Context: an optimization exercise on an open-source flow, tuned for small area and a short achievable clock period. The choices shown serve that exercise and are no tape-out recipe.
Where RTL was checked, it was by simulation tests only, not by an equivalence proof against the original.
Some runs may be left out. An edit can pass the tests and still lose a function that they never use.
No functional check of the RTL was part of run 1.
With no activity given, the tool overestimates toggling in this design, so its power and IR-drop figures are unreliable.

==> flow/design.v, too long to show whole: its modules and the start of the top module <==
// module test_dsp: 942 lines
module test_dsp #(parameter width_in1=26, parameter width_in2=14, parameter width_out=40) (
    input clk_i,
    input signed [width_in1:0] a_i,
    input signed [width_in2:0] b_i,
    input signed [width_out:0] pd_pattern1,
    output signed [width_out:0] c_o,
    output reg ones_o
);
  // ...
==> flow/run.sh <==
#!/bin/bash
# synth_recipe.tcl (not shown) runs the flow's synth.tcl, then flattens the netlist and writes it again
# the make line also repeats each setting of config.mk as NAME=value (left out here)
make -C /OpenROAD-flow-scripts/flow DESIGN_CONFIG=/design/flow/config.mk WORK_HOME=/design/flow/orfs CLKGATE_MAP_FILE= SYNTH_SCRIPT=/design/flow/synth_recipe.tcl finish
==> flow/config.mk <==
export PLATFORM = sky130hd
export DESIGN_NAME = test_dsp
export DESIGN_NICKNAME = test_dsp
export VERILOG_FILES = /design/flow/design.v
export SDC_FILE = /design/flow/constraint.sdc
export NUM_CORES = 4
export LEC_CHECK = 0
export ABC_CLOCK_PERIOD_IN_PS = 3000
export CAP_MARGIN = 20
export CORE_MARGIN = 2
export CORE_UTILIZATION = 40
export SETUP_SLACK_MARGIN = 3.4
export SLEW_MARGIN = 20
==> flow/constraint.sdc <==
create_clock -name core_clock -period 6.5 [get_ports {clk_i}]
set_input_delay 1.3000 -clock core_clock [delete_from_list [all_inputs] [get_ports {clk_i}]]
set_output_delay 1.3000 -clock core_clock [all_outputs]
set_load 0.01 [all_outputs]
Run 1, IR drop over the die:
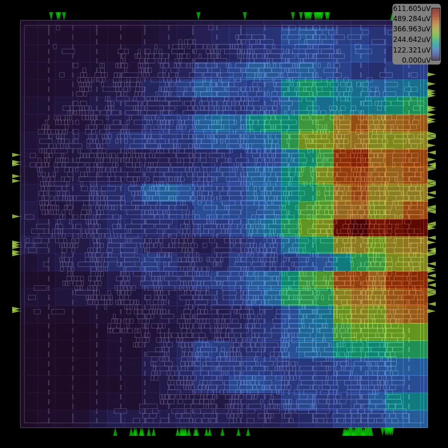

Run 1, placed cells, one color a class:
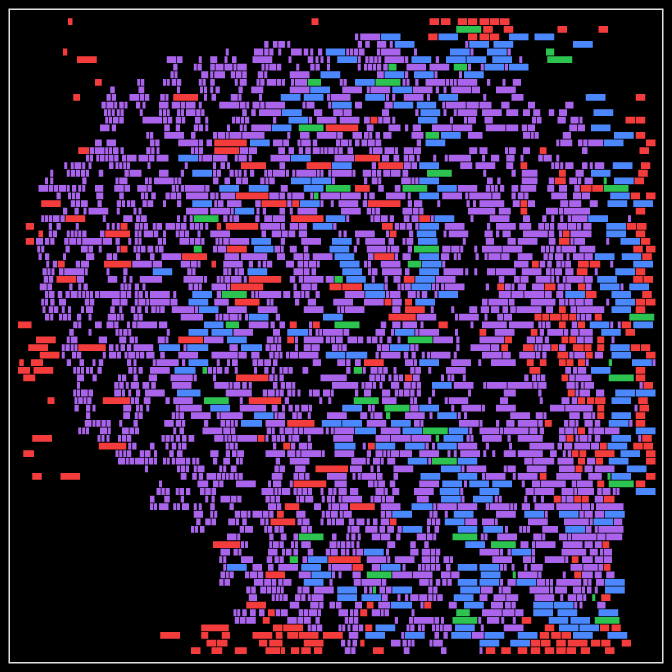
legend:
  green:
    class: clock drivers and dummy loads
    cells: 49
    share_of_their_area: 3.3%
  blue:
    class: flops
    cells: 235
    share_of_their_area: 18%
  purple:
    class: combinational and other logic
    cells: 2253
    share_of_their_area: 64%
  red:
    class: other buffers and delay cells
    cells: 284
    share_of_their_area: 14%
Seq area share: 0.178
Core Footprint: 0.0524 mm²
Final Util: 0.505

Run 1, nets reached from selected ports:
The bar under the picture is 50 µm long.
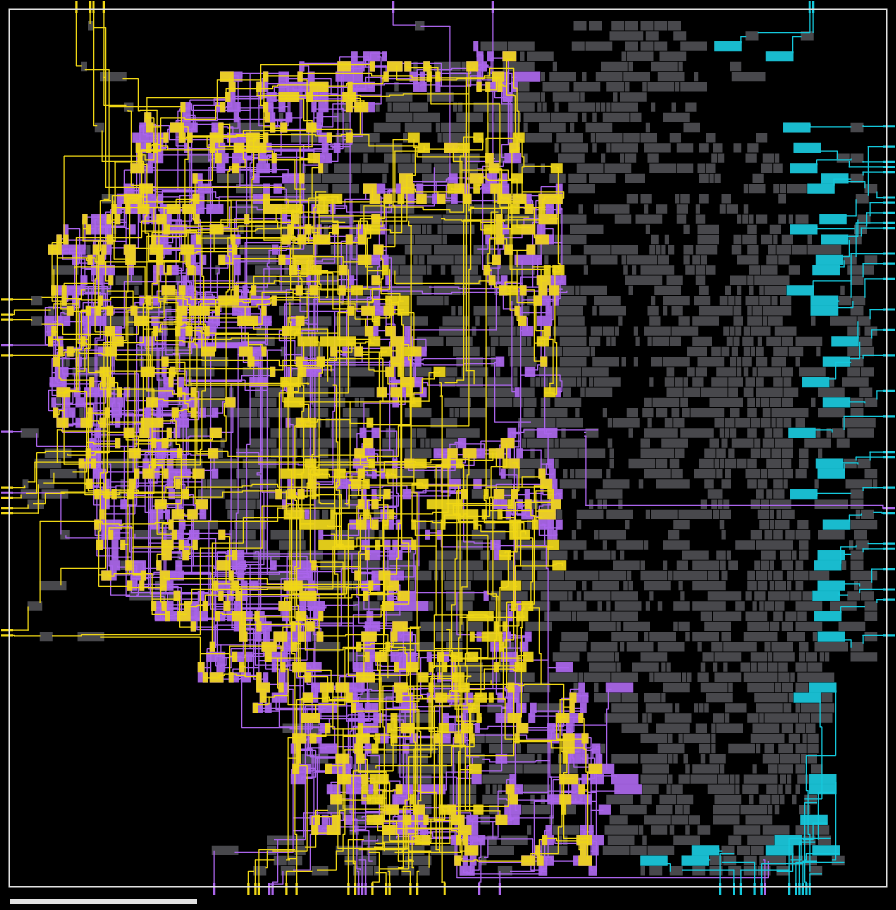
legend:
  cyan:
    port: `c_o`
    direction: output
    edge: 28 right, 11 bottom, 2 top
    end_cells: 41
    buffers: 41
    wire: 792 µm
  purple:
    port: `b_i`
    direction: input
    edge: 9 bottom, 3 left, 2 top, 1 right
    end_cells: 1154
    buffers: 40
    wire: 14700 µm
  yellow:
    port: `a_i`
    direction: input
    edge: 13 bottom, 10 left, 4 top
    end_cells: 644
    buffers: 70
    wire: 13500 µm
count of port buffers added during placement: 125
Ports: 126

Run 1, clock distribution:
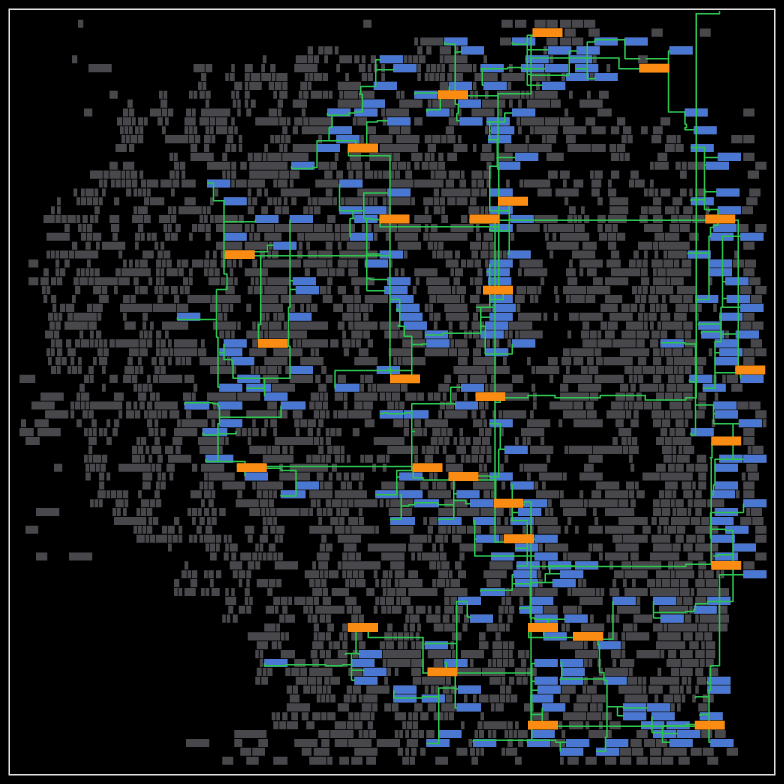
legend:
  orange:
    item: clock drivers
    count: 27
  blue:
    item: flip-flops
    count: 235
  green:
    item: clock wires
    length: 3280 µm
routed clock nets: 28
Clk Latency, worst-skew pair: 550 ps

==> flow_metrics.tcl, run 1 <==
set metrics [dict create \
    regToRegSetupSlack_ps 2920 \
    crit_fanout 2 \
    clk_pin_slew_ps 60 \
    rsz0062_at_grt "yes" \
    yosys.area.top_type "dfxtp_1" \
    crit_slowest_cell "fa_2" \
    synth_edf_count 0 \
    crit_chain "inv_1 -> fa_1 -> fa_2 -> inv_4 -> ha_4 -> nand3_4 -> or4_4 -> o32ai_4 -> o21ai_4 -> o311ai_2 -> o211ai_1 -> xnor2_1" \
    avgViaCountPerCell 5.65 \
    drive_above_1_share 0.153 \
    fin_ws_ps 2920 \
    tns_ps 0 \
    vias 19800 \
    finalWirelength_mm 71.9 \
    synth.top_cell.area_share 0.222 \
    synth.distinct_cells 64 \
    drtAntennaViolNets 0 \
    syn_area_mm2 0.0212 \
    grt_usage 0.248 \
    max_slew_margin 0.469 \
    ys_ff_latch 235 \
    required_ps 6930 \
    cp-start-kind "flip-flop" \
    nNetsFinal 3145 \
    final_cell_area_mm2 0.0265 \
    dr.pass1.iters 6 \
    wl_per_cell_um 20.5 \
    status "complete, no violations" \
    dp_slack_ps 2110 \
    syn_nets 3106 \
    yosys_warnings 1 \
    placed_area_mm2 0.0229 \
    grt_antenna_before_repair 4 \
    skew_ps 12.8 \
    critPathCaptureType "flip-flop" \
    clock_sinks 235 \
    layout.cells.non_filler 3511 \
    reg2reg_depth 12 \
    fmax_ghz 0.279 \
    die_h_um 234 \
    num_rows 84 \
    synth_top_flop_cell "dfxtp_1" \
    die_area_mm2 0.0548 \
    grt_max_degree 123 \
    slew_violations 0 \
    grt_pass1_vias 18200 \
    cts_root_buffer "clkbuf_16" \
    hpwl_mm 46.9 \
    clockBufferDepth 3 \
    max_stage_delay_ps 600 \
    tightest_slew_ps 795 \
    min_path_cells 0 \
    die_w_um 234 \
    fin_crit_sh 0.551 \
    syn_to_final_growth_pct 25.1 \
    cts_tree "done" \
    syn_inst 2762 \
    cts_buffers 27 \
    max_cap_viol_count 0 \
    crit_type "flip-flop to flip-flop" \
    start_util 0.404 \
    seq_area_frac_synth 0.222 \
    dp.cells 3349 \
    synthArstFlopShare 0 \
    drt-initial-drc-count 2440 \
    min_period_ps 3580 \
    cts_max_level 1 \
    gp_congestion 0.891 \
    drcViolationCount 0 \
    grt_pass1_wl_mm 106 \
    ys_top_cells_by_area "dfxtp_1, fa_1, a21oi_1" \
    yosysMostFrequentCell "inv_1" \
    arrival_ps 4010 \
    holdCritPathClass "flip-flop to flip-flop" \
    setup_violations 0 \
    syn_avg_cell_area_um2 7.66 \
    hold_viol 0 \
    grt_overflow 0 \
    ys_top_cells_by_count "inv_1, a21oi_1, nand2_1" \
]
-- run 1: metrics by stage --
step | hold slack [ps] | utilization
2_1_floorplan | 310 | -
3_3_place_gp | 315 | 0.436
3_5_place_dp | 327 | 0.436
4_1_cts | 325 | 0.485
5_1_grt | 353 | 0.505
6_report | 333 | 0.505
-- run 1: cells in the final DEF (no fill, tap or decap), drive strengths merged, types with 21 or more instances in the layout --
cell type / Yosys / routed
a211oi: 22 / 22
a21o: 21 / 21
a21oi: 298 / 298
a221oi: 35 / 35
a22o: 28 / 28
buf: 59 / 147
clkbuf: 216 / 63
clkdlybuf4s50: 0 / 87
dfxtp: 235 / 235
fa: 196 / 196
ha: 64 / 64
inv: 311 / 308
maj3: 74 / 74
nand2: 285 / 285
nand3: 25 / 25
nor2: 252 / 253
nor2b: 22 / 22
o211ai: 37 / 37
o21ai: 207 / 207
o22ai: 102 / 102
o31ai: 22 / 22
xnor2: 80 / 80
xor2: 40 / 40
-- run 1: routing by layer --
layer	vias up	global-route usage	routed length, µm
met2	902	0.407	33000
li1	9300	-	-
met5	-	0	14
met1	9523	0.354	31500
met3	112	0.0227	5650
met4	2	0.0526	1750
-- run 1: timing repair --
item / CTS / global route
setup endpoints to repair: 126 / 79
hold buffers: 0 / 0
buffers inserted: 49 / 35
cloned: 14 / 13
gates resized for setup: 276 / 135
pin swaps: 71 / 58
-- run 1: logic make-up after synthesis --
kind of cell    synth area share
buf+inv                    0.105
xor+xnor                  0.0497
fa+ha+maj                  0.258
flops                      0.222
simple gates               0.131
compound gates             0.233
mux                     0.000473
-- run 1: layout make-up --
type                            instances  area, µm²
Fill cell                            4792      26000
Multi-Input combinational cell       1940      15300
Sequential cell                       235       4720
Timing Repair Buffer                  284       3530
Inverter                              313       1200
Tap cell                              688        861
Clock buffer                           40        785
Clock inverter                          9       67.6
Antenna cell                            2       5.00
-- run 1: worst max-delay path: cells and delay by family (launching register included) --
| family | cells | cell delay (ps) |
|---|---|---|
| compound gates | 4 | 870 |
| xor+xnor | 1 | 150 |
| fa+ha+maj | 3 | 1390 |
| buf+inv | 2 | 120 |
| flops | 1 | 330 |
| simple gates | 2 | 590 |
Run 1, signal metal coverage by tile:
23 x 23 tiles, from dark purple (low) to yellow (high), scaled to the fullest tile. Values are wire area over tile area, all layers added.
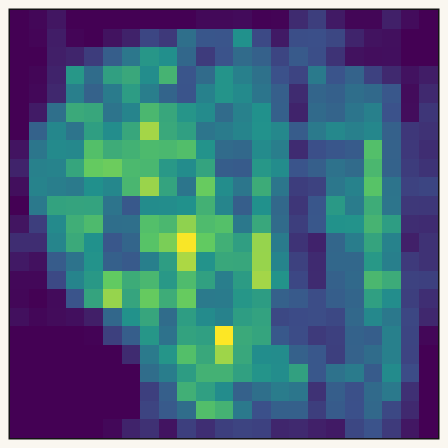

==> run 2, diff against run 1 <==
--- a/flow/design.v
+++ b/flow/design.v
@@ -779,7 +779,334 @@
 wire c1_181 = (r1_c40_0 & r1_c40_1) | (r1_c40_0 & c1_142) | (r1_c40_1 & c1_142);
 wire [40:0] cs_s = {c1_180, c1_179, c1_178, c1_177, c1_176, c1_175, c1_174, c1_173, c1_172, c1_171, c1_170, c1_169, c1_168, c1_167, c1_166, c1_165, c1_164, c1_163, c1_162, c1_161, c1_160, c1_159, c1_158, c1_157, c1_156, c1_155, c1_154, c1_153, c1_152, c1_151, c1_150, c1_149, c1_148, c1_147, c1_146, c1_145, c1_144, c1_143, s1_143, r1_c1_0, r1_c0_0};
 wire [40:0] cs_c = {s1_181, s1_180, s1_179, s1_178, s1_177, s1_176, s1_175, s1_174, s1_173, s1_172, s1_171, s1_170, s1_169, s1_168, s1_167, s1_166, s1_165, s1_164, s1_163, s1_162, s1_161, s1_160, s1_159, s1_158, s1_157, s1_156, s1_155, s1_154, s1_153, s1_152, s1_151, s1_150, s1_149, s1_148, s1_147, s1_146, s1_145, s1_144, r1_c2_2, 1'b0, r1_c0_1};
-wire [40:0] prod_d = cs_s + cs_c;
+wire ad_g0_0 = cs_s[0] & cs_c[0];
+wire ad_p0_0 = cs_s[0] ^ cs_c[0];
+wire ad_g0_1 = cs_s[1] & cs_c[1];
+wire ad_p0_1 = cs_s[1] ^ cs_c[1];
+wire ad_g0_2 = cs_s[2] & cs_c[2];
+wire ad_p0_2 = cs_s[2] ^ cs_c[2];
+wire ad_g0_3 = cs_s[3] & cs_c[3];
+wire ad_p0_3 = cs_s[3] ^ cs_c[3];
+wire ad_g0_4 = cs_s[4] & cs_c[4];
+wire ad_p0_4 = cs_s[4] ^ cs_c[4];
+wire ad_g0_5 = cs_s[5] & cs_c[5];
+wire ad_p0_5 = cs_s[5] ^ cs_c[5];
+wire ad_g0_6 = cs_s[6] & cs_c[6];
+wire ad_p0_6 = cs_s[6] ^ cs_c[6];
+wire ad_g0_7 = cs_s[7] & cs_c[7];
+wire ad_p0_7 = cs_s[7] ^ cs_c[7];
+wire ad_g0_8 = cs_s[8] & cs_c[8];
+wire ad_p0_8 = cs_s[8] ^ cs_c[8];
+wire ad_g0_9 = cs_s[9] & cs_c[9];
+wire ad_p0_9 = cs_s[9] ^ cs_c[9];
+wire ad_g0_10 = cs_s[10] & cs_c[10];
+wire ad_p0_10 = cs_s[10] ^ cs_c[10];
+wire ad_g0_11 = cs_s[11] & cs_c[11];
+wire ad_p0_11 = cs_s[11] ^ cs_c[11];
+wire ad_g0_12 = cs_s[12] & cs_c[12];
+wire ad_p0_12 = cs_s[12] ^ cs_c[12];
+wire ad_g0_13 = cs_s[13] & cs_c[13];
+wire ad_p0_13 = cs_s[13] ^ cs_c[13];
+wire ad_g0_14 = cs_s[14] & cs_c[14];
+wire ad_p0_14 = cs_s[14] ^ cs_c[14];
+wire ad_g0_15 = cs_s[15] & cs_c[15];
+wire ad_p0_15 = cs_s[15] ^ cs_c[15];
+wire ad_g0_16 = cs_s[16] & cs_c[16];
+wire ad_p0_16 = cs_s[16] ^ cs_c[16];
+wire ad_g0_17 = cs_s[17] & cs_c[17];
+wire ad_p0_17 = cs_s[17] ^ cs_c[17];
+wire ad_g0_18 = cs_s[18] & cs_c[18];
+wire ad_p0_18 = cs_s[18] ^ cs_c[18];
+wire ad_g0_19 = cs_s[19] & cs_c[19];
+wire ad_p0_19 = cs_s[19] ^ cs_c[19];
+wire ad_g0_20 = cs_s[20] & cs_c[20];
+wire ad_p0_20 = cs_s[20] ^ cs_c[20];
+wire ad_g0_21 = cs_s[21] & cs_c[21];
+wire ad_p0_21 = cs_s[21] ^ cs_c[21];
+wire ad_g0_22 = cs_s[22] & cs_c[22];
+wire ad_p0_22 = cs_s[22] ^ cs_c[22];
+wire ad_g0_23 = cs_s[23] & cs_c[23];
+wire ad_p0_23 = cs_s[23] ^ cs_c[23];
+wire ad_g0_24 = cs_s[24] & cs_c[24];
+wire ad_p0_24 = cs_s[24] ^ cs_c[24];
+wire ad_g0_25 = cs_s[25] & cs_c[25];
+wire ad_p0_25 = cs_s[25] ^ cs_c[25];
+wire ad_g0_26 = cs_s[26] & cs_c[26];
+wire ad_p0_26 = cs_s[26] ^ cs_c[26];
+wire ad_g0_27 = cs_s[27] & cs_c[27];
+wire ad_p0_27 = cs_s[27] ^ cs_c[27];
+wire ad_g0_28 = cs_s[28] & cs_c[28];
+wire ad_p0_28 = cs_s[28] ^ cs_c[28];
+wire ad_g0_29 = cs_s[29] & cs_c[29];
+wire ad_p0_29 = cs_s[29] ^ cs_c[29];
+wire ad_g0_30 = cs_s[30] & cs_c[30];
+wire ad_p0_30 = cs_s[30] ^ cs_c[30];
+wire ad_g0_31 = cs_s[31] & cs_c[31];
+wire ad_p0_31 = cs_s[31] ^ cs_c[31];
+wire ad_g0_32 = cs_s[32] & cs_c[32];
+wire ad_p0_32 = cs_s[32] ^ cs_c[32];
+wire ad_g0_33 = cs_s[33] & cs_c[33];
+wire ad_p0_33 = cs_s[33] ^ cs_c[33];
+wire ad_g0_34 = cs_s[34] & cs_c[34];
+wire ad_p0_34 = cs_s[34] ^ cs_c[34];
+wire ad_g0_35 = cs_s[35] & cs_c[35];
+wire ad_p0_35 = cs_s[35] ^ cs_c[35];
+wire ad_g0_36 = cs_s[36] & cs_c[36];
+wire ad_p0_36 = cs_s[36] ^ cs_c[36];
+wire ad_g0_37 = cs_s[37] & cs_c[37];
+wire ad_p0_37 = cs_s[37] ^ cs_c[37];
+wire ad_g0_38 = cs_s[38] & cs_c[38];
+wire ad_p0_38 = cs_s[38] ^ cs_c[38];
+wire ad_g0_39 = cs_s[39] & cs_c[39];
+wire ad_p0_39 = cs_s[39] ^ cs_c[39];
+wire ad_g0_40 = cs_s[40] & cs_c[40];
+wire ad_p0_40 = cs_s[40] ^ cs_c[40];
+wire ad_g1_1 = ad_g0_1 | (ad_p0_1 & ad_g0_0);
+wire ad_p1_1 = ad_p0_1 & ad_p0_0;
+wire ad_g1_3 = ad_g0_3 | (ad_p0_3 & ad_g0_2);
+wire ad_p1_3 = ad_p0_3 & ad_p0_2;
+wire ad_g1_5 = ad_g0_5 | (ad_p0_5 & ad_g0_4);
+wire ad_p1_5 = ad_p0_5 & ad_p0_4;
+wire ad_g1_7 = ad_g0_7 | (ad_p0_7 & ad_g0_6);
+wire ad_p1_7 = ad_p0_7 & ad_p0_6;
+wire ad_g1_9 = ad_g0_9 | (ad_p0_9 & ad_g0_8);
+wire ad_p1_9 = ad_p0_9 & ad_p0_8;
+wire ad_g1_11 = ad_g0_11 | (ad_p0_11 & ad_g0_10);
+wire ad_p1_11 = ad_p0_11 & ad_p0_10;
+wire ad_g1_13 = ad_g0_13 | (ad_p0_13 & ad_g0_12);
+wire ad_p1_13 = ad_p0_13 & ad_p0_12;
+wire ad_g1_15 = ad_g0_15 | (ad_p0_15 & ad_g0_14);
+wire ad_p1_15 = ad_p0_15 & ad_p0_14;
+wire ad_g1_17 = ad_g0_17 | (ad_p0_17 & ad_g0_16);
+wire ad_p1_17 = ad_p0_17 & ad_p0_16;
+wire ad_g1_19 = ad_g0_19 | (ad_p0_19 & ad_g0_18);
+wire ad_p1_19 = ad_p0_19 & ad_p0_18;
+wire ad_g1_21 = ad_g0_21 | (ad_p0_21 & ad_g0_20);
+wire ad_p1_21 = ad_p0_21 & ad_p0_20;
+wire ad_g1_23 = ad_g0_23 | (ad_p0_23 & ad_g0_22);
+wire ad_p1_23 = ad_p0_23 & ad_p0_22;
+wire ad_g1_25 = ad_g0_25 | (ad_p0_25 & ad_g0_24);
+wire ad_p1_25 = ad_p0_25 & ad_p0_24;
+wire ad_g1_27 = ad_g0_27 | (ad_p0_27 & ad_g0_26);
+wire ad_p1_27 = ad_p0_27 & ad_p0_26;
+wire ad_g1_29 = ad_g0_29 | (ad_p0_29 & ad_g0_28);
+wire ad_p1_29 = ad_p0_29 & ad_p0_28;
+wire ad_g1_31 = ad_g0_31 | (ad_p0_31 & ad_g0_30);
+wire ad_p1_31 = ad_p0_31 & ad_p0_30;
+wire ad_g1_33 = ad_g0_33 | (ad_p0_33 & ad_g0_32);
+wire ad_p1_33 = ad_p0_33 & ad_p0_32;
+wire ad_g1_35 = ad_g0_35 | (ad_p0_35 & ad_g0_34);
+wire ad_p1_35 = ad_p0_35 & ad_p0_34;
+wire ad_g1_37 = ad_g0_37 | (ad_p0_37 & ad_g0_36);
+wire ad_p1_37 = ad_p0_37 & ad_p0_36;
+wire ad_g1_39 = ad_g0_39 | (ad_p0_39 & ad_g0_38);
+wire ad_p1_39 = ad_p0_39 & ad_p0_38;
+wire ad_g2_2 = ad_g0_2 | (ad_p0_2 & ad_g1_1);
+wire ad_p2_2 = ad_p0_2 & ad_p1_1;
+wire ad_g2_3 = ad_g1_3 | (ad_p1_3 & ad_g1_1);
+wire ad_p2_3 = ad_p1_3 & ad_p1_1;
+wire ad_g2_6 = ad_g0_6 | (ad_p0_6 & ad_g1_5);
+wire ad_p2_6 = ad_p0_6 & ad_p1_5;
+wire ad_g2_7 = ad_g1_7 | (ad_p1_7 & ad_g1_5);
+wire ad_p2_7 = ad_p1_7 & ad_p1_5;
+wire ad_g2_10 = ad_g0_10 | (ad_p0_10 & ad_g1_9);
+wire ad_p2_10 = ad_p0_10 & ad_p1_9;
+wire ad_g2_11 = ad_g1_11 | (ad_p1_11 & ad_g1_9);
+wire ad_p2_11 = ad_p1_11 & ad_p1_9;
+wire ad_g2_14 = ad_g0_14 | (ad_p0_14 & ad_g1_13);
+wire ad_p2_14 = ad_p0_14 & ad_p1_13;
+wire ad_g2_15 = ad_g1_15 | (ad_p1_15 & ad_g1_13);
+wire ad_p2_15 = ad_p1_15 & ad_p1_13;
+wire ad_g2_18 = ad_g0_18 | (ad_p0_18 & ad_g1_17);
+wire ad_p2_18 = ad_p0_18 & ad_p1_17;
+wire ad_g2_19 = ad_g1_19 | (ad_p1_19 & ad_g1_17);
+wire ad_p2_19 = ad_p1_19 & ad_p1_17;
+wire ad_g2_22 = ad_g0_22 | (ad_p0_22 & ad_g1_21);
+wire ad_p2_22 = ad_p0_22 & ad_p1_21;
+wire ad_g2_23 = ad_g1_23 | (ad_p1_23 & ad_g1_21);
+wire ad_p2_23 = ad_p1_23 & ad_p1_21;
+wire ad_g2_26 = ad_g0_26 | (ad_p0_26 & ad_g1_25);
+wire ad_p2_26 = ad_p0_26 & ad_p1_25;
+wire ad_g2_27 = ad_g1_27 | (ad_p1_27 & ad_g1_25);
+wire ad_p2_27 = ad_p1_27 & ad_p1_25;
+wire ad_g2_30 = ad_g0_30 | (ad_p0_30 & ad_g1_29);
+wire ad_p2_30 = ad_p0_30 & ad_p1_29;
+wire ad_g2_31 = ad_g1_31 | (ad_p1_31 & ad_g1_29);
+wire ad_p2_31 = ad_p1_31 & ad_p1_29;
+wire ad_g2_34 = ad_g0_34 | (ad_p0_34 & ad_g1_33);
+wire ad_p2_34 = ad_p0_34 & ad_p1_33;
+wire ad_g2_35 = ad_g1_35 | (ad_p1_35 & ad_g1_33);
+wire ad_p2_35 = ad_p1_35 & ad_p1_33;
+wire ad_g2_38 = ad_g0_38 | (ad_p0_38 & ad_g1_37);
+wire ad_p2_38 = ad_p0_38 & ad_p1_37;
+wire ad_g2_39 = ad_g1_39 | (ad_p1_39 & ad_g1_37);
+wire ad_p2_39 = ad_p1_39 & ad_p1_37;
+wire ad_g3_4 = ad_g0_4 | (ad_p0_4 & ad_g2_3);
+wire ad_p3_4 = ad_p0_4 & ad_p2_3;
+wire ad_g3_5 = ad_g1_5 | (ad_p1_5 & ad_g2_3);
+wire ad_p3_5 = ad_p1_5 & ad_p2_3;
+wire ad_g3_6 = ad_g2_6 | (ad_p2_6 & ad_g2_3);
+wire ad_p3_6 = ad_p2_6 & ad_p2_3;
+wire ad_g3_7 = ad_g2_7 | (ad_p2_7 & ad_g2_3);
+wire ad_p3_7 = ad_p2_7 & ad_p2_3;
+wire ad_g3_12 = ad_g0_12 | (ad_p0_12 & ad_g2_11);
+wire ad_p3_12 = ad_p0_12 & ad_p2_11;
+wire ad_g3_13 = ad_g1_13 | (ad_p1_13 & ad_g2_11);
+wire ad_p3_13 = ad_p1_13 & ad_p2_11;
+wire ad_g3_14 = ad_g2_14 | (ad_p2_14 & ad_g2_11);
+wire ad_p3_14 = ad_p2_14 & ad_p2_11;
+wire ad_g3_15 = ad_g2_15 | (ad_p2_15 & ad_g2_11);
+wire ad_p3_15 = ad_p2_15 & ad_p2_11;
+wire ad_g3_20 = ad_g0_20 | (ad_p0_20 & ad_g2_19);
+wire ad_p3_20 = ad_p0_20 & ad_p2_19;
+wire ad_g3_21 = ad_g1_21 | (ad_p1_21 & ad_g2_19);
+wire ad_p3_21 = ad_p1_21 & ad_p2_19;
+wire ad_g3_22 = ad_g2_22 | (ad_p2_22 & ad_g2_19);
+wire ad_p3_22 = ad_p2_22 & ad_p2_19;
+wire ad_g3_23 = ad_g2_23 | (ad_p2_23 & ad_g2_19);
+wire ad_p3_23 = ad_p2_23 & ad_p2_19;
+wire ad_g3_28 = ad_g0_28 | (ad_p0_28 & ad_g2_27);
+wire ad_p3_28 = ad_p0_28 & ad_p2_27;
+wire ad_g3_29 = ad_g1_29 | (ad_p1_29 & ad_g2_27);
+wire ad_p3_29 = ad_p1_29 & ad_p2_27;
+wire ad_g3_30 = ad_g2_30 | (ad_p2_30 & ad_g2_27);
+wire ad_p3_30 = ad_p2_30 & ad_p2_27;
+wire ad_g3_31 = ad_g2_31 | (ad_p2_31 & ad_g2_27);
+wire ad_p3_31 = ad_p2_31 & ad_p2_27;
+wire ad_g3_36 = ad_g0_36 | (ad_p0_36 & ad_g2_35);
+wire ad_p3_36 = ad_p0_36 & ad_p2_35;
+wire ad_g3_37 = ad_g1_37 | (ad_p1_37 & ad_g2_35);
+wire ad_p3_37 = ad_p1_37 & ad_p2_35;
+wire ad_g3_38 = ad_g2_38 | (ad_p2_38 & ad_g2_35);
+wire ad_p3_38 = ad_p2_38 & ad_p2_35;
+wire ad_g3_39 = ad_g2_39 | (ad_p2_39 & ad_g2_35);
+wire ad_p3_39 = ad_p2_39 & ad_p2_35;
+wire ad_g4_8 = ad_g0_8 | (ad_p0_8 & ad_g3_7);
+wire ad_p4_8 = ad_p0_8 & ad_p3_7;
+wire ad_g4_9 = ad_g1_9 | (ad_p1_9 & ad_g3_7);
+wire ad_p4_9 = ad_p1_9 & ad_p3_7;
+wire ad_g4_10 = ad_g2_10 | (ad_p2_10 & ad_g3_7);
+wire ad_p4_10 = ad_p2_10 & ad_p3_7;
+wire ad_g4_11 = ad_g2_11 | (ad_p2_11 & ad_g3_7);
+wire ad_p4_11 = ad_p2_11 & ad_p3_7;
+wire ad_g4_12 = ad_g3_12 | (ad_p3_12 & ad_g3_7);
+wire ad_p4_12 = ad_p3_12 & ad_p3_7;
+wire ad_g4_13 = ad_g3_13 | (ad_p3_13 & ad_g3_7);
+wire ad_p4_13 = ad_p3_13 & ad_p3_7;
+wire ad_g4_14 = ad_g3_14 | (ad_p3_14 & ad_g3_7);
+wire ad_p4_14 = ad_p3_14 & ad_p3_7;
+wire ad_g4_15 = ad_g3_15 | (ad_p3_15 & ad_g3_7);
+wire ad_p4_15 = ad_p3_15 & ad_p3_7;
+wire ad_g4_24 = ad_g0_24 | (ad_p0_24 & ad_g3_23);
+wire ad_p4_24 = ad_p0_24 & ad_p3_23;
+wire ad_g4_25 = ad_g1_25 | (ad_p1_25 & ad_g3_23);
+wire ad_p4_25 = ad_p1_25 & ad_p3_23;
+wire ad_g4_26 = ad_g2_26 | (ad_p2_26 & ad_g3_23);
+wire ad_p4_26 = ad_p2_26 & ad_p3_23;
+wire ad_g4_27 = ad_g2_27 | (ad_p2_27 & ad_g3_23);
+wire ad_p4_27 = ad_p2_27 & ad_p3_23;
+wire ad_g4_28 = ad_g3_28 | (ad_p3_28 & ad_g3_23);
+wire ad_p4_28 = ad_p3_28 & ad_p3_23;
+wire ad_g4_29 = ad_g3_29 | (ad_p3_29 & ad_g3_23);
+wire ad_p4_29 = ad_p3_29 & ad_p3_23;
+wire ad_g4_30 = ad_g3_30 | (ad_p3_30 & ad_g3_23);
+wire ad_p4_30 = ad_p3_30 & ad_p3_23;
+wire ad_g4_31 = ad_g3_31 | (ad_p3_31 & ad_g3_23);
+wire ad_p4_31 = ad_p3_31 & ad_p3_23;
+wire ad_g4_40 = ad_g0_40 | (ad_p0_40 & ad_g3_39);
+wire ad_p4_40 = ad_p0_40 & ad_p3_39;
+wire ad_g5_16 = ad_g0_16 | (ad_p0_16 & ad_g4_15);
+wire ad_p5_16 = ad_p0_16 & ad_p4_15;
+wire ad_g5_17 = ad_g1_17 | (ad_p1_17 & ad_g4_15);
+wire ad_p5_17 = ad_p1_17 & ad_p4_15;
+wire ad_g5_18 = ad_g2_18 | (ad_p2_18 & ad_g4_15);
+wire ad_p5_18 = ad_p2_18 & ad_p4_15;
+wire ad_g5_19 = ad_g2_19 | (ad_p2_19 & ad_g4_15);
+wire ad_p5_19 = ad_p2_19 & ad_p4_15;
+wire ad_g5_20 = ad_g3_20 | (ad_p3_20 & ad_g4_15);
+wire ad_p5_20 = ad_p3_20 & ad_p4_15;
+wire ad_g5_21 = ad_g3_21 | (ad_p3_21 & ad_g4_15);
+wire ad_p5_21 = ad_p3_21 & ad_p4_15;
+wire ad_g5_22 = ad_g3_22 | (ad_p3_22 & ad_g4_15);
+wire ad_p5_22 = ad_p3_22 & ad_p4_15;
+wire ad_g5_23 = ad_g3_23 | (ad_p3_23 & ad_g4_15);
+wire ad_p5_23 = ad_p3_23 & ad_p4_15;
+wire ad_g5_24 = ad_g4_24 | (ad_p4_24 & ad_g4_15);
+wire ad_p5_24 = ad_p4_24 & ad_p4_15;
+wire ad_g5_25 = ad_g4_25 | (ad_p4_25 & ad_g4_15);
+wire ad_p5_25 = ad_p4_25 & ad_p4_15;
+wire ad_g5_26 = ad_g4_26 | (ad_p4_26 & ad_g4_15);
+wire ad_p5_26 = ad_p4_26 & ad_p4_15;
+wire ad_g5_27 = ad_g4_27 | (ad_p4_27 & ad_g4_15);
+wire ad_p5_27 = ad_p4_27 & ad_p4_15;
+wire ad_g5_28 = ad_g4_28 | (ad_p4_28 & ad_g4_15);
+wire ad_p5_28 = ad_p4_28 & ad_p4_15;
+wire ad_g5_29 = ad_g4_29 | (ad_p4_29 & ad_g4_15);
+wire ad_p5_29 = ad_p4_29 & ad_p4_15;
+wire ad_g5_30 = ad_g4_30 | (ad_p4_30 & ad_g4_15);
+wire ad_p5_30 = ad_p4_30 & ad_p4_15;
+wire ad_g5_31 = ad_g4_31 | (ad_p4_31 & ad_g4_15);
+wire ad_p5_31 = ad_p4_31 & ad_p4_15;
+wire ad_g6_32 = ad_g0_32 | (ad_p0_32 & ad_g5_31);
+wire ad_p6_32 = ad_p0_32 & ad_p5_31;
+wire ad_g6_33 = ad_g1_33 | (ad_p1_33 & ad_g5_31);
+wire ad_p6_33 = ad_p1_33 & ad_p5_31;
+wire ad_g6_34 = ad_g2_34 | (ad_p2_34 & ad_g5_31);
+wire ad_p6_34 = ad_p2_34 & ad_p5_31;
+wire ad_g6_35 = ad_g2_35 | (ad_p2_35 & ad_g5_31);
+wire ad_p6_35 = ad_p2_35 & ad_p5_31;
+wire ad_g6_36 = ad_g3_36 | (ad_p3_36 & ad_g5_31);
+wire ad_p6_36 = ad_p3_36 & ad_p5_31;
+wire ad_g6_37 = ad_g3_37 | (ad_p3_37 & ad_g5_31);
+wire ad_p6_37 = ad_p3_37 & ad_p5_31;
+wire ad_g6_38 = ad_g3_38 | (ad_p3_38 & ad_g5_31);
+wire ad_p6_38 = ad_p3_38 & ad_p5_31;
+wire ad_g6_39 = ad_g3_39 | (ad_p3_39 & ad_g5_31);
+wire ad_p6_39 = ad_p3_39 & ad_p5_31;
+wire ad_g6_40 = ad_g4_40 | (ad_p4_40 & ad_g5_31);
+wire ad_p6_40 = ad_p4_40 & ad_p5_31;
+wire sm_0 = ad_p0_0;
+wire sm_1 = ad_p0_1 ^ ad_g0_0;
+wire sm_2 = ad_p0_2 ^ ad_g1_1;
+wire sm_3 = ad_p0_3 ^ ad_g2_2;
+wire sm_4 = ad_p0_4 ^ ad_g2_3;
+wire sm_5 = ad_p0_5 ^ ad_g3_4;
+wire sm_6 = ad_p0_6 ^ ad_g3_5;
+wire sm_7 = ad_p0_7 ^ ad_g3_6;
+wire sm_8 = ad_p0_8 ^ ad_g3_7;
+wire sm_9 = ad_p0_9 ^ ad_g4_8;
+wire sm_10 = ad_p0_10 ^ ad_g4_9;
+wire sm_11 = ad_p0_11 ^ ad_g4_10;
+wire sm_12 = ad_p0_12 ^ ad_g4_11;
+wire sm_13 = ad_p0_13 ^ ad_g4_12;
+wire sm_14 = ad_p0_14 ^ ad_g4_13;
+wire sm_15 = ad_p0_15 ^ ad_g4_14;
+wire sm_16 = ad_p0_16 ^ ad_g4_15;
+wire sm_17 = ad_p0_17 ^ ad_g5_16;
+wire sm_18 = ad_p0_18 ^ ad_g5_17;
+wire sm_19 = ad_p0_19 ^ ad_g5_18;
+wire sm_20 = ad_p0_20 ^ ad_g5_19;
+wire sm_21 = ad_p0_21 ^ ad_g5_20;
+wire sm_22 = ad_p0_22 ^ ad_g5_21;
+wire sm_23 = ad_p0_23 ^ ad_g5_22;
+wire sm_24 = ad_p0_24 ^ ad_g5_23;
+wire sm_25 = ad_p0_25 ^ ad_g5_24;
+wire sm_26 = ad_p0_26 ^ ad_g5_25;
+wire sm_27 = ad_p0_27 ^ ad_g5_26;
+wire sm_28 = ad_p0_28 ^ ad_g5_27;
+wire sm_29 = ad_p0_29 ^ ad_g5_28;
+wire sm_30 = ad_p0_30 ^ ad_g5_29;
+wire sm_31 = ad_p0_31 ^ ad_g5_30;
+wire sm_32 = ad_p0_32 ^ ad_g5_31;
+wire sm_33 = ad_p0_33 ^ ad_g6_32;
+wire sm_34 = ad_p0_34 ^ ad_g6_33;
+wire sm_35 = ad_p0_35 ^ ad_g6_34;
+wire sm_36 = ad_p0_36 ^ ad_g6_35;
+wire sm_37 = ad_p0_37 ^ ad_g6_36;
+wire sm_38 = ad_p0_38 ^ ad_g6_37;
+wire sm_39 = ad_p0_39 ^ ad_g6_38;
+wire sm_40 = ad_p0_40 ^ ad_g6_39;
+wire [40:0] prod_d = {sm_40, sm_39, sm_38, sm_37, sm_36, sm_35, sm_34, sm_33, sm_32, sm_31, sm_30, sm_29, sm_28, sm_27, sm_26, sm_25, sm_24, sm_23, sm_22, sm_21, sm_20, sm_19, sm_18, sm_17, sm_16, sm_15, sm_14, sm_13, sm_12, sm_11, sm_10, sm_9, sm_8, sm_7, sm_6, sm_5, sm_4, sm_3, sm_2, sm_1, sm_0};
 wire [40:0] kc = {(cs_s[39:0] & cs_c[39:0]) | ((cs_s[39:0] | cs_c[39:0]) & ~pat_r[39:0]), 1'b0};
 wire eq_d = ~|(cs_s ^ cs_c ^ pat_r ^ kc);
 always @(posedge clk_i) begin
==> flow/flow/run.sh (new file) <==
#!/bin/bash
# Standard ORFS layout, with one extra step between synthesis and floorplan:
# flow/polarity.py removes the polarity inverters that Yosys's full-adder
# extraction leaves between adder cells (full adders are self-dual), and
# swaps gates for their complement cells where that saves an inverter.
# Registers and ports are untouched.
set -euo pipefail
cd "$(dirname "$0")/.."
W=$(pwd)
R=$W/orfs/results/${FLOW_PLATFORM}/test_dsp/base
LIB=${FLOW_HOME}/platforms/${FLOW_PLATFORM}/lib/sky130_fd_sc_hd__tt_025C_1v80.lib
# port buffers: a real buffer cell (buffer_ports otherwise picks a delay cell)
export BUFFER_PORTS_ARGS="-buffer_cell sky130_fd_sc_hd__buf_4"
bash standard.sh synth > "$W/run_synth.log" 2>&1
cp "$R/1_2_yosys.v" "$W/1_2_yosys.standard.v"
python3 flow/polarity.py "$LIB" "$W/1_2_yosys.standard.v" "$R/1_2_yosys.v" > "$W/run_polarity.log" 2>&1
rm -f "$R/1_synth.odb" "$R/1_synth.sdc"
bash standard.sh finish > "$W/run_layout.log" 2>&1
==> flow/flow/polarity.py (new file) <==
#!/usr/bin/env python3
"""Remove polarity inverters from a Yosys gate netlist (sky130hd).

Yosys's extract_fa leaves many inverters between full-adder cells.  A full
adder is self-dual, FA(~a, ~b, ~c) = (~sum, ~carry), so each fa cell may
work on inverted signals; a gate with a complement cell (and2/nand2,
a21o/a21oi, ...) may produce its output inverted.  This pass chooses those
polarities to minimise cell area (the inverters still needed plus the
complement swaps), then rewires the netlist with one shared inverter per
signal whose other polarity is still needed.  Registers, ports and every
other cell keep their function; only combinational cells change.

usage: polarity.py LIB in.v out.v
"""
import random
import re
import sys

lib, fin, fout = sys.argv[1:4]
src = open(fin).read()
libt = open(lib).read()

# --- library: area and pins per cell --------------------------------------
AREA = {}
PINS = {}
for m in re.finditer(r'cell \("sky130_fd_sc_hd__(\w+)"\)\s*\{', libt):
    name = m.group(1)
    nxt = libt.find('cell ("sky130_fd_sc_hd__', m.end())
    body = libt[m.end():nxt if nxt > 0 else len(libt)]
    a = re.search(r'\barea\s*:\s*([\d.]+)', body)
    AREA[name] = float(a.group(1)) if a else 0.0
    ins, outs = set(), set()
    for pm in re.finditer(r'pin \("(\w+)"\)\s*\{(.{0,400})', body, re.S):
        d = re.search(r'direction\s*:\s*"?(\w+)', pm.group(2))
        if d:
            (ins if d.group(1) == 'input' else outs).add(pm.group(1))
    PINS[name] = (ins, outs)

PAIRS = [('and2', 'nand2'), ('and3', 'nand3'), ('and4', 'nand4'), ('or2', 'nor2'),
         ('or3', 'nor3'), ('or4', 'nor4'), ('xor2', 'xnor2'), ('xor3', 'xnor3'),
         ('a21o', 'a21oi'), ('a22o', 'a22oi'), ('a211o', 'a211oi'), ('a31o', 'a31oi'),
         ('a32o', 'a32oi'), ('a221o', 'a221oi'), ('a2111o', 'a2111oi'), ('a311o', 'a311oi'),
         ('a41o', 'a41oi'), ('o21a', 'o21ai'), ('o22a', 'o22ai'), ('o211a', 'o211ai'),
         ('o31a', 'o31ai'), ('o32a', 'o32ai'), ('o221a', 'o221ai'), ('o311a', 'o311ai'),
         ('o2111a', 'o2111ai'), ('o41a', 'o41ai'), ('a21bo', 'a21boi'), ('o21ba', 'o21bai'),
         ('and2b', 'nand2b'), ('or2b', 'nor2b'), ('and3b', 'nand3b'), ('or3b', 'nor3b'),
         ('and4b', 'nand4b'), ('or4b', 'nor4b'), ('and4bb', 'nand4bb'), ('or4bb', 'nor4bb'),
         ('mux2', 'mux2i')]
COMP = {}
for a, b in PAIRS:
    COMP[a] = b
    COMP[b] = a


def complement(short):
    m = re.fullmatch(r'(\w+?)_(\d+)', short)
    if not m or m.group(1) not in COMP:
        return None
    base, drive = COMP[m.group(1)], int(m.group(2))
    drives = sorted(int(re.fullmatch(r'.*_(\d+)', n).group(1)) for n in AREA
                    if re.fullmatch(re.escape(base) + r'_\d+', n))
    cand = [d for d in drives if d >= drive] or drives
    if not cand:
        return None
    c = f'{base}_{cand[0]}'
    if c not in PINS or short not in PINS:
        return None
    if PINS[c][0] != PINS[short][0] or len(PINS[c][1]) != 1 or len(PINS[short][1]) != 1:
        return None
    return c


INV_AREA = AREA['inv_1']

# --- netlist ---------------------------------------------------------------
cell_re = re.compile(r'^  (sky130_fd_sc_hd__(\w+)) (\S+)\s+\((.*?)\n  \);\n', re.S | re.M)
pin_re = re.compile(r'\.(\w+)\(([^()]*)\)')

cells = []
for m in cell_re.finditer(src):
    short = m.group(2)
    pins = pin_re.findall(m.group(4))
    cells.append({'short': short, 'name': m.group(3), 'pins': pins, 'span': m.span()})

hdr = re.search(r'module\s+\w+\s*\((.*?)\);', src, re.S)
ports = set(x.strip() for x in hdr.group(1).split(','))
if re.search(r'^\s*assign\s', src, re.M):
    open(fout, 'w').write(src)
    print('assign statements present; netlist left unchanged')
    sys.exit(0)


def key(n):
    return n.strip()


def is_port_net(k):
    return k.lstrip('\\').split('[')[0].strip() in ports


def outpins(c):
    return PINS.get(c['short'], (set(), {'X', 'Y', 'Q', 'SUM', 'COUT', 'HI', 'LO'}))[1]


driver = {}
for i, c in enumerate(cells):
    for p, n in c['pins']:
        if p in outpins(c):
            driver[key(n)] = i

removable = []
for c in cells:
    ok = False
    if re.fullmatch(r'inv_\d+', c['short']):
        ok = not is_port_net(key(dict(c['pins'])['Y']))
    removable.append(ok)


def root(k):
    par = 0
    while k in driver and removable[driver[k]]:
        k = key(dict(cells[driver[k]]['pins'])['A'])
        par ^= 1
    return k, par


kind = []
comp = []
for i, c in enumerate(cells):
    if removable[i]:
        kind.append(None)
        comp.append(None)
    elif re.fullmatch(r'fa_\d+', c['short']):
        kind.append('fa')
        comp.append(None)
    else:
        cc = complement(c['short'])
        kind.append('comp' if cc else None)
        comp.append(cc)

cons = []
for i, c in enumerate(cells):
    if removable[i]:
        continue
    for j, (p, n) in enumerate(c['pins']):
        if p in outpins(c):
            continue
        r, q = root(key(n))
        cons.append((i, j, r, q))
by_root = {}
for ci, (i, j, r, q) in enumerate(cons):
    by_root.setdefault(r, []).append(ci)
port_roots = {k for k in driver if is_port_net(k)}

flip = [0] * len(cells)


def drv_pol(r):
    d = driver.get(r)
    if d is None or kind[d] is None:
        return 0
    return flip[d]


def need(ci):
    i, j, r, q = cons[ci]
    return q ^ (flip[i] if kind[i] == 'fa' else 0)


def cost_root(r):
    d = drv_pol(r)
    if r in port_roots and d:
        return 1e6
    for ci in by_root.get(r, []):
        if need(ci) != d:
            return INV_AREA
    return 0.0


def cell_cost(i):
    if kind[i] == 'comp' and flip[i]:
        return AREA[comp[i]] - AREA[cells[i]['short']]
    return 0.0


touch = {}
for i, c in enumerate(cells):
    if kind[i] is None:
        continue
    rs = set()
    for p, n in c['pins']:
        k = key(n)
        if p in outpins(c):
            rs.add(k)
        elif kind[i] == 'fa':
            rs.add(root(k)[0])
    touch[i] = rs


def total():
    return sum(cost_root(r) for r in set(by_root) | port_roots) + sum(cell_cost(i) for i in touch)


def delta(i):
    rs = touch[i]
    c0 = sum(cost_root(r) for r in rs) + cell_cost(i)
    flip[i] ^= 1
    c1 = sum(cost_root(r) for r in rs) + cell_cost(i)
    flip[i] ^= 1
    return c1 - c0


before = total()
rng = random.Random(1)
ids = list(touch)
best_flip = list(flip)
cur = best = before
steps = 60 * len(ids) + 1
for step in range(steps):
    T = max(0.05, 4.0 * (1 - step / steps))
    i = ids[rng.randrange(len(ids))]
    d = delta(i)
    if d <= 0 or rng.random() < pow(2.718281828, -d / T):
        flip[i] ^= 1
        cur += d
        if cur < best - 1e-9:
            best = cur
            best_flip = list(flip)
flip[:] = best_flip
changed = True
while changed:
    changed = False
    for i in ids:
        if delta(i) < -1e-9:
            flip[i] ^= 1
            changed = True
after = total()

# --- rewrite ---------------------------------------------------------------
orig_text = {}
for c in cells:
    for p, n in c['pins']:
        orig_text.setdefault(key(n), n)
newinv = {}
extra_wires, extra_cells = [], []


def net_for(r, want):
    if want == drv_pol(r):
        return orig_text.get(r, r)
    if r not in newinv:
        k = len(newinv)
        nn = f'polinv_{k}'
        newinv[r] = nn
        extra_wires.append(f'  wire {nn};\n')
        extra_cells.append(f'  sky130_fd_sc_hd__inv_1 polinv_cell_{k} (\n'
                           f'    .A({orig_text.get(r, r)}),\n    .Y({nn})\n  );\n')
    return newinv[r]


newpins = {}
for ci, (i, j, r, q) in enumerate(cons):
    newpins[(i, j)] = net_for(r, need(ci))

out = []
pos = 0
nswap = 0
for i, c in enumerate(cells):
    s, e = c['span']
    out.append(src[pos:s])
    pos = e
    if removable[i]:
        continue
    short = c['short']
    pins = c['pins']
    if kind[i] == 'comp' and flip[i]:
        nswap += 1
        newshort = comp[i]
        op_old = next(iter(PINS[short][1]))
        op_new = next(iter(PINS[newshort][1]))
        pins = [(op_new if p == op_old else p, n) for p, n in pins]
        short = newshort
    pl = [f'    .{p}({newpins.get((i, j), n)})' for j, (p, n) in enumerate(pins)]
    out.append(f'  sky130_fd_sc_hd__{short} {c["name"]} (\n' + ',\n'.join(pl) + '\n  );\n')
tail = src[pos:]
idx = tail.rfind('endmodule')
out.append(tail[:idx])
out.extend(extra_cells)
out.append(tail[idx:])
text = ''.join(out)
m = re.search(r'\n  wire ', text)
text = text[:m.start() + 1] + ''.join(extra_wires) + text[m.start() + 1:]
open(fout, 'w').write(text)
print(f'inverters removed {sum(removable)}, added {len(newinv)}; complement swaps {nswap}; '
      f'fa flipped {sum(flip[i] for i in ids if kind[i] == "fa")}; '
      f'area cost {before:.1f} -> {after:.1f} (relative)')
==> flow/standard.sh (new file) <==
#!/bin/bash
# synth_recipe.tcl (not shown) runs the flow's synth.tcl, then flattens the netlist and writes it again
# the make line also repeats each setting of config.mk as NAME=value (left out here)
make -C /OpenROAD-flow-scripts/flow DESIGN_CONFIG=/design/flow/config.mk WORK_HOME=/design/flow/orfs CLKGATE_MAP_FILE= SYNTH_SCRIPT=/design/flow/synth_recipe.tcl "${@:-finish}"
==> flow/config.mk (replaced) <==
export PLATFORM = sky130hd
export DESIGN_NAME = test_dsp
export DESIGN_NICKNAME = test_dsp
export VERILOG_FILES = /design/flow/design.v
export SDC_FILE = /design/flow/constraint.sdc
export NUM_CORES = 4
export LEC_CHECK = 0
export ABC_AREA = 1
export CAP_MARGIN = 20
export CORE_MARGIN = 2
export CORE_UTILIZATION = 60
export SETUP_SLACK_MARGIN = 3.0
export SLEW_MARGIN = 20
removed: flow/run.sh
Run 2, signal metal coverage by tile:
34 x 34 tiles, from dark purple (low) to yellow (high), scaled to the fullest tile. Values are wire area over tile area, all layers added.
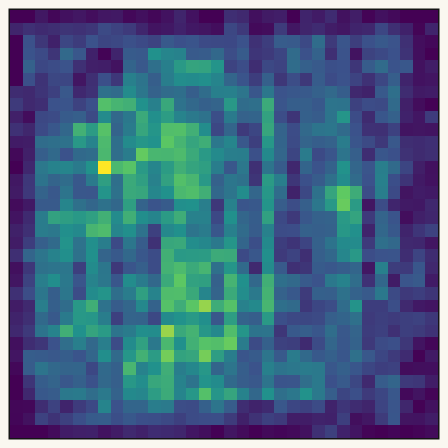
mean over tiles: 0.27
densest ninth of the die: center
tiles over half the peak: 15%
Vias: 11700
Avg WL per Cell: 22.2 µm
final wirelength: 45.2 mm
gr usage total: 0.328

==> run 2 against run 1 <==
  * Still clean
  * Critical path depth down 5
  * Core utilization rose by 18 points
  * Synthesized cell count down 43%
  * Register-to-register slack better by 210 ps
  * First-iteration DRC count decreased by 60%
  * Routed wire length decreased by 37%
  * Critical endpoint is now r1_c13_3
==> flow_metrics.tcl, run 2 <==
set metrics [dict create \
    hpwl_mm 32.1 \
    syn_nets 1917 \
    fin_crit_sh 0.531 \
    drt-initial-drc-count 970 \
    hold_viol 0 \
    drtAntennaViolNets 0 \
    layout_common_cells "dfxtp_1, xor2_1, inv_1, fa_1, o22ai_1" \
    min_period_ps 3450 \
    clkLatencyLatePin_ps 550 \
    die_w_um 168 \
    ios 126 \
    grt_pass1_vias 11900 \
    max_cap_viol_count 0 \
    slew_violations 0 \
    grt_overflow 0 \
    crit_fanout 17 \
    grt_pass1_wl_mm 70.2 \
    clk_pin_slew_ps 60 \
    cts_max_level 1 \
    syn_to_final_growth_pct 13.4 \
    final_common_cell "dfxtp_1" \
    fillCellCount 2079 \
    drive_above_1_share 0.185 \
    start_util 0.605 \
    required_ps 6920 \
    clock_sinks 235 \
    tightest_slew_ps 968 \
    nNetsFinal 2021 \
    grt_antenna_before_repair 2 \
    syn_area_mm2 0.0161 \
    diodes 0 \
    tns_ps 0 \
    arrival_ps 3870 \
    num_rows 60 \
    critPathCaptureType "flip-flop" \
    yosys_warnings 1 \
    cts_buffers 27 \
    final_cell_area_mm2 0.0183 \
    placed_area_mm2 0.0170 \
    core_mm2 0.0267 \
    status "complete, no violations" \
    min_path_cells 0 \
    dr.pass1.iters 5 \
    reg2reg_depth 12 \
    regToRegSetupSlack_ps 3130 \
    grt_max_degree 34 \
    cts_root_buffer "clkbuf_16" \
    die_h_um 168 \
    crit_type "input pin to flip-flop" \
    rsz0062_at_grt "yes" \
    cts_tree "done" \
    gp_congestion 0.942 \
    drcViolationCount 0 \
    holdCritPathClass "flip-flop to flip-flop" \
    cp-start-kind "input pin" \
    clockBufferDepth 3 \
    syn_avg_cell_area_um2 10.3 \
    fmax_ghz 0.290 \
    die_area_mm2 0.0282 \
    io_buffers 125 \
    syn_inst 1568 \
    setup_violations 0 \
    max_slew_margin 0.354 \
    avgViaCountPerCell 5.76 \
]
Run 2, clock distribution:
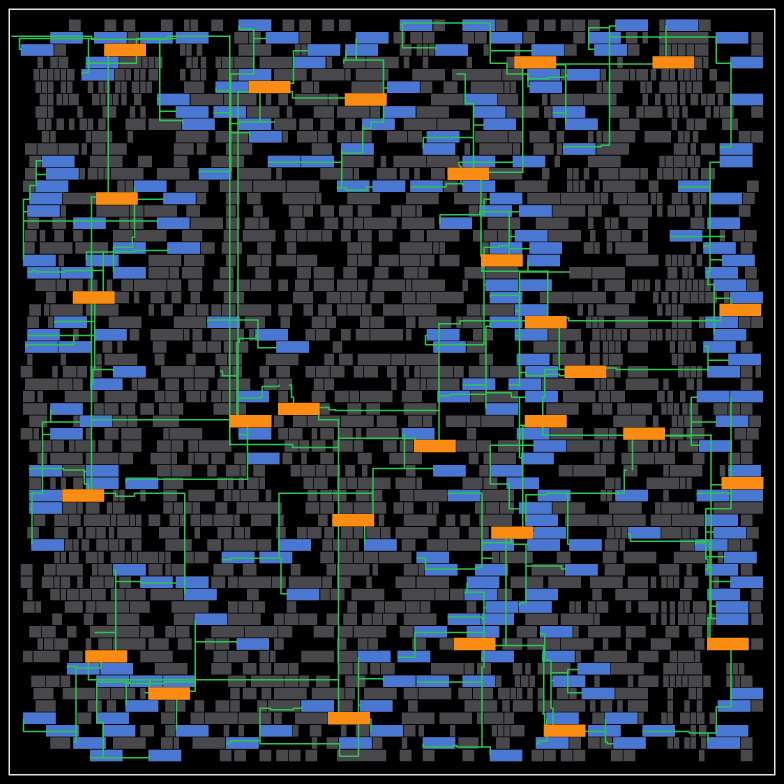
legend:
  blue:
    item: flip-flops
    count: 235
  orange:
    item: clock drivers
    count: 27
  green:
    item: clock wires
    length: 3220 µm
flops lie: spread over the die
skew final: 17.4 ps

-- run 2: cell types whose count changed in the layout (fill, tap and decap cells not counted), sizes merged, moves of 27 or more --
cell | previous run | this run
clkbuf | 63 | 36
xor2 | 40 | 212
inv | 308 | 203
a22o | 28 | 1
o22ai | 102 | 213
a221oi | 35 | 2
maj3 | 74 | 0
clkdlybuf4s50 | 87 | 0
o211ai | 37 | 0
nand2 | 285 | 170
xnor2 | 80 | 11
a21oi | 298 | 42
o21ai | 207 | 16
nor2 | 253 | 52
-- run 2: cell type report --
cell class	instances	area, µm²	share of cell area
timing repair buffer	150	1140	0.0624
timing repair inverter	3	22.5	0.00123
tap	341	427	0.0233
multi-input combinational	1044	10200	0.558
clock buffer	36	769	0.0421
inverter	211	811	0.0443
clock inverter	14	208	0.0114
sequential	235	4700	0.257
-- run 2: worst max-delay path, stage by stage --
cell,delay (ps)
buf_4,280
nor2_2,150
a21oi_2,680
o22ai_1,170
xor2_1,210
fa_1,540
fa_1,520
-- run 2: through the flow --
stage                     worst slack [ps]  hold slack (ps)  std cells   util
after detailed placement              1870              344       1959  0.639
after CTS                             2970              357       2023  0.682
after floorplan                       3070              310       1568      -
final                                 3050              353       2034  0.686
after global routing                  2980              365       2034  0.686
after global placement                2080              345       1959  0.639
-- run 2: metal layers --
metal  track usage  vias to the layer above  share of wire
met5             0                        -        0.00024
met2         0.528                      588           0.47
met3        0.0564                      103          0.086
met1         0.448                     5718           0.41
met4         0.123                        2          0.040
li1              -                     5298              -
-- run 2: what timing repair did --
item                                    in CTS  in global routing
endpoints found under the setup margin      86                 61
gates cloned                                 5                  2
resized for setup                           18                  6
hold buffers                                 0                  0
pin swaps                                    3                  4
setup buffers                                9                  9
Run 2, nets reached from selected ports:
The bar under the picture is 50 µm long.
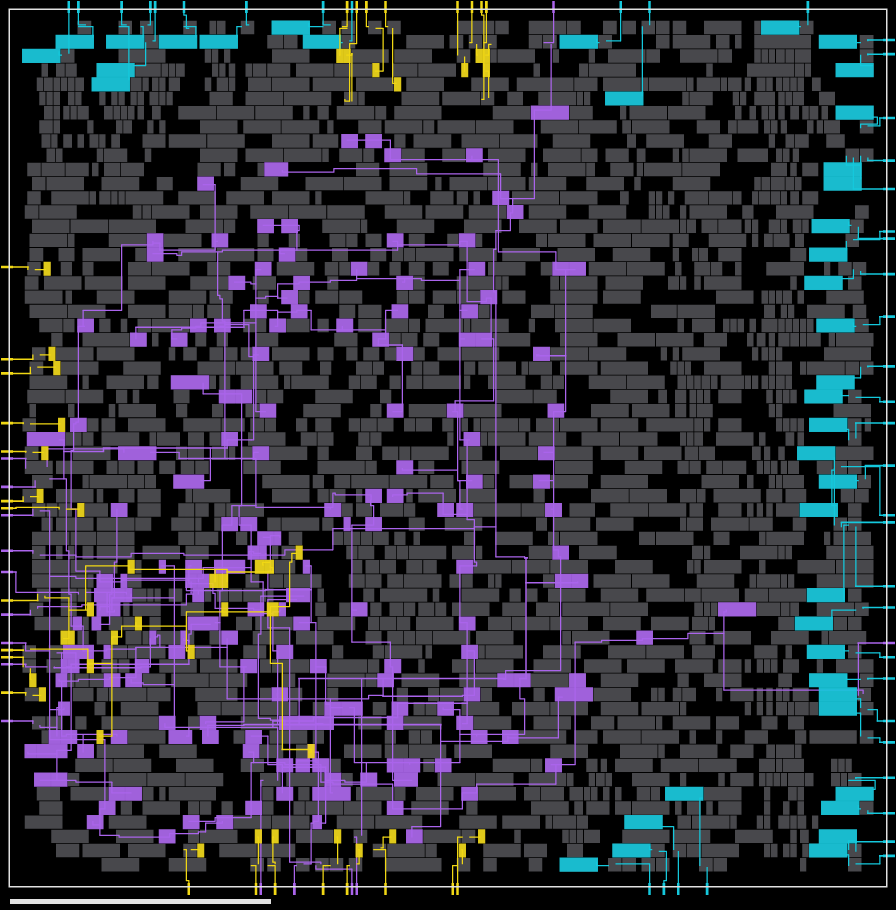

==> run 3, diff against run 2 <==
--- a/flow/config.mk
+++ b/flow/config.mk
@@ -9,5 +9,5 @@
 export CAP_MARGIN = 20
 export CORE_MARGIN = 2
 export CORE_UTILIZATION = 60
-export SETUP_SLACK_MARGIN = 3.0
+export SETUP_SLACK_MARGIN = 3.6
 export SLEW_MARGIN = 20
Run 3, nets reached from selected ports:
The bar under the picture is 50 µm long.
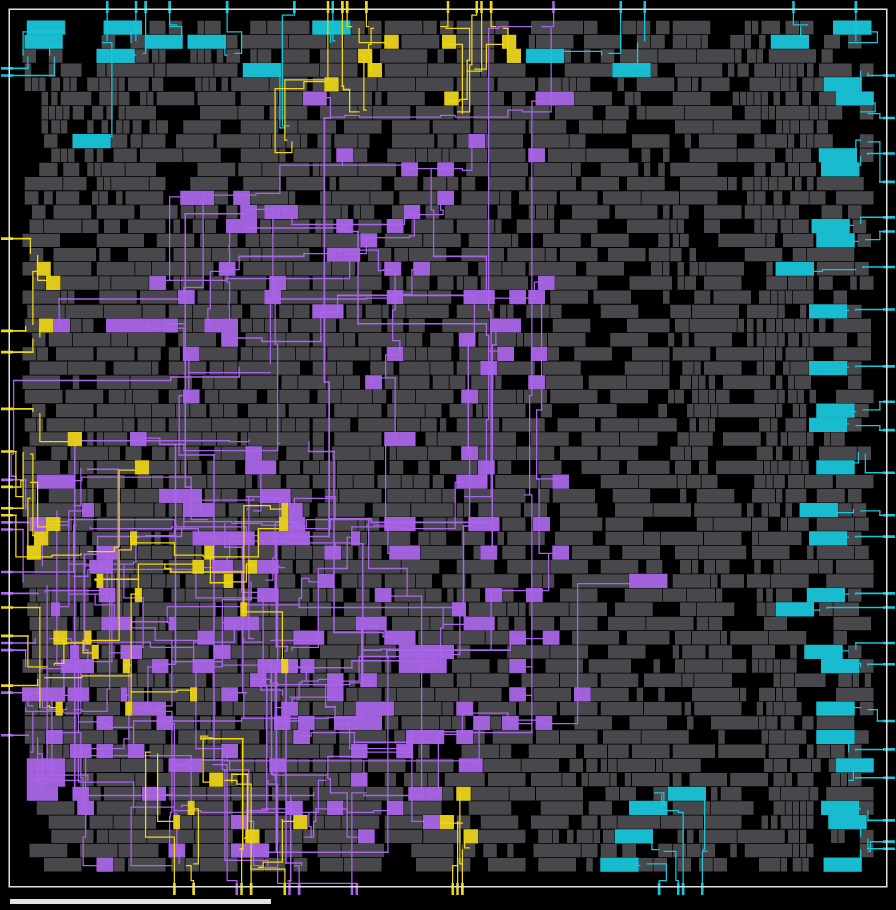
legend:
  purple:
    port: `b_i`
    direction: input
    edge: 9 left, 5 bottom, 1 top
    end_cells: 180
    buffers: 39
    wire: 4610 µm
  yellow:
    port: `a_i`
    direction: input
    edge: 11 left, 8 bottom, 8 top
    end_cells: 42
    buffers: 27
    wire: 906 µm
  cyan:
    port: `c_o`
    direction: output
    edge: 24 right, 11 top, 4 bottom, 2 left
    end_cells: 41
    buffers: 41
    wire: 465 µm

Run 3, signal metal coverage by tile:
34 x 34 tiles, from dark purple (low) to yellow (high), scaled to the fullest tile. Values are wire area over tile area, all layers added.
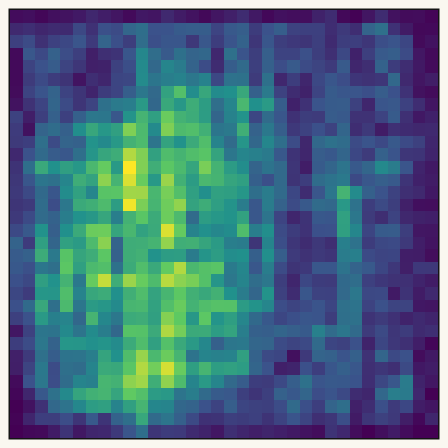
tiles over half the peak: 24%
fullest tile: 1.1
nearly empty tiles: 1.0%
mean over tiles: 0.36
final wirelength: 57.3 mm
Vias: 13500

==> run 3 against run 2 <==
  * Still clean
  * Sequential share of layout area down 4.4 points
  * Synthesized cell count did not move
  * First-iteration DRC count up 38%
  * Worst setup slack gained 330 ps
  * Critical endpoint is now eq_r
==> flow_metrics.tcl, run 3 <==
set metrics [dict create \
    start_util 0.605 \
    regToRegSetupSlack_ps 3380 \
    layout_common_cells "dfxtp_1, buf_4, xor2_1, inv_1, fa_1" \
    yosys_warnings 1 \
    required_ps 6980 \
    hold_viol 0 \
    clockBufferDepth 3 \
    syn_nets 1917 \
    cts_tree "done" \
    crit_fanout 2 \
    nNetsFinal 2168 \
    wl_per_cell_um 26.3 \
    cts_buffers 26 \
    skew_ps 15.4 \
    drt-initial-drc-count 1338 \
    io_buffers 125 \
    syn_area_mm2 0.0161 \
    min_path_cells 0 \
    crit_family "adder cells" \
    cp-start-kind "flip-flop" \
    grt_pass1_wl_mm 75.6 \
    status "complete, no violations" \
    rsz0062_at_grt "yes" \
    drive_above_1_share 0.429 \
    max_slew_margin 0.474 \
    grt_antenna_before_repair 0 \
    arrival_ps 3610 \
    cts_root_buffer "clkbuf_16" \
    layout.cells.non_filler 2182 \
    dp.cells 1956 \
    final_common_cell "dfxtp_1" \
    crit_type "flip-flop to flip-flop" \
    grt_usage 0.356 \
    crit_top_cell "fa_2" \
    fmax_ghz 0.320 \
    slew_violations 0 \
    ios 126 \
    drcViolationCount 0 \
    clkLatencyLatePin_ps 550 \
    fillCellCount 1517 \
    die_w_um 168 \
    syn_avg_cell_area_um2 10.3 \
    avgViaCountPerCell 6.18 \
    crit_slowest_cell "fa_2" \
    timing.hold.ws_ps 329 \
    fin_crit_sh 0.481 \
    drtAntennaViolNets 0 \
    min_period_ps 3120 \
    reg2reg_depth 10 \
    grt_pass1_vias 12800 \
    grt_max_degree 30 \
    hpwl_mm 32.5 \
    holdCritPathClass "flip-flop to flip-flop" \
    gp_congestion 0.905 \
    cts_max_level 1 \
    num_rows 60 \
    syn_to_final_growth_pct 37.0 \
    clock_sinks 235 \
    ctsHoldBuffers 0 \
    clk_pin_slew_ps 70 \
    cp_num_cells 10 \
    max_cap_viol_count 0 \
    grt_overflow 0 \
    worst-path-buf-inv 0 \
    tns_ps 0 \
    dr.pass1.iters 5 \
    die_h_um 168 \
    max_stage_delay_ps 610 \
    critPathCaptureType "flip-flop" \
    crit_chain "fa_1 -> fa_2 -> fa_2 -> nand2_4 -> o21ai_2 -> a21oi_4 -> nand2_2 -> nor2_4 -> nand3_4 -> nor2_2" \
    setup_violations 0 \
    core_mm2 0.0267 \
    die_area_mm2 0.0282 \
    tightest_slew_ps 788 \
    syn_inst 1568 \
]
==> run 3: final cells by class <==
class / instances / area (µm²) / share of cell area
multi-input cells: 1048 / 12000 / 0.544
flip-flops and latches: 235 / 4720 / 0.214
repair buffers: 289 / 2980 / 0.135
inverters: 211 / 976 / 0.0442
clock buffers: 37 / 763 / 0.0346
well taps: 341 / 427 / 0.0193
clock inverters: 11 / 123 / 0.00555
repair inverters: 8 / 78.8 / 0.00357
diodes: 2 / 5.00 / 0.000227
==> run 3: through the flow <==
| stage | worst slack (ps) | utilization | instance area (µm²) |
|---|---|---|---|
| final | 3380 | 0.829 | 22100 |
| after global routing | 3350 | 0.829 | 22100 |
| after CTS | 3440 | 0.741 | 19700 |
| after detailed placement | 2260 | 0.659 | 17600 |
| after global placement | 2310 | 0.659 | 17600 |
| after floorplan | 3170 | - | 16800 |
==> run 3: worst reg2reg max path, stage by stage, from the launching register on <==
cell	delay, ps
dfxtp_2	320
fa_1	520
fa_2	610
fa_2	530
nand2_4	130
o21ai_2	90
a21oi_4	230
nand2_2	100
nor2_4	240
nand3_4	180
nor2_2	120
==> run 3: timing repair <==
item / 4_1_cts / 5_1_grt
pin swaps: 60 / 148
gates resized for setup: 158 / 234
setup endpoints to repair: 131 / 66
cloned: 16 / 10
setup buffers: 44 / 106
==> run 3: metal layers <==
layer / vias to the layer above / track usage / share of wire
li1: 5598 / - / -
met1: 6587 / 0.466 / 0.36
met2: 979 / 0.573 / 0.46
met3: 329 / 0.0729 / 0.11
met4: 0 / 0.165 / 0.076
met5: - / 0 / 0
Run 3, IR drop over the die:
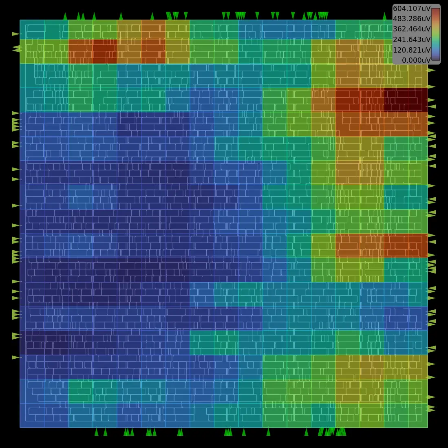

==> run 4, diff against run 3 <==
--- a/flow/config.mk
+++ b/flow/config.mk
@@ -9,5 +9,5 @@
 export CAP_MARGIN = 20
 export CORE_MARGIN = 2
 export CORE_UTILIZATION = 60
-export SETUP_SLACK_MARGIN = 3.6
+export SETUP_SLACK_MARGIN = 3.3
 export SLEW_MARGIN = 20
Run 4, IR drop over the die:
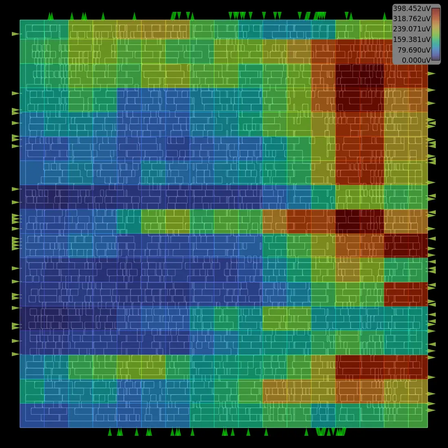

==> run 4 against run 3 <==
  * Still clean
  * First-iteration DRC count decreased by 29%
  * Global-route usage decreased by 2.2 points
  * Design area decreased by 15%
  * Final cell count decreased by 6.8%
  * Fmax decreased by 2.2%
  * Sequential share of layout area increased by 3.8 points
  * Register-to-register slack got worse by 70 ps
  * Die area unchanged
  * Sequential cell count unchanged
  * Via count decreased by 12%
  * Routed wire length decreased by 19%
  * Largest cell class unchanged
  * Highest routed layer is now met5
==> flow_metrics.tcl, run 4 <==
set metrics [dict create \
    drt-initial-drc-count 952 \
    vias 11800 \
    fmax_ghz 0.313 \
    timing.hold.ws_ps 336 \
    crit_slowest_cell "fa_2" \
    fillCellCount 2047 \
    ctsHoldBuffers 0 \
    top_layer "met5" \
    arrival_ps 3620 \
    syn_nets 1917 \
    cp-start-kind "flip-flop" \
    layout_common_cells "dfxtp_1, xor2_1, inv_1, fa_1, o22ai_1" \
    status "complete, no violations" \
    grt_usage 0.334 \
    dr.pass1.iters 5 \
    grt_max_degree 33 \
    fin_crit_sh 0.491 \
    gp_congestion 0.918 \
    wl_per_cell_um 22.8 \
    max_stage_delay_ps 660 \
    yosys_warnings 1 \
    drtAntennaViolNets 0 \
    clockBufferDepth 3 \
    wl_met1_mm 19.1 \
    clkLatencyLatePin_ps 540 \
    diodes 0 \
    clock_sinks 235 \
    critPathCaptureType "flip-flop" \
    syn_inst 1568 \
    cts_root_buffer "clkbuf_16" \
    drive_above_1_share 0.223 \
    cts_max_level 1 \
    reg2reg_depth 11 \
    slew_violations 0 \
    drcViolationCount 0 \
    die_h_um 168 \
    tns_ps 0 \
    nNetsFinal 2028 \
    grt_pass1_vias 12200 \
    grt_pass1_wl_mm 71.2 \
    wl_met2_mm 21.5 \
    max_slew_margin 0.414 \
    syn_to_final_growth_pct 16.1 \
    ios 126 \
    syn_avg_cell_area_um2 10.3 \
    regToRegSetupSlack_ps 3310 \
    hpwl_mm 32.6 \
    routed-wl-met3_mm 3.83 \
    syn_area_mm2 0.0161 \
    required_ps 6930 \
    final_common_cell "dfxtp_1" \
    finalWirelength_mm 46.4 \
    min_path_cells 0 \
    holdCritPathClass "flip-flop to flip-flop" \
    regArea_mm2 0.00471 \
    crit_fanout 4 \
    setup_violations 0 \
    hold_viol 0 \
    crit_chain "fa_1 -> fa_2 -> ha_1 -> nand2_1 -> nor2_1 -> a21oi_4 -> nand2_4 -> nand2_2 -> nand2_4 -> fa_2 -> xor2_1" \
    die_w_um 168 \
    skew_ps 7.01 \
    grt_antenna_before_repair 2 \
    cts_buffers 27 \
    fin_util 0.703 \
    start_util 0.605 \
    die_area_mm2 0.0282 \
    multi_input_comb_area_mm2 0.0106 \
    min_period_ps 3190 \
    avgViaCountPerCell 5.82 \
    clk_pin_slew_ps 60 \
    core_mm2 0.0267 \
    num_rows 60 \
    grt_overflow 0 \
    rsz0062_at_grt "yes" \
    cts_tree "done" \
    tightest_slew_ps 878 \
    max_cap_viol_count 0 \
    io_buffers 125 \
    crit_type "flip-flop to flip-flop" \
]
Run 4, nets reached from selected ports:
The bar under the picture is 50 µm long.
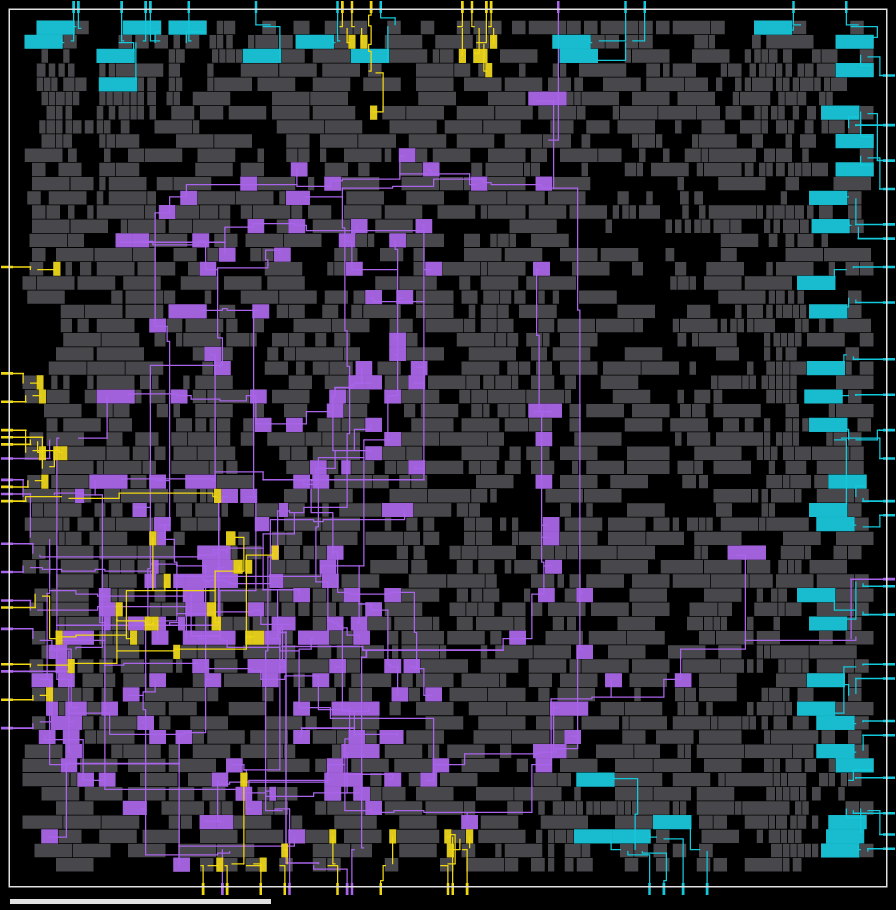
legend:
  yellow:
    port: `a_i`
    direction: input
    edge: 11 left, 9 bottom, 7 top
    end_cells: 42
    buffers: 27
    wire: 469 µm
  cyan:
    port: `c_o`
    direction: output
    edge: 24 right, 13 top, 4 bottom
    end_cells: 41
    buffers: 41
    wire: 475 µm
  purple:
    port: `b_i`
    direction: input
    edge: 9 left, 4 bottom, 1 top, 1 right
    end_cells: 180
    buffers: 15
    wire: 3120 µm

==> run 4: worst max-delay path, delay by kind of cell (launching register included) <==
family	cells	cell delay, ps
simple gates	5	540
flops	1	320
fa+ha+maj	4	1870
compound gates	1	180
xor+xnor	1	160
==> run 4: routing by layer <==
layer  track usage  vias to the layer above
li1              -                     5314
met1         0.456                     5833
met2         0.539                      574
met3        0.0543                      118
met4         0.127                        4
met5             0                        -
==> run 4: through the flow <==
stage | instance area [µm²] | setup slack [ps] | cells
6_report | 18700 | 3310 | 2034
5_1_grt | 18700 | 3250 | 2034
4_1_cts | 18400 | 3300 | 2026
3_5_place_dp | 17100 | 2120 | 1957
3_3_place_gp | 17100 | 2160 | 1957
2_1_floorplan | 16300 | 3170 | 1568
==> run 4: layout make-up <==
class	count	area share
Clock buffer	36	0.0390
Timing Repair Buffer	158	0.0714
Timing Repair inverter	1	0.000401
Sequential cell	235	0.251
Tap cell	341	0.0228
Clock inverter	7	0.00207
Multi-Input combinational cell	1045	0.568
Inverter	211	0.0447
==> run 4: timing repair <==
item / 4_1_cts / 5_1_grt
pin swaps: 20 / 19
gates cloned: 6 / 0
setup endpoints to repair: 103 / 45
endpoints found under the hold margin: 0 / 0
buffers inserted: 20 / 8
resized for setup: 50 / 48
Run 4, clock distribution:
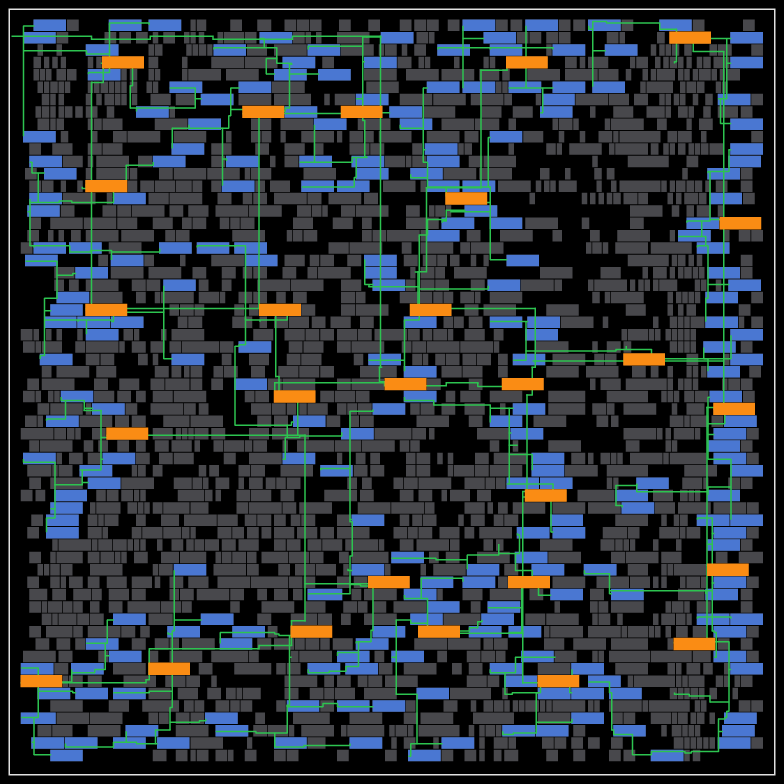

==> run 5, diff against run 4 <==
--- a/flow/flow/run.sh
+++ b/flow/flow/run.sh
@@ -10,7 +10,7 @@
 R=$W/orfs/results/${FLOW_PLATFORM}/test_dsp/base
 LIB=${FLOW_HOME}/platforms/${FLOW_PLATFORM}/lib/sky130_fd_sc_hd__tt_025C_1v80.lib
 # port buffers: a real buffer cell (buffer_ports otherwise picks a delay cell)
-export BUFFER_PORTS_ARGS="-buffer_cell sky130_fd_sc_hd__buf_4"
+export BUFFER_PORTS_ARGS="-buffer_cell sky130_fd_sc_hd__buf_2"
 bash standard.sh synth > "$W/run_synth.log" 2>&1
 cp "$R/1_2_yosys.v" "$W/1_2_yosys.standard.v"
 python3 flow/polarity.py "$LIB" "$W/1_2_yosys.standard.v" "$R/1_2_yosys.v" > "$W/run_polarity.log" 2>&1
--- a/flow/flow/polarity.py
+++ b/flow/flow/polarity.py
@@ -262,6 +262,16 @@
 for ci, (i, j, r, q) in enumerate(cons):
     newpins[(i, j)] = net_for(r, need(ci))
 
+# size each new inverter by its fanout
+fan = {}
+for nn in newpins.values():
+    fan[nn] = fan.get(nn, 0) + 1
+for k, r in enumerate(list(newinv)):
+    nn = newinv[r]
+    f = fan.get(nn, 0)
+    size = 1 if f <= 3 else 2 if f <= 6 else 4 if f <= 12 else 8
+    extra_cells[k] = extra_cells[k].replace('sky130_fd_sc_hd__inv_1 ', f'sky130_fd_sc_hd__inv_{size} ', 1)
+
 out = []
 pos = 0
 nswap = 0
Run 5, clock distribution:
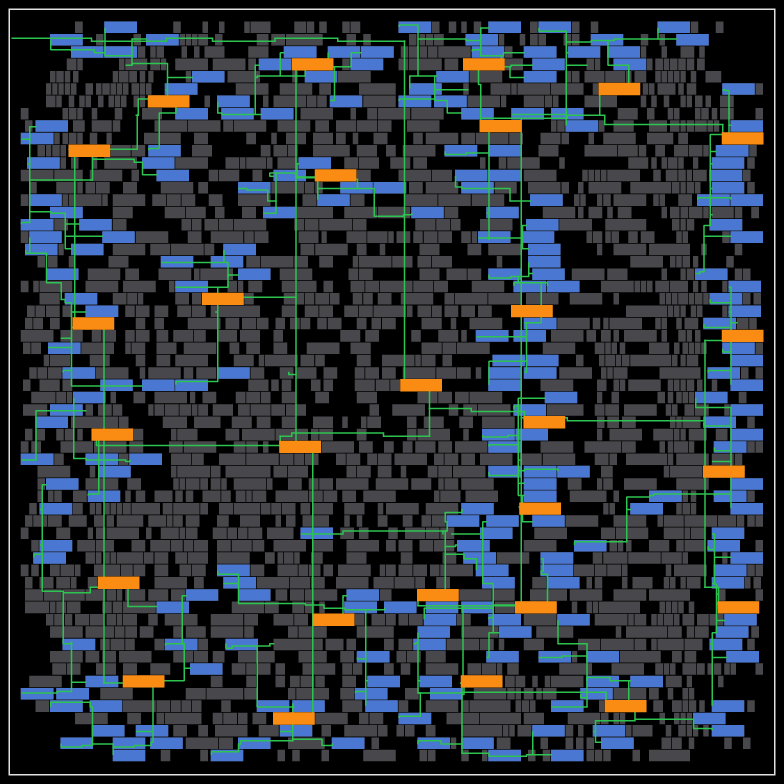
legend:
  blue:
    item: flip-flops
    count: 235
  green:
    item: clock wires
    length: 2940 µm
  orange:
    item: clock drivers
    count: 27
routed clock nets: 28
flops lie: spread over the die
skew final: 13.6 ps

==> run 5 against run 4 <==
  * Worst setup slack better by 30 ps
  * Core utilization about the same
  * Via count down 0.28%
  * Critical path depth down 2
  * First-iteration DRC count up 21%
  * Synthesized area up 0.56%
  * Non-clock buffer count up 9
  * Sequential share of layout area down 0.069 points
  * Global-route usage down 0.65 points
  * Highest routed layer is now met4
==> flow_metrics.tcl, run 5 <==
set metrics [dict create \
    drcViolationCount 0 \
    dp.cells 1958 \
    crit_top_cell "fa_1" \
    max_slew_margin 0.515 \
    syn_inst 1568 \
    grt_usage 0.327 \
    final_cell_area_mm2 0.0188 \
    crit_slowest_cell "fa_1" \
    status "complete, no violations" \
    min_period_ps 3160 \
    fin_util 0.702 \
    vias 11800 \
    cts_tree "done" \
    grt_max_degree 34 \
    grt_antenna_before_repair 2 \
    clockBufferDepth 3 \
    max_stage_delay_ps 520 \
    clk_pin_slew_ps 60 \
    drive_above_1_share 0.250 \
    rsz0062_at_grt "yes" \
    drtAntennaViolNets 0 \
    arrival_ps 3590 \
    num_rows 60 \
    core_mm2 0.0267 \
    yosys_warnings 1 \
    syn_area_mm2 0.0162 \
    gp_congestion 0.918 \
    grt_overflow 0 \
    start_util 0.607 \
    holdCritPathClass "flip-flop to flip-flop" \
    syn_avg_cell_area_um2 10.3 \
    crit_type "input pin to flip-flop" \
    drt-initial-drc-count 1149 \
    hpwl_mm 32.2 \
    max_cap_viol_count 0 \
    cts_buffers 27 \
    cts_root_buffer "clkbuf_16" \
    ctsHoldBuffers 0 \
    slew_violations 0 \
    tns_ps 0 \
    grt_pass1_vias 11900 \
    cp-start-kind "input pin" \
    avgViaCountPerCell 5.76 \
    grt_pass1_wl_mm 69.7 \
    finalWirelength_mm 45.8 \
    clock_sinks 235 \
    regToRegSetupSlack_ps 3350 \
    reg2reg_depth 11 \
    ios 126 \
    fmax_ghz 0.316 \
    hold_viol 0 \
    die_area_mm2 0.0284 \
    fin_crit_sh 0.487 \
    final_common_cell "dfxtp_1" \
    die_h_um 168 \
    layout.cells.non_filler 2052 \
    layout_common_cells "dfxtp_1, xor2_1, fa_1, inv_1, o22ai_1" \
    crit_fanout 20 \
    critPathCaptureType "flip-flop" \
    min_path_cells 0 \
    placed_area_mm2 0.0170 \
    fillCellCount 2042 \
    syn_nets 1917 \
    tightest_slew_ps 724 \
    io_buffers 125 \
    die_w_um 168 \
    cts_max_level 1 \
    dr.pass1.iters 5 \
    crit_chain "buf_6 -> nand2_2 -> nor2_2 -> a21oi_4 -> buf_12 -> o22ai_1 -> xor2_1 -> fa_1 -> fa_1" \
    required_ps 6930 \
    timing.hold.ws_ps 330 \
    clkLatencyLatePin_ps 550 \
    nNetsFinal 2037 \
    syn_to_final_growth_pct 15.7 \
    setup_violations 0 \
    wl_per_cell_um 22.3 \
]
Run 5, IR drop over the die:
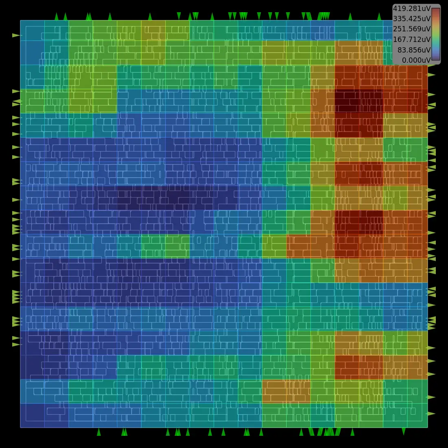

## run 5: per-stage QoR
stage                     worst slack, ps
final                                3340
after global routing                 3250
after CTS                            3300
after detailed placement             1890
after global placement               1940
after floorplan                      3190
## run 5: timing repair
action | CTS | global route
hold endpoints to repair | 0 | 0
resized for setup | 42 | 42
setup endpoints to repair | 115 | 49
gates cloned | 6 | 0
buffers inserted | 16 | 20
pin swaps | 16 | 11
## run 5: layout make-up
class,instances,area [µm²],share of cell area
multi-input cells,1046,10700,0.569
flip-flops and latches,235,4700,0.251
repair buffers,167,1120,0.0599
inverters,211,903,0.0481
clock buffers,39,811,0.0432
well taps,341,427,0.0227
clock inverters,10,110,0.00587
diodes,3,7.51,0.000400
## run 5: worst max-delay path: cells and delay by family
kind            cells  cell delay, ps
simple gates        2             380
xor+xnor            1             240
compound gates      2             210
fa+ha+maj           2            1010
buf+inv             2             410
## run 5: routing by layer
metal | share of wire | GRT usage | wire length [µm] | up-vias
li1 | - | - | - | 5359
met5 | 0 | 0 | 0 | -
met4 | 0.045 | 0.143 | 2070 | 0
met2 | 0.46 | 0.517 | 20900 | 584
met3 | 0.098 | 0.101 | 4490 | 115
met1 | 0.40 | 0.419 | 18400 | 5752
Run 5, signal metal coverage by tile:
34 x 34 tiles, from dark purple (low) to yellow (high), scaled to the fullest tile. Values are wire area over tile area, all layers added.
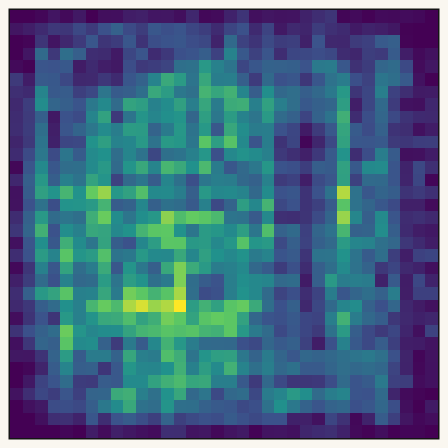

==> run 6, diff against run 5 <==
--- a/flow/design.v
+++ b/flow/design.v
@@ -160,7 +160,7 @@
 reg r1_c40_1;
 reg [40:0] pat_r;
 reg [40:0] prod_r;
-reg eq_r;
+reg [5:0] eqp_r;
 wire bo0 = b_i[0] ^ 1'b0;
 wire bt0 = (b_i[1] & ~b_i[0] & ~1'b0) | (~b_i[1] & b_i[0] & 1'b0);
 wire bn0 = b_i[1];
@@ -1108,7 +1108,14 @@
 wire sm_40 = ad_p0_40 ^ ad_g6_39;
 wire [40:0] prod_d = {sm_40, sm_39, sm_38, sm_37, sm_36, sm_35, sm_34, sm_33, sm_32, sm_31, sm_30, sm_29, sm_28, sm_27, sm_26, sm_25, sm_24, sm_23, sm_22, sm_21, sm_20, sm_19, sm_18, sm_17, sm_16, sm_15, sm_14, sm_13, sm_12, sm_11, sm_10, sm_9, sm_8, sm_7, sm_6, sm_5, sm_4, sm_3, sm_2, sm_1, sm_0};
 wire [40:0] kc = {(cs_s[39:0] & cs_c[39:0]) | ((cs_s[39:0] | cs_c[39:0]) & ~pat_r[39:0]), 1'b0};
-wire eq_d = ~|(cs_s ^ cs_c ^ pat_r ^ kc);
+wire [40:0] eqz = cs_s ^ cs_c ^ pat_r ^ kc;
+wire [5:0] eqp_d;
+assign eqp_d[0] = ~|eqz[6:0];
+assign eqp_d[1] = ~|eqz[13:7];
+assign eqp_d[2] = ~|eqz[19:14];
+assign eqp_d[3] = ~|eqz[26:20];
+assign eqp_d[4] = ~|eqz[33:27];
+assign eqp_d[5] = ~|eqz[40:34];
 always @(posedge clk_i) begin
     r1_c0_0 <= bn0;
     r1_c0_1 <= pp0_0;
@@ -1263,8 +1270,8 @@
     r1_c40_1 <= pp7_26;
     pat_r <= pd_pattern1;
     prod_r <= prod_d;
-    eq_r <= eq_d;
-    ones_o <= eq_r;
+    eqp_r <= eqp_d;
+    ones_o <= &eqp_r;
 end
 assign c_o = prod_r;
 endmodule
Run 6, signal metal coverage by tile:
33 x 33 tiles, from dark purple (low) to yellow (high), scaled to the fullest tile. Values are wire area over tile area, all layers added.
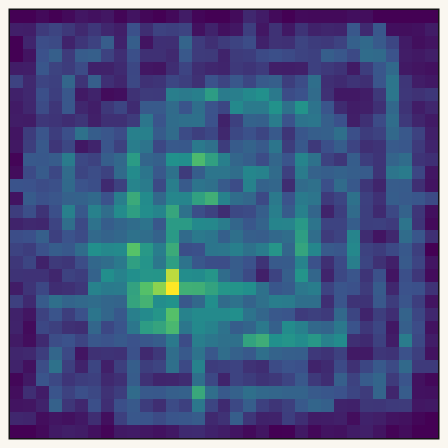
tiles over half the peak: 4.7%
fullest tile: 0.96
densest ninth of the die: center
mean over tiles: 0.23
final wirelength: 40.0 mm
Avg WL per Cell: 20.0 µm

Run 6, placed cells, one color a class:
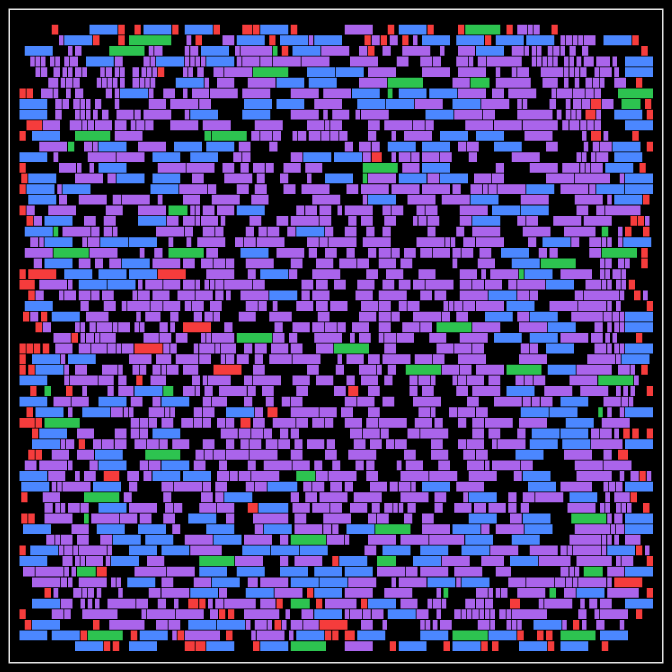
legend:
  red:
    class: other buffers and delay cells
    cells: 147
    share_of_their_area: 5.0%
  purple:
    class: combinational and other logic
    cells: 1232
    share_of_their_area: 63%
  blue:
    class: flops
    cells: 240
    share_of_their_area: 26%
  green:
    class: clock drivers and dummy loads
    cells: 52
    share_of_their_area: 5.1%
Seq area share: 0.259
# rows: 59
Final Util: 0.713
final instance area: 0.0186 mm²

==> run 6 against run 5 <==
  * Final cell count fell by 2.2%
  * Die area fell by 1.8%
  * Design area fell by 0.99%
  * Still clean on timing, DRC and antenna
  * Sequential share of layout area rose by 0.80 points
  * Count of clock-buffer cells in the layout rose by 6
  * Global-route usage fell by 3.8 points
  * Core utilization rose by 1.1 points
  * Synthesized cell count fell by 1.3%
==> flow_metrics.tcl, run 6 <==
set metrics [dict create \
    status "complete, no violations" \
    clk_pin_slew_ps 70 \
    hpwl_mm 27.0 \
    grt_pass1_wl_mm 63.9 \
    clockBufferDepth 3 \
    layout.cells.non_filler 2006 \
    multi_input_comb_area_mm2 0.0107 \
    syn_inst 1547 \
    grt_pass1_vias 11600 \
    min_path_cells 2 \
    syn_area_mm2 0.0159 \
    regToRegSetupSlack_ps 3380 \
    slew_violations 0 \
    crit_fanout 3 \
    max_slew_margin 0.653 \
    drtAntennaViolNets 0 \
    die_w_um 167 \
    dp.cells 1929 \
    holdCritPathClass "flip-flop to flip-flop" \
    max_cap_viol_count 0 \
    regArea_mm2 0.00481 \
    cts_max_level 1 \
    grt_antenna_before_repair 0 \
    ios 126 \
    die_h_um 167 \
    grt_max_degree 34 \
    drcViolationCount 0 \
    syn_avg_cell_area_um2 10.3 \
    clkLatencyLatePin_ps 550 \
    drt-initial-drc-count 791 \
    tns_ps 0 \
    gp_congestion 0.819 \
    die_area_mm2 0.0278 \
    skew_ps 17.6 \
    clock_sinks 240 \
    vias 11400 \
    hold_viol 0 \
    reg2reg_depth 13 \
    syn_to_final_growth_pct 16.7 \
    drive_above_1_share 0.239 \
    fin_ws_ps 3380 \
    arrival_ps 3560 \
    grt_overflow 0 \
    tightest_slew_ps 519 \
    final_common_cell "dfxtp_1" \
    min_period_ps 3120 \
    cts_tree "done" \
    yosys_warnings 1 \
    rsz0062_at_grt "yes" \
    avgViaCountPerCell 5.68 \
    dr.pass1.iters 5 \
    fmax_ghz 0.321 \
    syn_nets 1896 \
    io_buffers 125 \
    required_ps 6940 \
    setup_violations 0 \
    crit_type "flip-flop to flip-flop" \
    dp_slack_ps 1990 \
    core_mm2 0.0261 \
    timing.hold.ws_ps 455 \
    start_util 0.611 \
    layout_common_cells "dfxtp_1, xor2_1, fa_1, inv_1, o22ai_1" \
    fin_crit_sh 0.480 \
    placed_area_mm2 0.0169 \
    grt_usage 0.290 \
    critPathCaptureType "flip-flop" \
    fillCellCount 1917 \
    diodes 0 \
    cts_buffers 28 \
    cp-start-kind "flip-flop" \
    nNetsFinal 1998 \
    cts_root_buffer "clkbuf_16" \
]
## run 6: timing repair
item,4_1_cts,5_1_grt
endpoints found under the setup margin,113,66
buffers inserted,9,9
pin swaps,19,19
gates resized for setup,37,56
hold buffers,0,0
gates cloned,5,2
## run 6: worst max-delay path, stage by stage, from the launching register on
cell and delay, ps:
dfxtp_2 330, fa_1 510, fa_2 610, ha_4 230, nand2_2 110, inv_1 80, nand2_2 90, nand2_4 70
a21oi_4 140, nand2_4 110, nand2_4 80, nand2_4 80, fa_2 390, xor2_1 160
## run 6: routing by layer
| metal | global-route usage | share of wire |
|---|---|---|
| met2 | 0.474 | 0.48 |
| met3 | 0.0411 | 0.063 |
| met5 | 0 | 0 |
| met4 | 0.0821 | 0.028 |
| met1 | 0.405 | 0.43 |
## run 6: final cells by class
class                   instances  area share
flip-flops and latches        240       0.259
multi-input cells            1031       0.574
clock buffers                  45      0.0466
repair buffers                147      0.0488
well taps                     335      0.0226
inverters                     201      0.0460
clock inverters                 7     0.00337
Run 6, clock distribution:
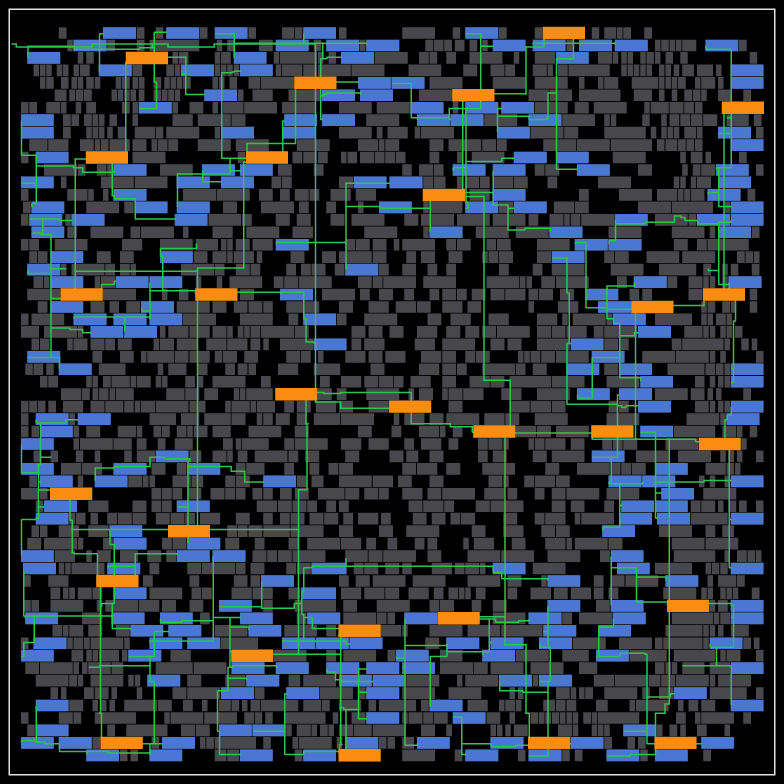

==> run 7, diff against run 6 <==
--- a/flow/config.mk
+++ b/flow/config.mk
@@ -9,5 +9,7 @@
 export CAP_MARGIN = 20
 export CORE_MARGIN = 2
 export CORE_UTILIZATION = 60
+export CTS_CLUSTER_DIAMETER = 80
+export CTS_CLUSTER_SIZE = 20
 export SETUP_SLACK_MARGIN = 3.3
 export SLEW_MARGIN = 20
Run 7, clock distribution:
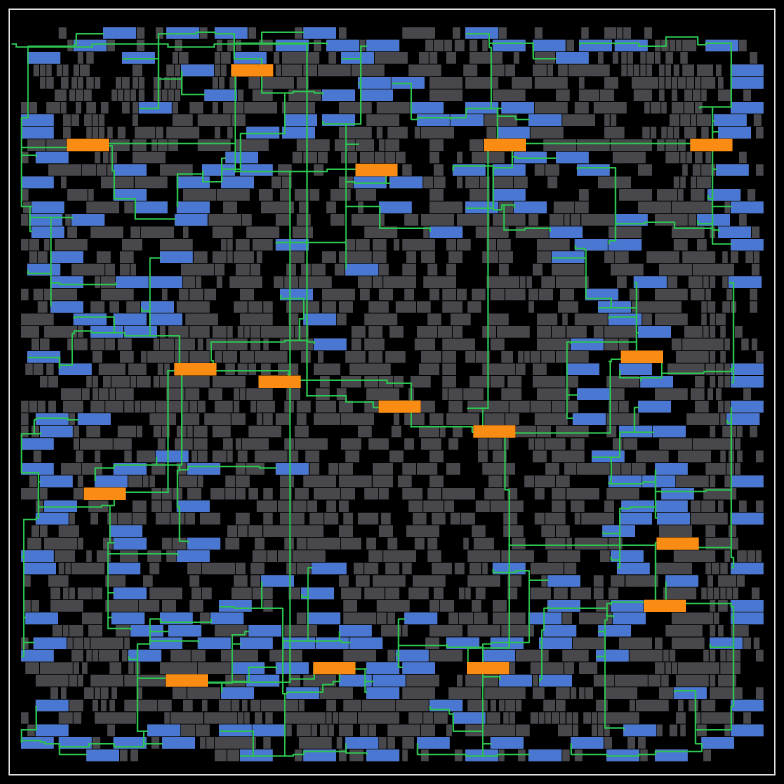
legend:
  green:
    item: clock wires
    length: 2930 µm
  blue:
    item: flip-flops
    count: 240
  orange:
    item: clock drivers
    count: 16
routed clock nets: 17
flops lie: spread over the die
skew final: 22.0 ps
Clk Latency, worst-skew pair: 510 ps

Run 7, IR drop over the die:
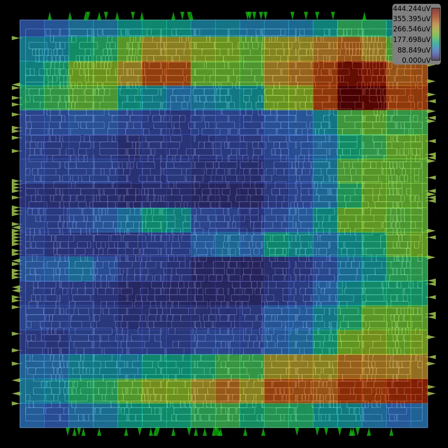

==> run 7 against run 6 <==
  * Highest routed layer unchanged
  * Sequential cell count did not move
  * Core utilization is 1.4 points lower
  * Clock skew up 4.4 ps
  * Largest cell class unchanged
  * Final cell count down 1.1%
  * Register-to-register slack improved by 20 ps
  * Critical path type is now input pin to flip-flop
  * Still clean
==> flow_metrics.tcl, run 7 <==
set metrics [dict create \
    tightest_slew_ps 518 \
    grt_pass1_wl_mm 63.0 \
    clock_sinks 240 \
    grt_pass1_vias 11400 \
    reg2reg_depth 11 \
    ios 126 \
    fin_crit_sh 0.489 \
    hpwl_mm 27.0 \
    cts_buffers 16 \
    tns_ps 0 \
    drcViolationCount 0 \
    die_w_um 167 \
    critPathCaptureType "flip-flop" \
    crit_fanout 33 \
    crit_slowest_cell "fa_1" \
    yosys_warnings 1 \
    syn_nets 1896 \
    vias 11300 \
    crit_chain "buf_12 -> nand2_1 -> inv_1 -> nor2_2 -> inv_4 -> o22ai_1 -> xor2_1 -> fa_1 -> inv_1 -> fa_1" \
    layout_common_cells "dfxtp_1, xor2_1, fa_1, inv_1, o22ai_1" \
    arrival_ps 3570 \
    min_period_ps 3180 \
    clk_pin_slew_ps 90 \
    required_ps 6890 \
    grt_overflow 0 \
    finalWirelength_mm 39.8 \
    cts_root_buffer "clkbuf_16" \
    cts_max_level 1 \
    setup_violations 0 \
    max_stage_delay_ps 540 \
    nNetsFinal 1994 \
    io_buffers 125 \
    min_path_cells 2 \
    grt_usage 0.286 \
    timing.hold.ws_ps 456 \
    gp_congestion 0.819 \
    max_cap_viol_count 0 \
    dr.pass1.iters 5 \
    drt-initial-drc-count 974 \
    holdCritPathClass "flip-flop to flip-flop" \
    avgViaCountPerCell 5.69 \
    status "complete, no violations" \
    regToRegSetupSlack_ps 3400 \
    syn_inst 1547 \
    final_cell_area_mm2 0.0182 \
    syn_to_final_growth_pct 14.5 \
    grt_max_degree 34 \
    num_rows 59 \
    hold_viol 0 \
    die_h_um 167 \
    drive_above_1_share 0.226 \
    fillCellCount 1968 \
    wl_per_cell_um 20.1 \
    max_slew_margin 0.654 \
    clockBufferDepth 3 \
    die_area_mm2 0.0278 \
    core_mm2 0.0261 \
    cts_tree "done" \
    syn_avg_cell_area_um2 10.3 \
    rsz0062_at_grt "yes" \
    fmax_ghz 0.314 \
    crit_type "input pin to flip-flop" \
    syn_area_mm2 0.0159 \
    grt_antenna_before_repair 0 \
    final_common_cell "dfxtp_1" \
    slew_violations 0 \
    start_util 0.611 \
    placed_area_mm2 0.0169 \
    cp-start-kind "input pin" \
    drtAntennaViolNets 0 \
    diodes 0 \
]
==> run 7: repair_timing <==
action	in CTS	in global routing
pin swaps	21	17
cloned	5	3
buffers inserted	12	13
hold buffers	0	0
resized for setup	40	40
endpoints found under the hold margin	0	0
setup endpoints to repair	116	70
==> run 7: cell type report <==
type / instances / area [µm²] / area share
clock inverter: 4 / 76.3 / 0.00419
sequential: 240 / 4810 / 0.264
clock buffer: 17 / 425 / 0.0233
multi-input combinational: 1030 / 10600 / 0.582
timing repair inverter: 1 / 8.76 / 0.000481
inverter: 201 / 876 / 0.0481
tap: 335 / 419 / 0.0230
timing repair buffer: 155 / 1000 / 0.0549
==> run 7: metrics by stage <==
stage	setup WS, ps	utilization	instances
2_1_floorplan	3210	-	1547
3_3_place_gp	2090	0.650	1929
3_5_place_dp	1990	0.650	1929
4_1_cts	3310	0.685	1967
5_1_grt	3250	0.699	1983
6_report	3320	0.699	1983
==> run 7: layer usage <==
metal	routed length [µm]	up-vias	share of wire	global-route usage
li1	-	5182	-	-
met1	17200	5605	0.43	0.406
met2	18800	433	0.47	0.471
met3	2720	70	0.068	0.0356
met4	1060	0	0.027	0.0671
met5	0	-	0	0
==> run 7: critical path, delay by kind of cell <==
family	cells	cell delay, ps
adders and majority gates	2	990
buffers and inverters	4	640
AOI/OAI and AO/OA	1	150
and+or+nand+nor	2	230
xor gates and xnor gates	1	200
Run 7, nets reached from selected ports:
The bar under the picture is 50 µm long.
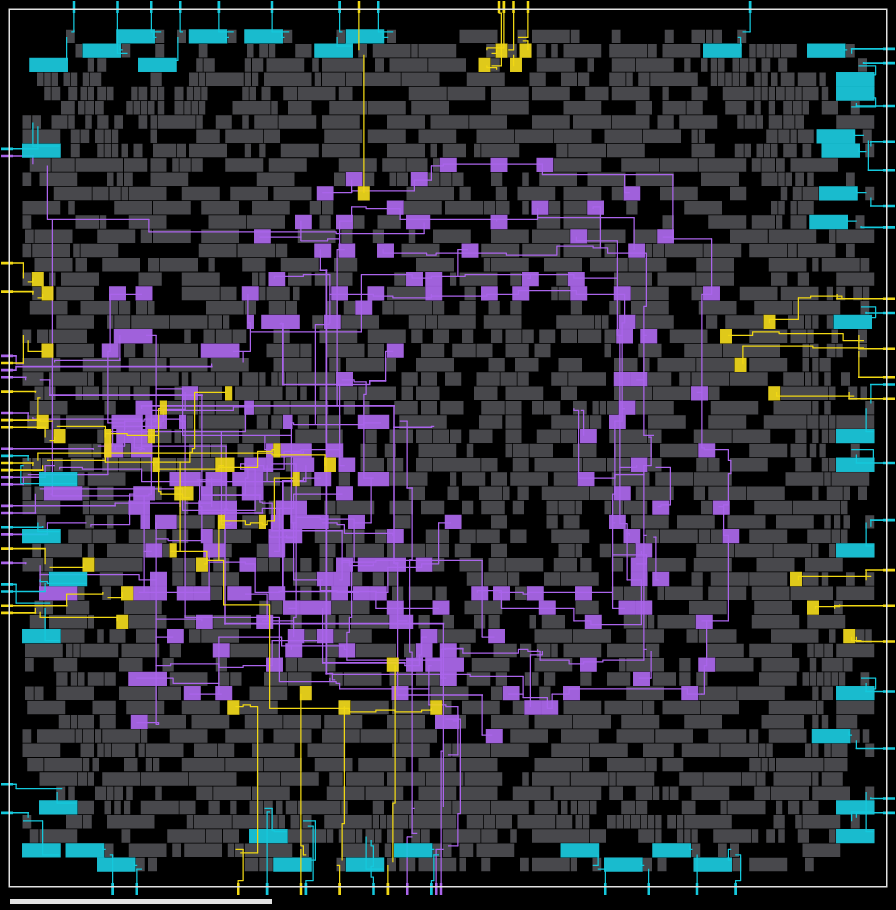

==> run 8, diff against run 7 <==
--- a/flow/config.mk
+++ b/flow/config.mk
@@ -9,7 +9,5 @@
 export CAP_MARGIN = 20
 export CORE_MARGIN = 2
 export CORE_UTILIZATION = 60
-export CTS_CLUSTER_DIAMETER = 80
-export CTS_CLUSTER_SIZE = 20
-export SETUP_SLACK_MARGIN = 3.3
+export SETUP_SLACK_MARGIN = 3.4
 export SLEW_MARGIN = 20
Run 8, nets reached from selected ports:
The bar under the picture is 50 µm long.
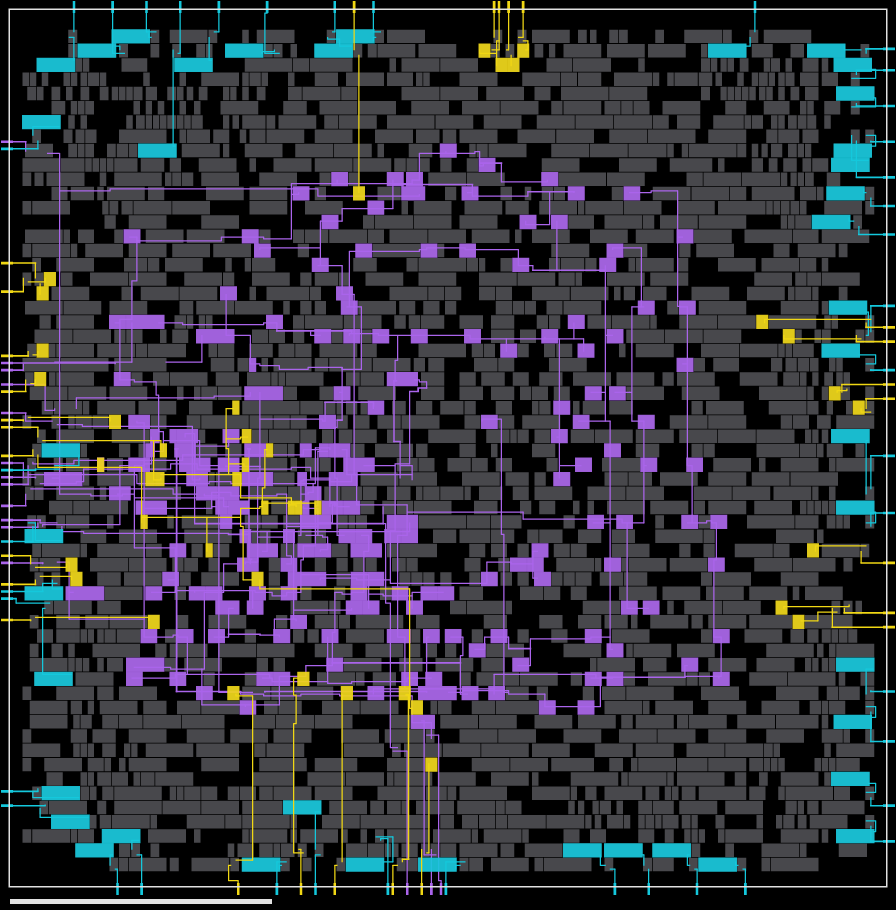
legend:
  cyan:
    port: `c_o`
    direction: output
    edge: 15 right, 10 bottom, 9 top, 7 left
    end_cells: 41
    buffers: 41
    wire: 477 µm
  purple:
    port: `b_i`
    direction: input
    edge: 12 left, 3 bottom
    end_cells: 181
    buffers: 20
    wire: 3200 µm
  yellow:
    port: `a_i`
    direction: input
    edge: 10 left, 7 right, 5 bottom, 5 top
    end_cells: 42
    buffers: 27
    wire: 741 µm

==> run 8 against run 7 <==
  * Non-clock buffer count grew 18
  * First-iteration DRC count is 16% higher
  * Critical path depth rose by 3
  * Routed wire length grew 5.0%
  * Still clean on timing, DRC and antenna
  * Worst setup slack better by 100 ps
  * Final cell count increased by 2.4%
==> flow_metrics.tcl, run 8 <==
set metrics [dict create \
    holdCritPathClass "flip-flop to flip-flop" \
    syn_nets 1896 \
    syn_to_final_growth_pct 19.3 \
    layout_common_cells "dfxtp_1, xor2_1, fa_1, inv_1, o22ai_1" \
    layout.cells.non_filler 2031 \
    io_buffers 125 \
    cp-start-kind "flip-flop" \
    fmax_ghz 0.325 \
    required_ps 6930 \
    regToRegSetupSlack_ps 3420 \
    worst-path-buf-inv 1 \
    grt_max_degree 34 \
    status "complete, no violations" \
    drt-initial-drc-count 1133 \
    max_cap_viol_count 0 \
    avgViaCountPerCell 5.72 \
    critPathCaptureType "flip-flop" \
    max_slew_margin 0.322 \
    timing.hold.ws_ps 445 \
    cts_max_level 1 \
    die_area_mm2 0.0278 \
    dr.pass1.iters 7 \
    drive_above_1_share 0.268 \
    crit_top_cell "nand2_4" \
    crit_slowest_cell "fa_2" \
    grt_usage 0.301 \
    cts_tree "done" \
    die_h_um 167 \
    yosys_warnings 1 \
    start_util 0.611 \
    multi_input_comb_area_mm2 0.0108 \
    syn_inst 1547 \
    reg2reg_depth 13 \
    die_w_um 167 \
    dp.cells 1929 \
    setup_violations 0 \
    drcViolationCount 0 \
    slew_violations 0 \
    final_common_cell "dfxtp_1" \
    arrival_ps 3510 \
    grt_antenna_before_repair 1 \
    grt_overflow 0 \
    gp_congestion 0.830 \
    rsz0062_at_grt "yes" \
    clock_sinks 240 \
    diodes 0 \
    min_period_ps 3080 \
    crit_fanout 6 \
    fillCellCount 1965 \
    vias 11600 \
    drtAntennaViolNets 0 \
    finalWirelength_mm 41.8 \
    hpwl_mm 27.3 \
    skew_ps 12.1 \
    clockBufferDepth 3 \
    num_rows 59 \
    min_path_cells 2 \
    clkLatencyLatePin_ps 550 \
    cts_buffers 28 \
    syn_avg_cell_area_um2 10.3 \
    grt_pass1_wl_mm 65.6 \
    cts_root_buffer "clkbuf_16" \
    crit_type "flip-flop to flip-flop" \
    syn_area_mm2 0.0159 \
    fin_crit_sh 0.474 \
    grt_pass1_vias 11900 \
    wl_per_cell_um 20.6 \
    core_mm2 0.0261 \
    nNetsFinal 2026 \
    max_stage_delay_ps 620 \
    crit_chain "fa_1 -> fa_2 -> ha_4 -> nand2_2 -> inv_1 -> a21oi_2 -> nand2_2 -> nand2_4 -> nand2_8 -> nand2_4 -> nand2_4 -> fa_2 -> xor2_1" \
    clk_pin_slew_ps 60 \
    ios 126 \
    crit_family "adder cells" \
    tightest_slew_ps 1020 \
    tns_ps 0 \
    ctsHoldBuffers 0 \
    regArea_mm2 0.00481 \
    hold_viol 0 \
    cp_num_cells 13 \
]
Run 8, IR drop over the die:
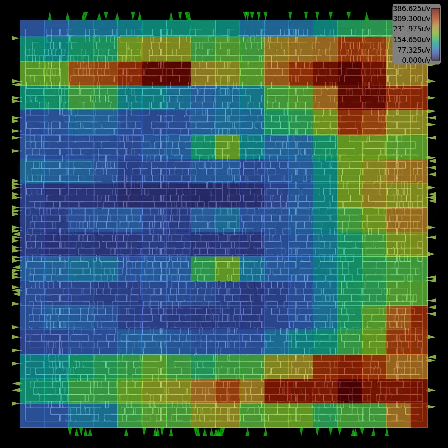

[run 8: layout make-up]
type / count / area share
clock buffers: 42 / 0.0450
clock inverters: 7 / 0.00218
inverters: 201 / 0.0464
multi-input cells: 1031 / 0.570
flip-flops and latches: 240 / 0.253
well taps: 335 / 0.0221
repair buffers: 173 / 0.0596
repair inverters: 2 / 0.000923
[run 8: tightest hold or removal path: cells and delay by family (launching register included)]
| kind | cells | cell delay (ps) |
|---|---|---|
| simple gates | 2 | 100 |
| flops | 1 | 300 |
[run 8: routing by layer]
layer	track usage	up-vias	wire [µm]
met5	0	-	13
met1	0.416	5720	17500
met2	0.482	517	19700
li1	-	5274	-
met4	0.0926	2	1190
met3	0.0580	99	3360
[run 8: through the flow]
step	utilization	area [µm²]	worst slack [ps]
after floorplan	-	16500	3210
after global placement	0.651	17000	2060
after detailed placement	0.651	17000	1970
after CTS	0.712	18500	3390
after global routing	0.728	19000	3330
final	0.728	19000	3420
[run 8: what timing repair did]
item | 4_1_cts | 5_1_grt
pin swaps | 36 | 37
cloned | 8 | 1
endpoints found under the setup margin | 123 | 61
setup buffers | 29 | 15
resized for setup | 68 | 65
Run 8, clock distribution:
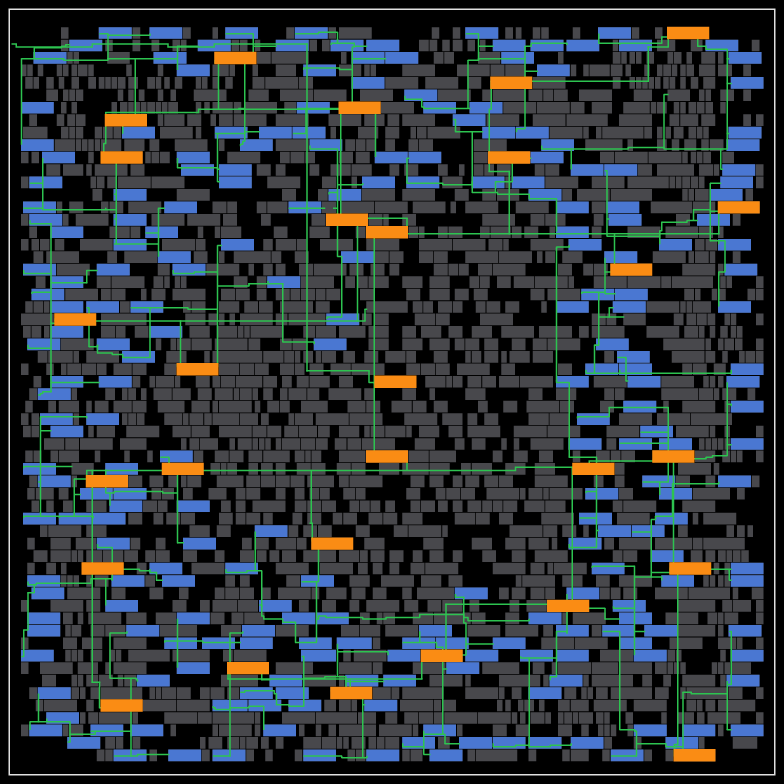

==> run 9: too many edits to list; what changed since run 8 <==
flow/design.v: 1277 -> 1235 lines; modules unchanged: 0
  test_dsp: edited, 1276 -> 1234 lines
Run 9, clock distribution:
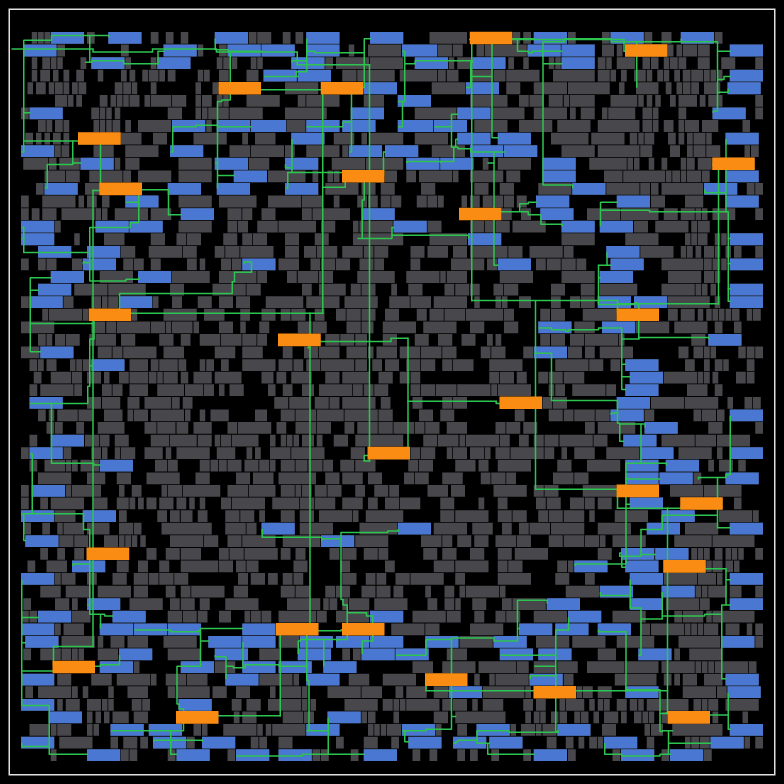
legend:
  green:
    item: clock wires
    length: 3000 µm
  blue:
    item: flip-flops
    count: 219
  orange:
    item: clock drivers
    count: 25
routed clock nets: 26
flops lie: spread over the die
skew final: 13.5 ps

Run 9, nets reached from selected ports:
The bar under the picture is 50 µm long.
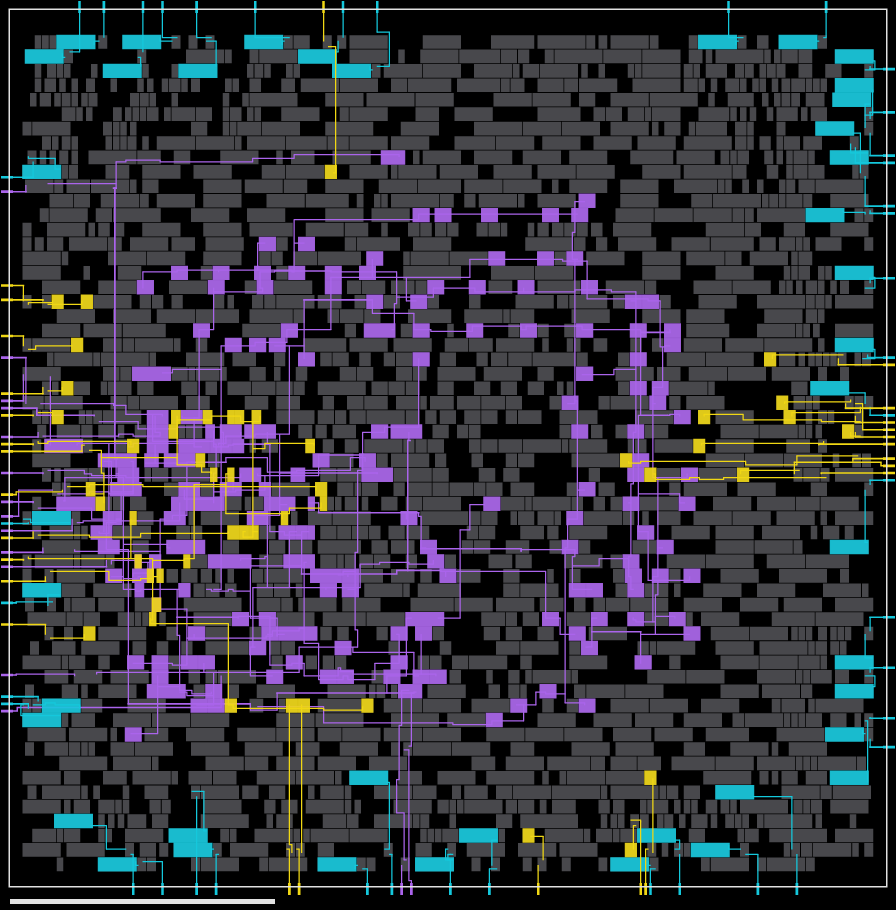
legend:
  yellow:
    port: `a_i`
    direction: input
    edge: 12 left, 9 right, 5 bottom, 1 top
    end_cells: 49
    buffers: 27
    wire: 938 µm
  purple:
    port: `b_i`
    direction: input
    edge: 13 left, 2 bottom
    end_cells: 175
    buffers: 17
    wire: 2810 µm
  cyan:
    port: `c_o`
    direction: output
    edge: 14 right, 12 bottom, 10 top, 5 left
    end_cells: 41
    buffers: 41
    wire: 472 µm

==> run 9 against run 8 <==
  * Still clean
  * Clock skew up 1.4 ps
  * Fmax fell by 0.89%
  * Critical path type unchanged
  * Largest cell class unchanged
  * Highest routed layer is now met4
==> flow_metrics.tcl, run 9 <==
set metrics [dict create \
    status "complete, no violations" \
    min_period_ps 3110 \
    io_buffers 125 \
    required_ps 6900 \
    clock_sinks 219 \
    grt_pass1_vias 11400 \
    drtAntennaViolNets 0 \
    syn_to_final_growth_pct 17.6 \
    drive_above_1_share 0.259 \
    syn_inst 1532 \
    cts_tree "done" \
    nNetsFinal 2001 \
    drcViolationCount 0 \
    diodes 0 \
    cp_num_cells 11 \
    clockBufferDepth 3 \
    die_w_um 165 \
    arrival_ps 3510 \
    grt_antenna_before_repair 1 \
    yosys_warnings 1 \
    clk_pin_slew_ps 60 \
    ios 126 \
    grt_overflow 0 \
    grt_pass1_wl_mm 62.4 \
    core_mm2 0.0253 \
    crit_chain "fa_1 -> fa_2 -> ha_4 -> nand2_2 -> or3_4 -> inv_1 -> nand2_2 -> nand2_4 -> nand2_2 -> nand2_4 -> fa_2" \
    clkLatencyLatePin_ps 530 \
    crit_type "flip-flop to flip-flop" \
    tns_ps 0 \
    cts_buffers 25 \
    finalWirelength_mm 40.1 \
    crit_top_cell "nand2_2" \
    setup_violations 0 \
    fin_crit_sh 0.478 \
    gp_congestion 0.840 \
    hpwl_mm 26.6 \
    cp-start-kind "flip-flop" \
    worst-path-buf-inv 1 \
    grt_usage 0.299 \
    max_cap_viol_count 0 \
    fmax_ghz 0.322 \
    crit_slowest_cell "fa_1" \
    hold_viol 0 \
    syn_area_mm2 0.0156 \
    slew_violations 0 \
    cts_root_buffer "clkbuf_16" \
    rsz0062_at_grt "yes" \
    layout.cells.non_filler 1996 \
    cts_max_level 1 \
    avgViaCountPerCell 5.72 \
    syn_avg_cell_area_um2 10.2 \
    crit_fanout 4 \
    reg2reg_depth 11 \
    fin_util 0.724 \
    dr.pass1.iters 5 \
    max_slew_margin 0.396 \
    syn_nets 1881 \
    die_area_mm2 0.0273 \
    tightest_slew_ps 906 \
    dp.cells 1908 \
    min_path_cells 2 \
    vias 11400 \
    holdCritPathClass "flip-flop to flip-flop" \
    layout_common_cells "dfxtp_1, xor2_1, fa_1, inv_1, o22ai_1" \
    die_h_um 165 \
    num_rows 58 \
    max_stage_delay_ps 580 \
    fillCellCount 1861 \
    final_common_cell "dfxtp_1" \
    crit_family "adder cells" \
    grt_max_degree 31 \
    wl_per_cell_um 20.1 \
    start_util 0.615 \
    critPathCaptureType "flip-flop" \
    regToRegSetupSlack_ps 3390 \
    drt-initial-drc-count 979 \
]
run 9: what timing repair did:
item,CTS,global route
endpoints found under the setup margin,136,63
endpoints found under the hold margin,0,0
buffers inserted,23,12
hold buffers,0,0
gates cloned,10,2
gates resized for setup,50,56
pin swaps,32,28
run 9: final cells by class:
| type | instances | area, µm² | area share |
|---|---|---|---|
| Timing Repair Buffer | 163 | 1080 | 0.0590 |
| Sequential cell | 219 | 4390 | 0.239 |
| Multi-Input combinational cell | 1035 | 10700 | 0.585 |
| Inverter | 207 | 895 | 0.0488 |
| Clock inverter | 5 | 100 | 0.00546 |
| Timing Repair inverter | 1 | 7.51 | 0.000410 |
| Clock buffer | 36 | 717 | 0.0391 |
| Tap cell | 330 | 413 | 0.0225 |
run 9: worst min-delay path: cells and delay by family, from the launching register on:
kind / cells / cell delay [ps]
flops: 1 / 290
simple gates: 2 / 90
run 9: routing by layer:
| layer | wire (µm) | track usage |
|---|---|---|
| met5 | 0 | 0 |
| met4 | 1340 | 0.0972 |
| met3 | 3330 | 0.0477 |
| met2 | 18400 | 0.476 |
| met1 | 16900 | 0.420 |
run 9: metrics by stage:
step	setup slack, ps	instance area (µm²)	hold slack (ps)
floorplan	3180	16100	400
global placement	1990	16500	423
detailed placement	1950	16500	420
CTS	3370	18000	429
global route	3250	18300	453
finish	3390	18300	422

[separate check: timing with driven ports]
In the flow no input, the clock included, has a driving cell. The finished layouts below were timed again as built, in two steps. Step 1, drivers: a clkbuf_16 drives clk_i and a buf_2 each remaining input, both assumed. Step 2, shift: input delay + t, output delay - t, t = (earliest + latest rising clock arrival at the registers) / 2. This alone moves slack from input paths to output paths. Slacks: ideal / step 1 / step 2; pairs: ideal / step 1.
run	t (ns)	setup slack, ns	latest minus earliest clock arrival (ns)	worst slew at a driven data input, ns	cell pins on the clock port's net
run 1	0.602	2.922 / 2.922 / 2.771	0.016 / 0.016	0.17	1
run 2	0.601	3.046 / 3.070 / 2.470	0.019 / 0.019	0.05	1
run 3	0.594	3.376 / 3.344 / 2.750	0.017 / 0.018	0.24	1
run 4	0.591	3.307 / 3.307 / 2.751	0.008 / 0.007	0.06	1
run 5	0.595	3.337 / 3.336 / 2.741	0.013 / 0.014	0.06	1
run 6	0.597	3.381 / 3.353 / 2.756	0.017 / 0.018	0.08	1
run 7	0.548	3.319 / 3.281 / 2.733	0.023 / 0.023	0.08	1
run 8	0.593	3.420 / 3.388 / 2.795	0.012 / 0.012	0.09	1
run 9	0.579	3.392 / 3.392 / 2.834	0.014 / 0.014	0.09	1
After both steps setup and hold are still met in every run listed. The setup slack of run 3, which loses most, moves by -0.032 ns with the drivers and by -0.626 ns with both steps.
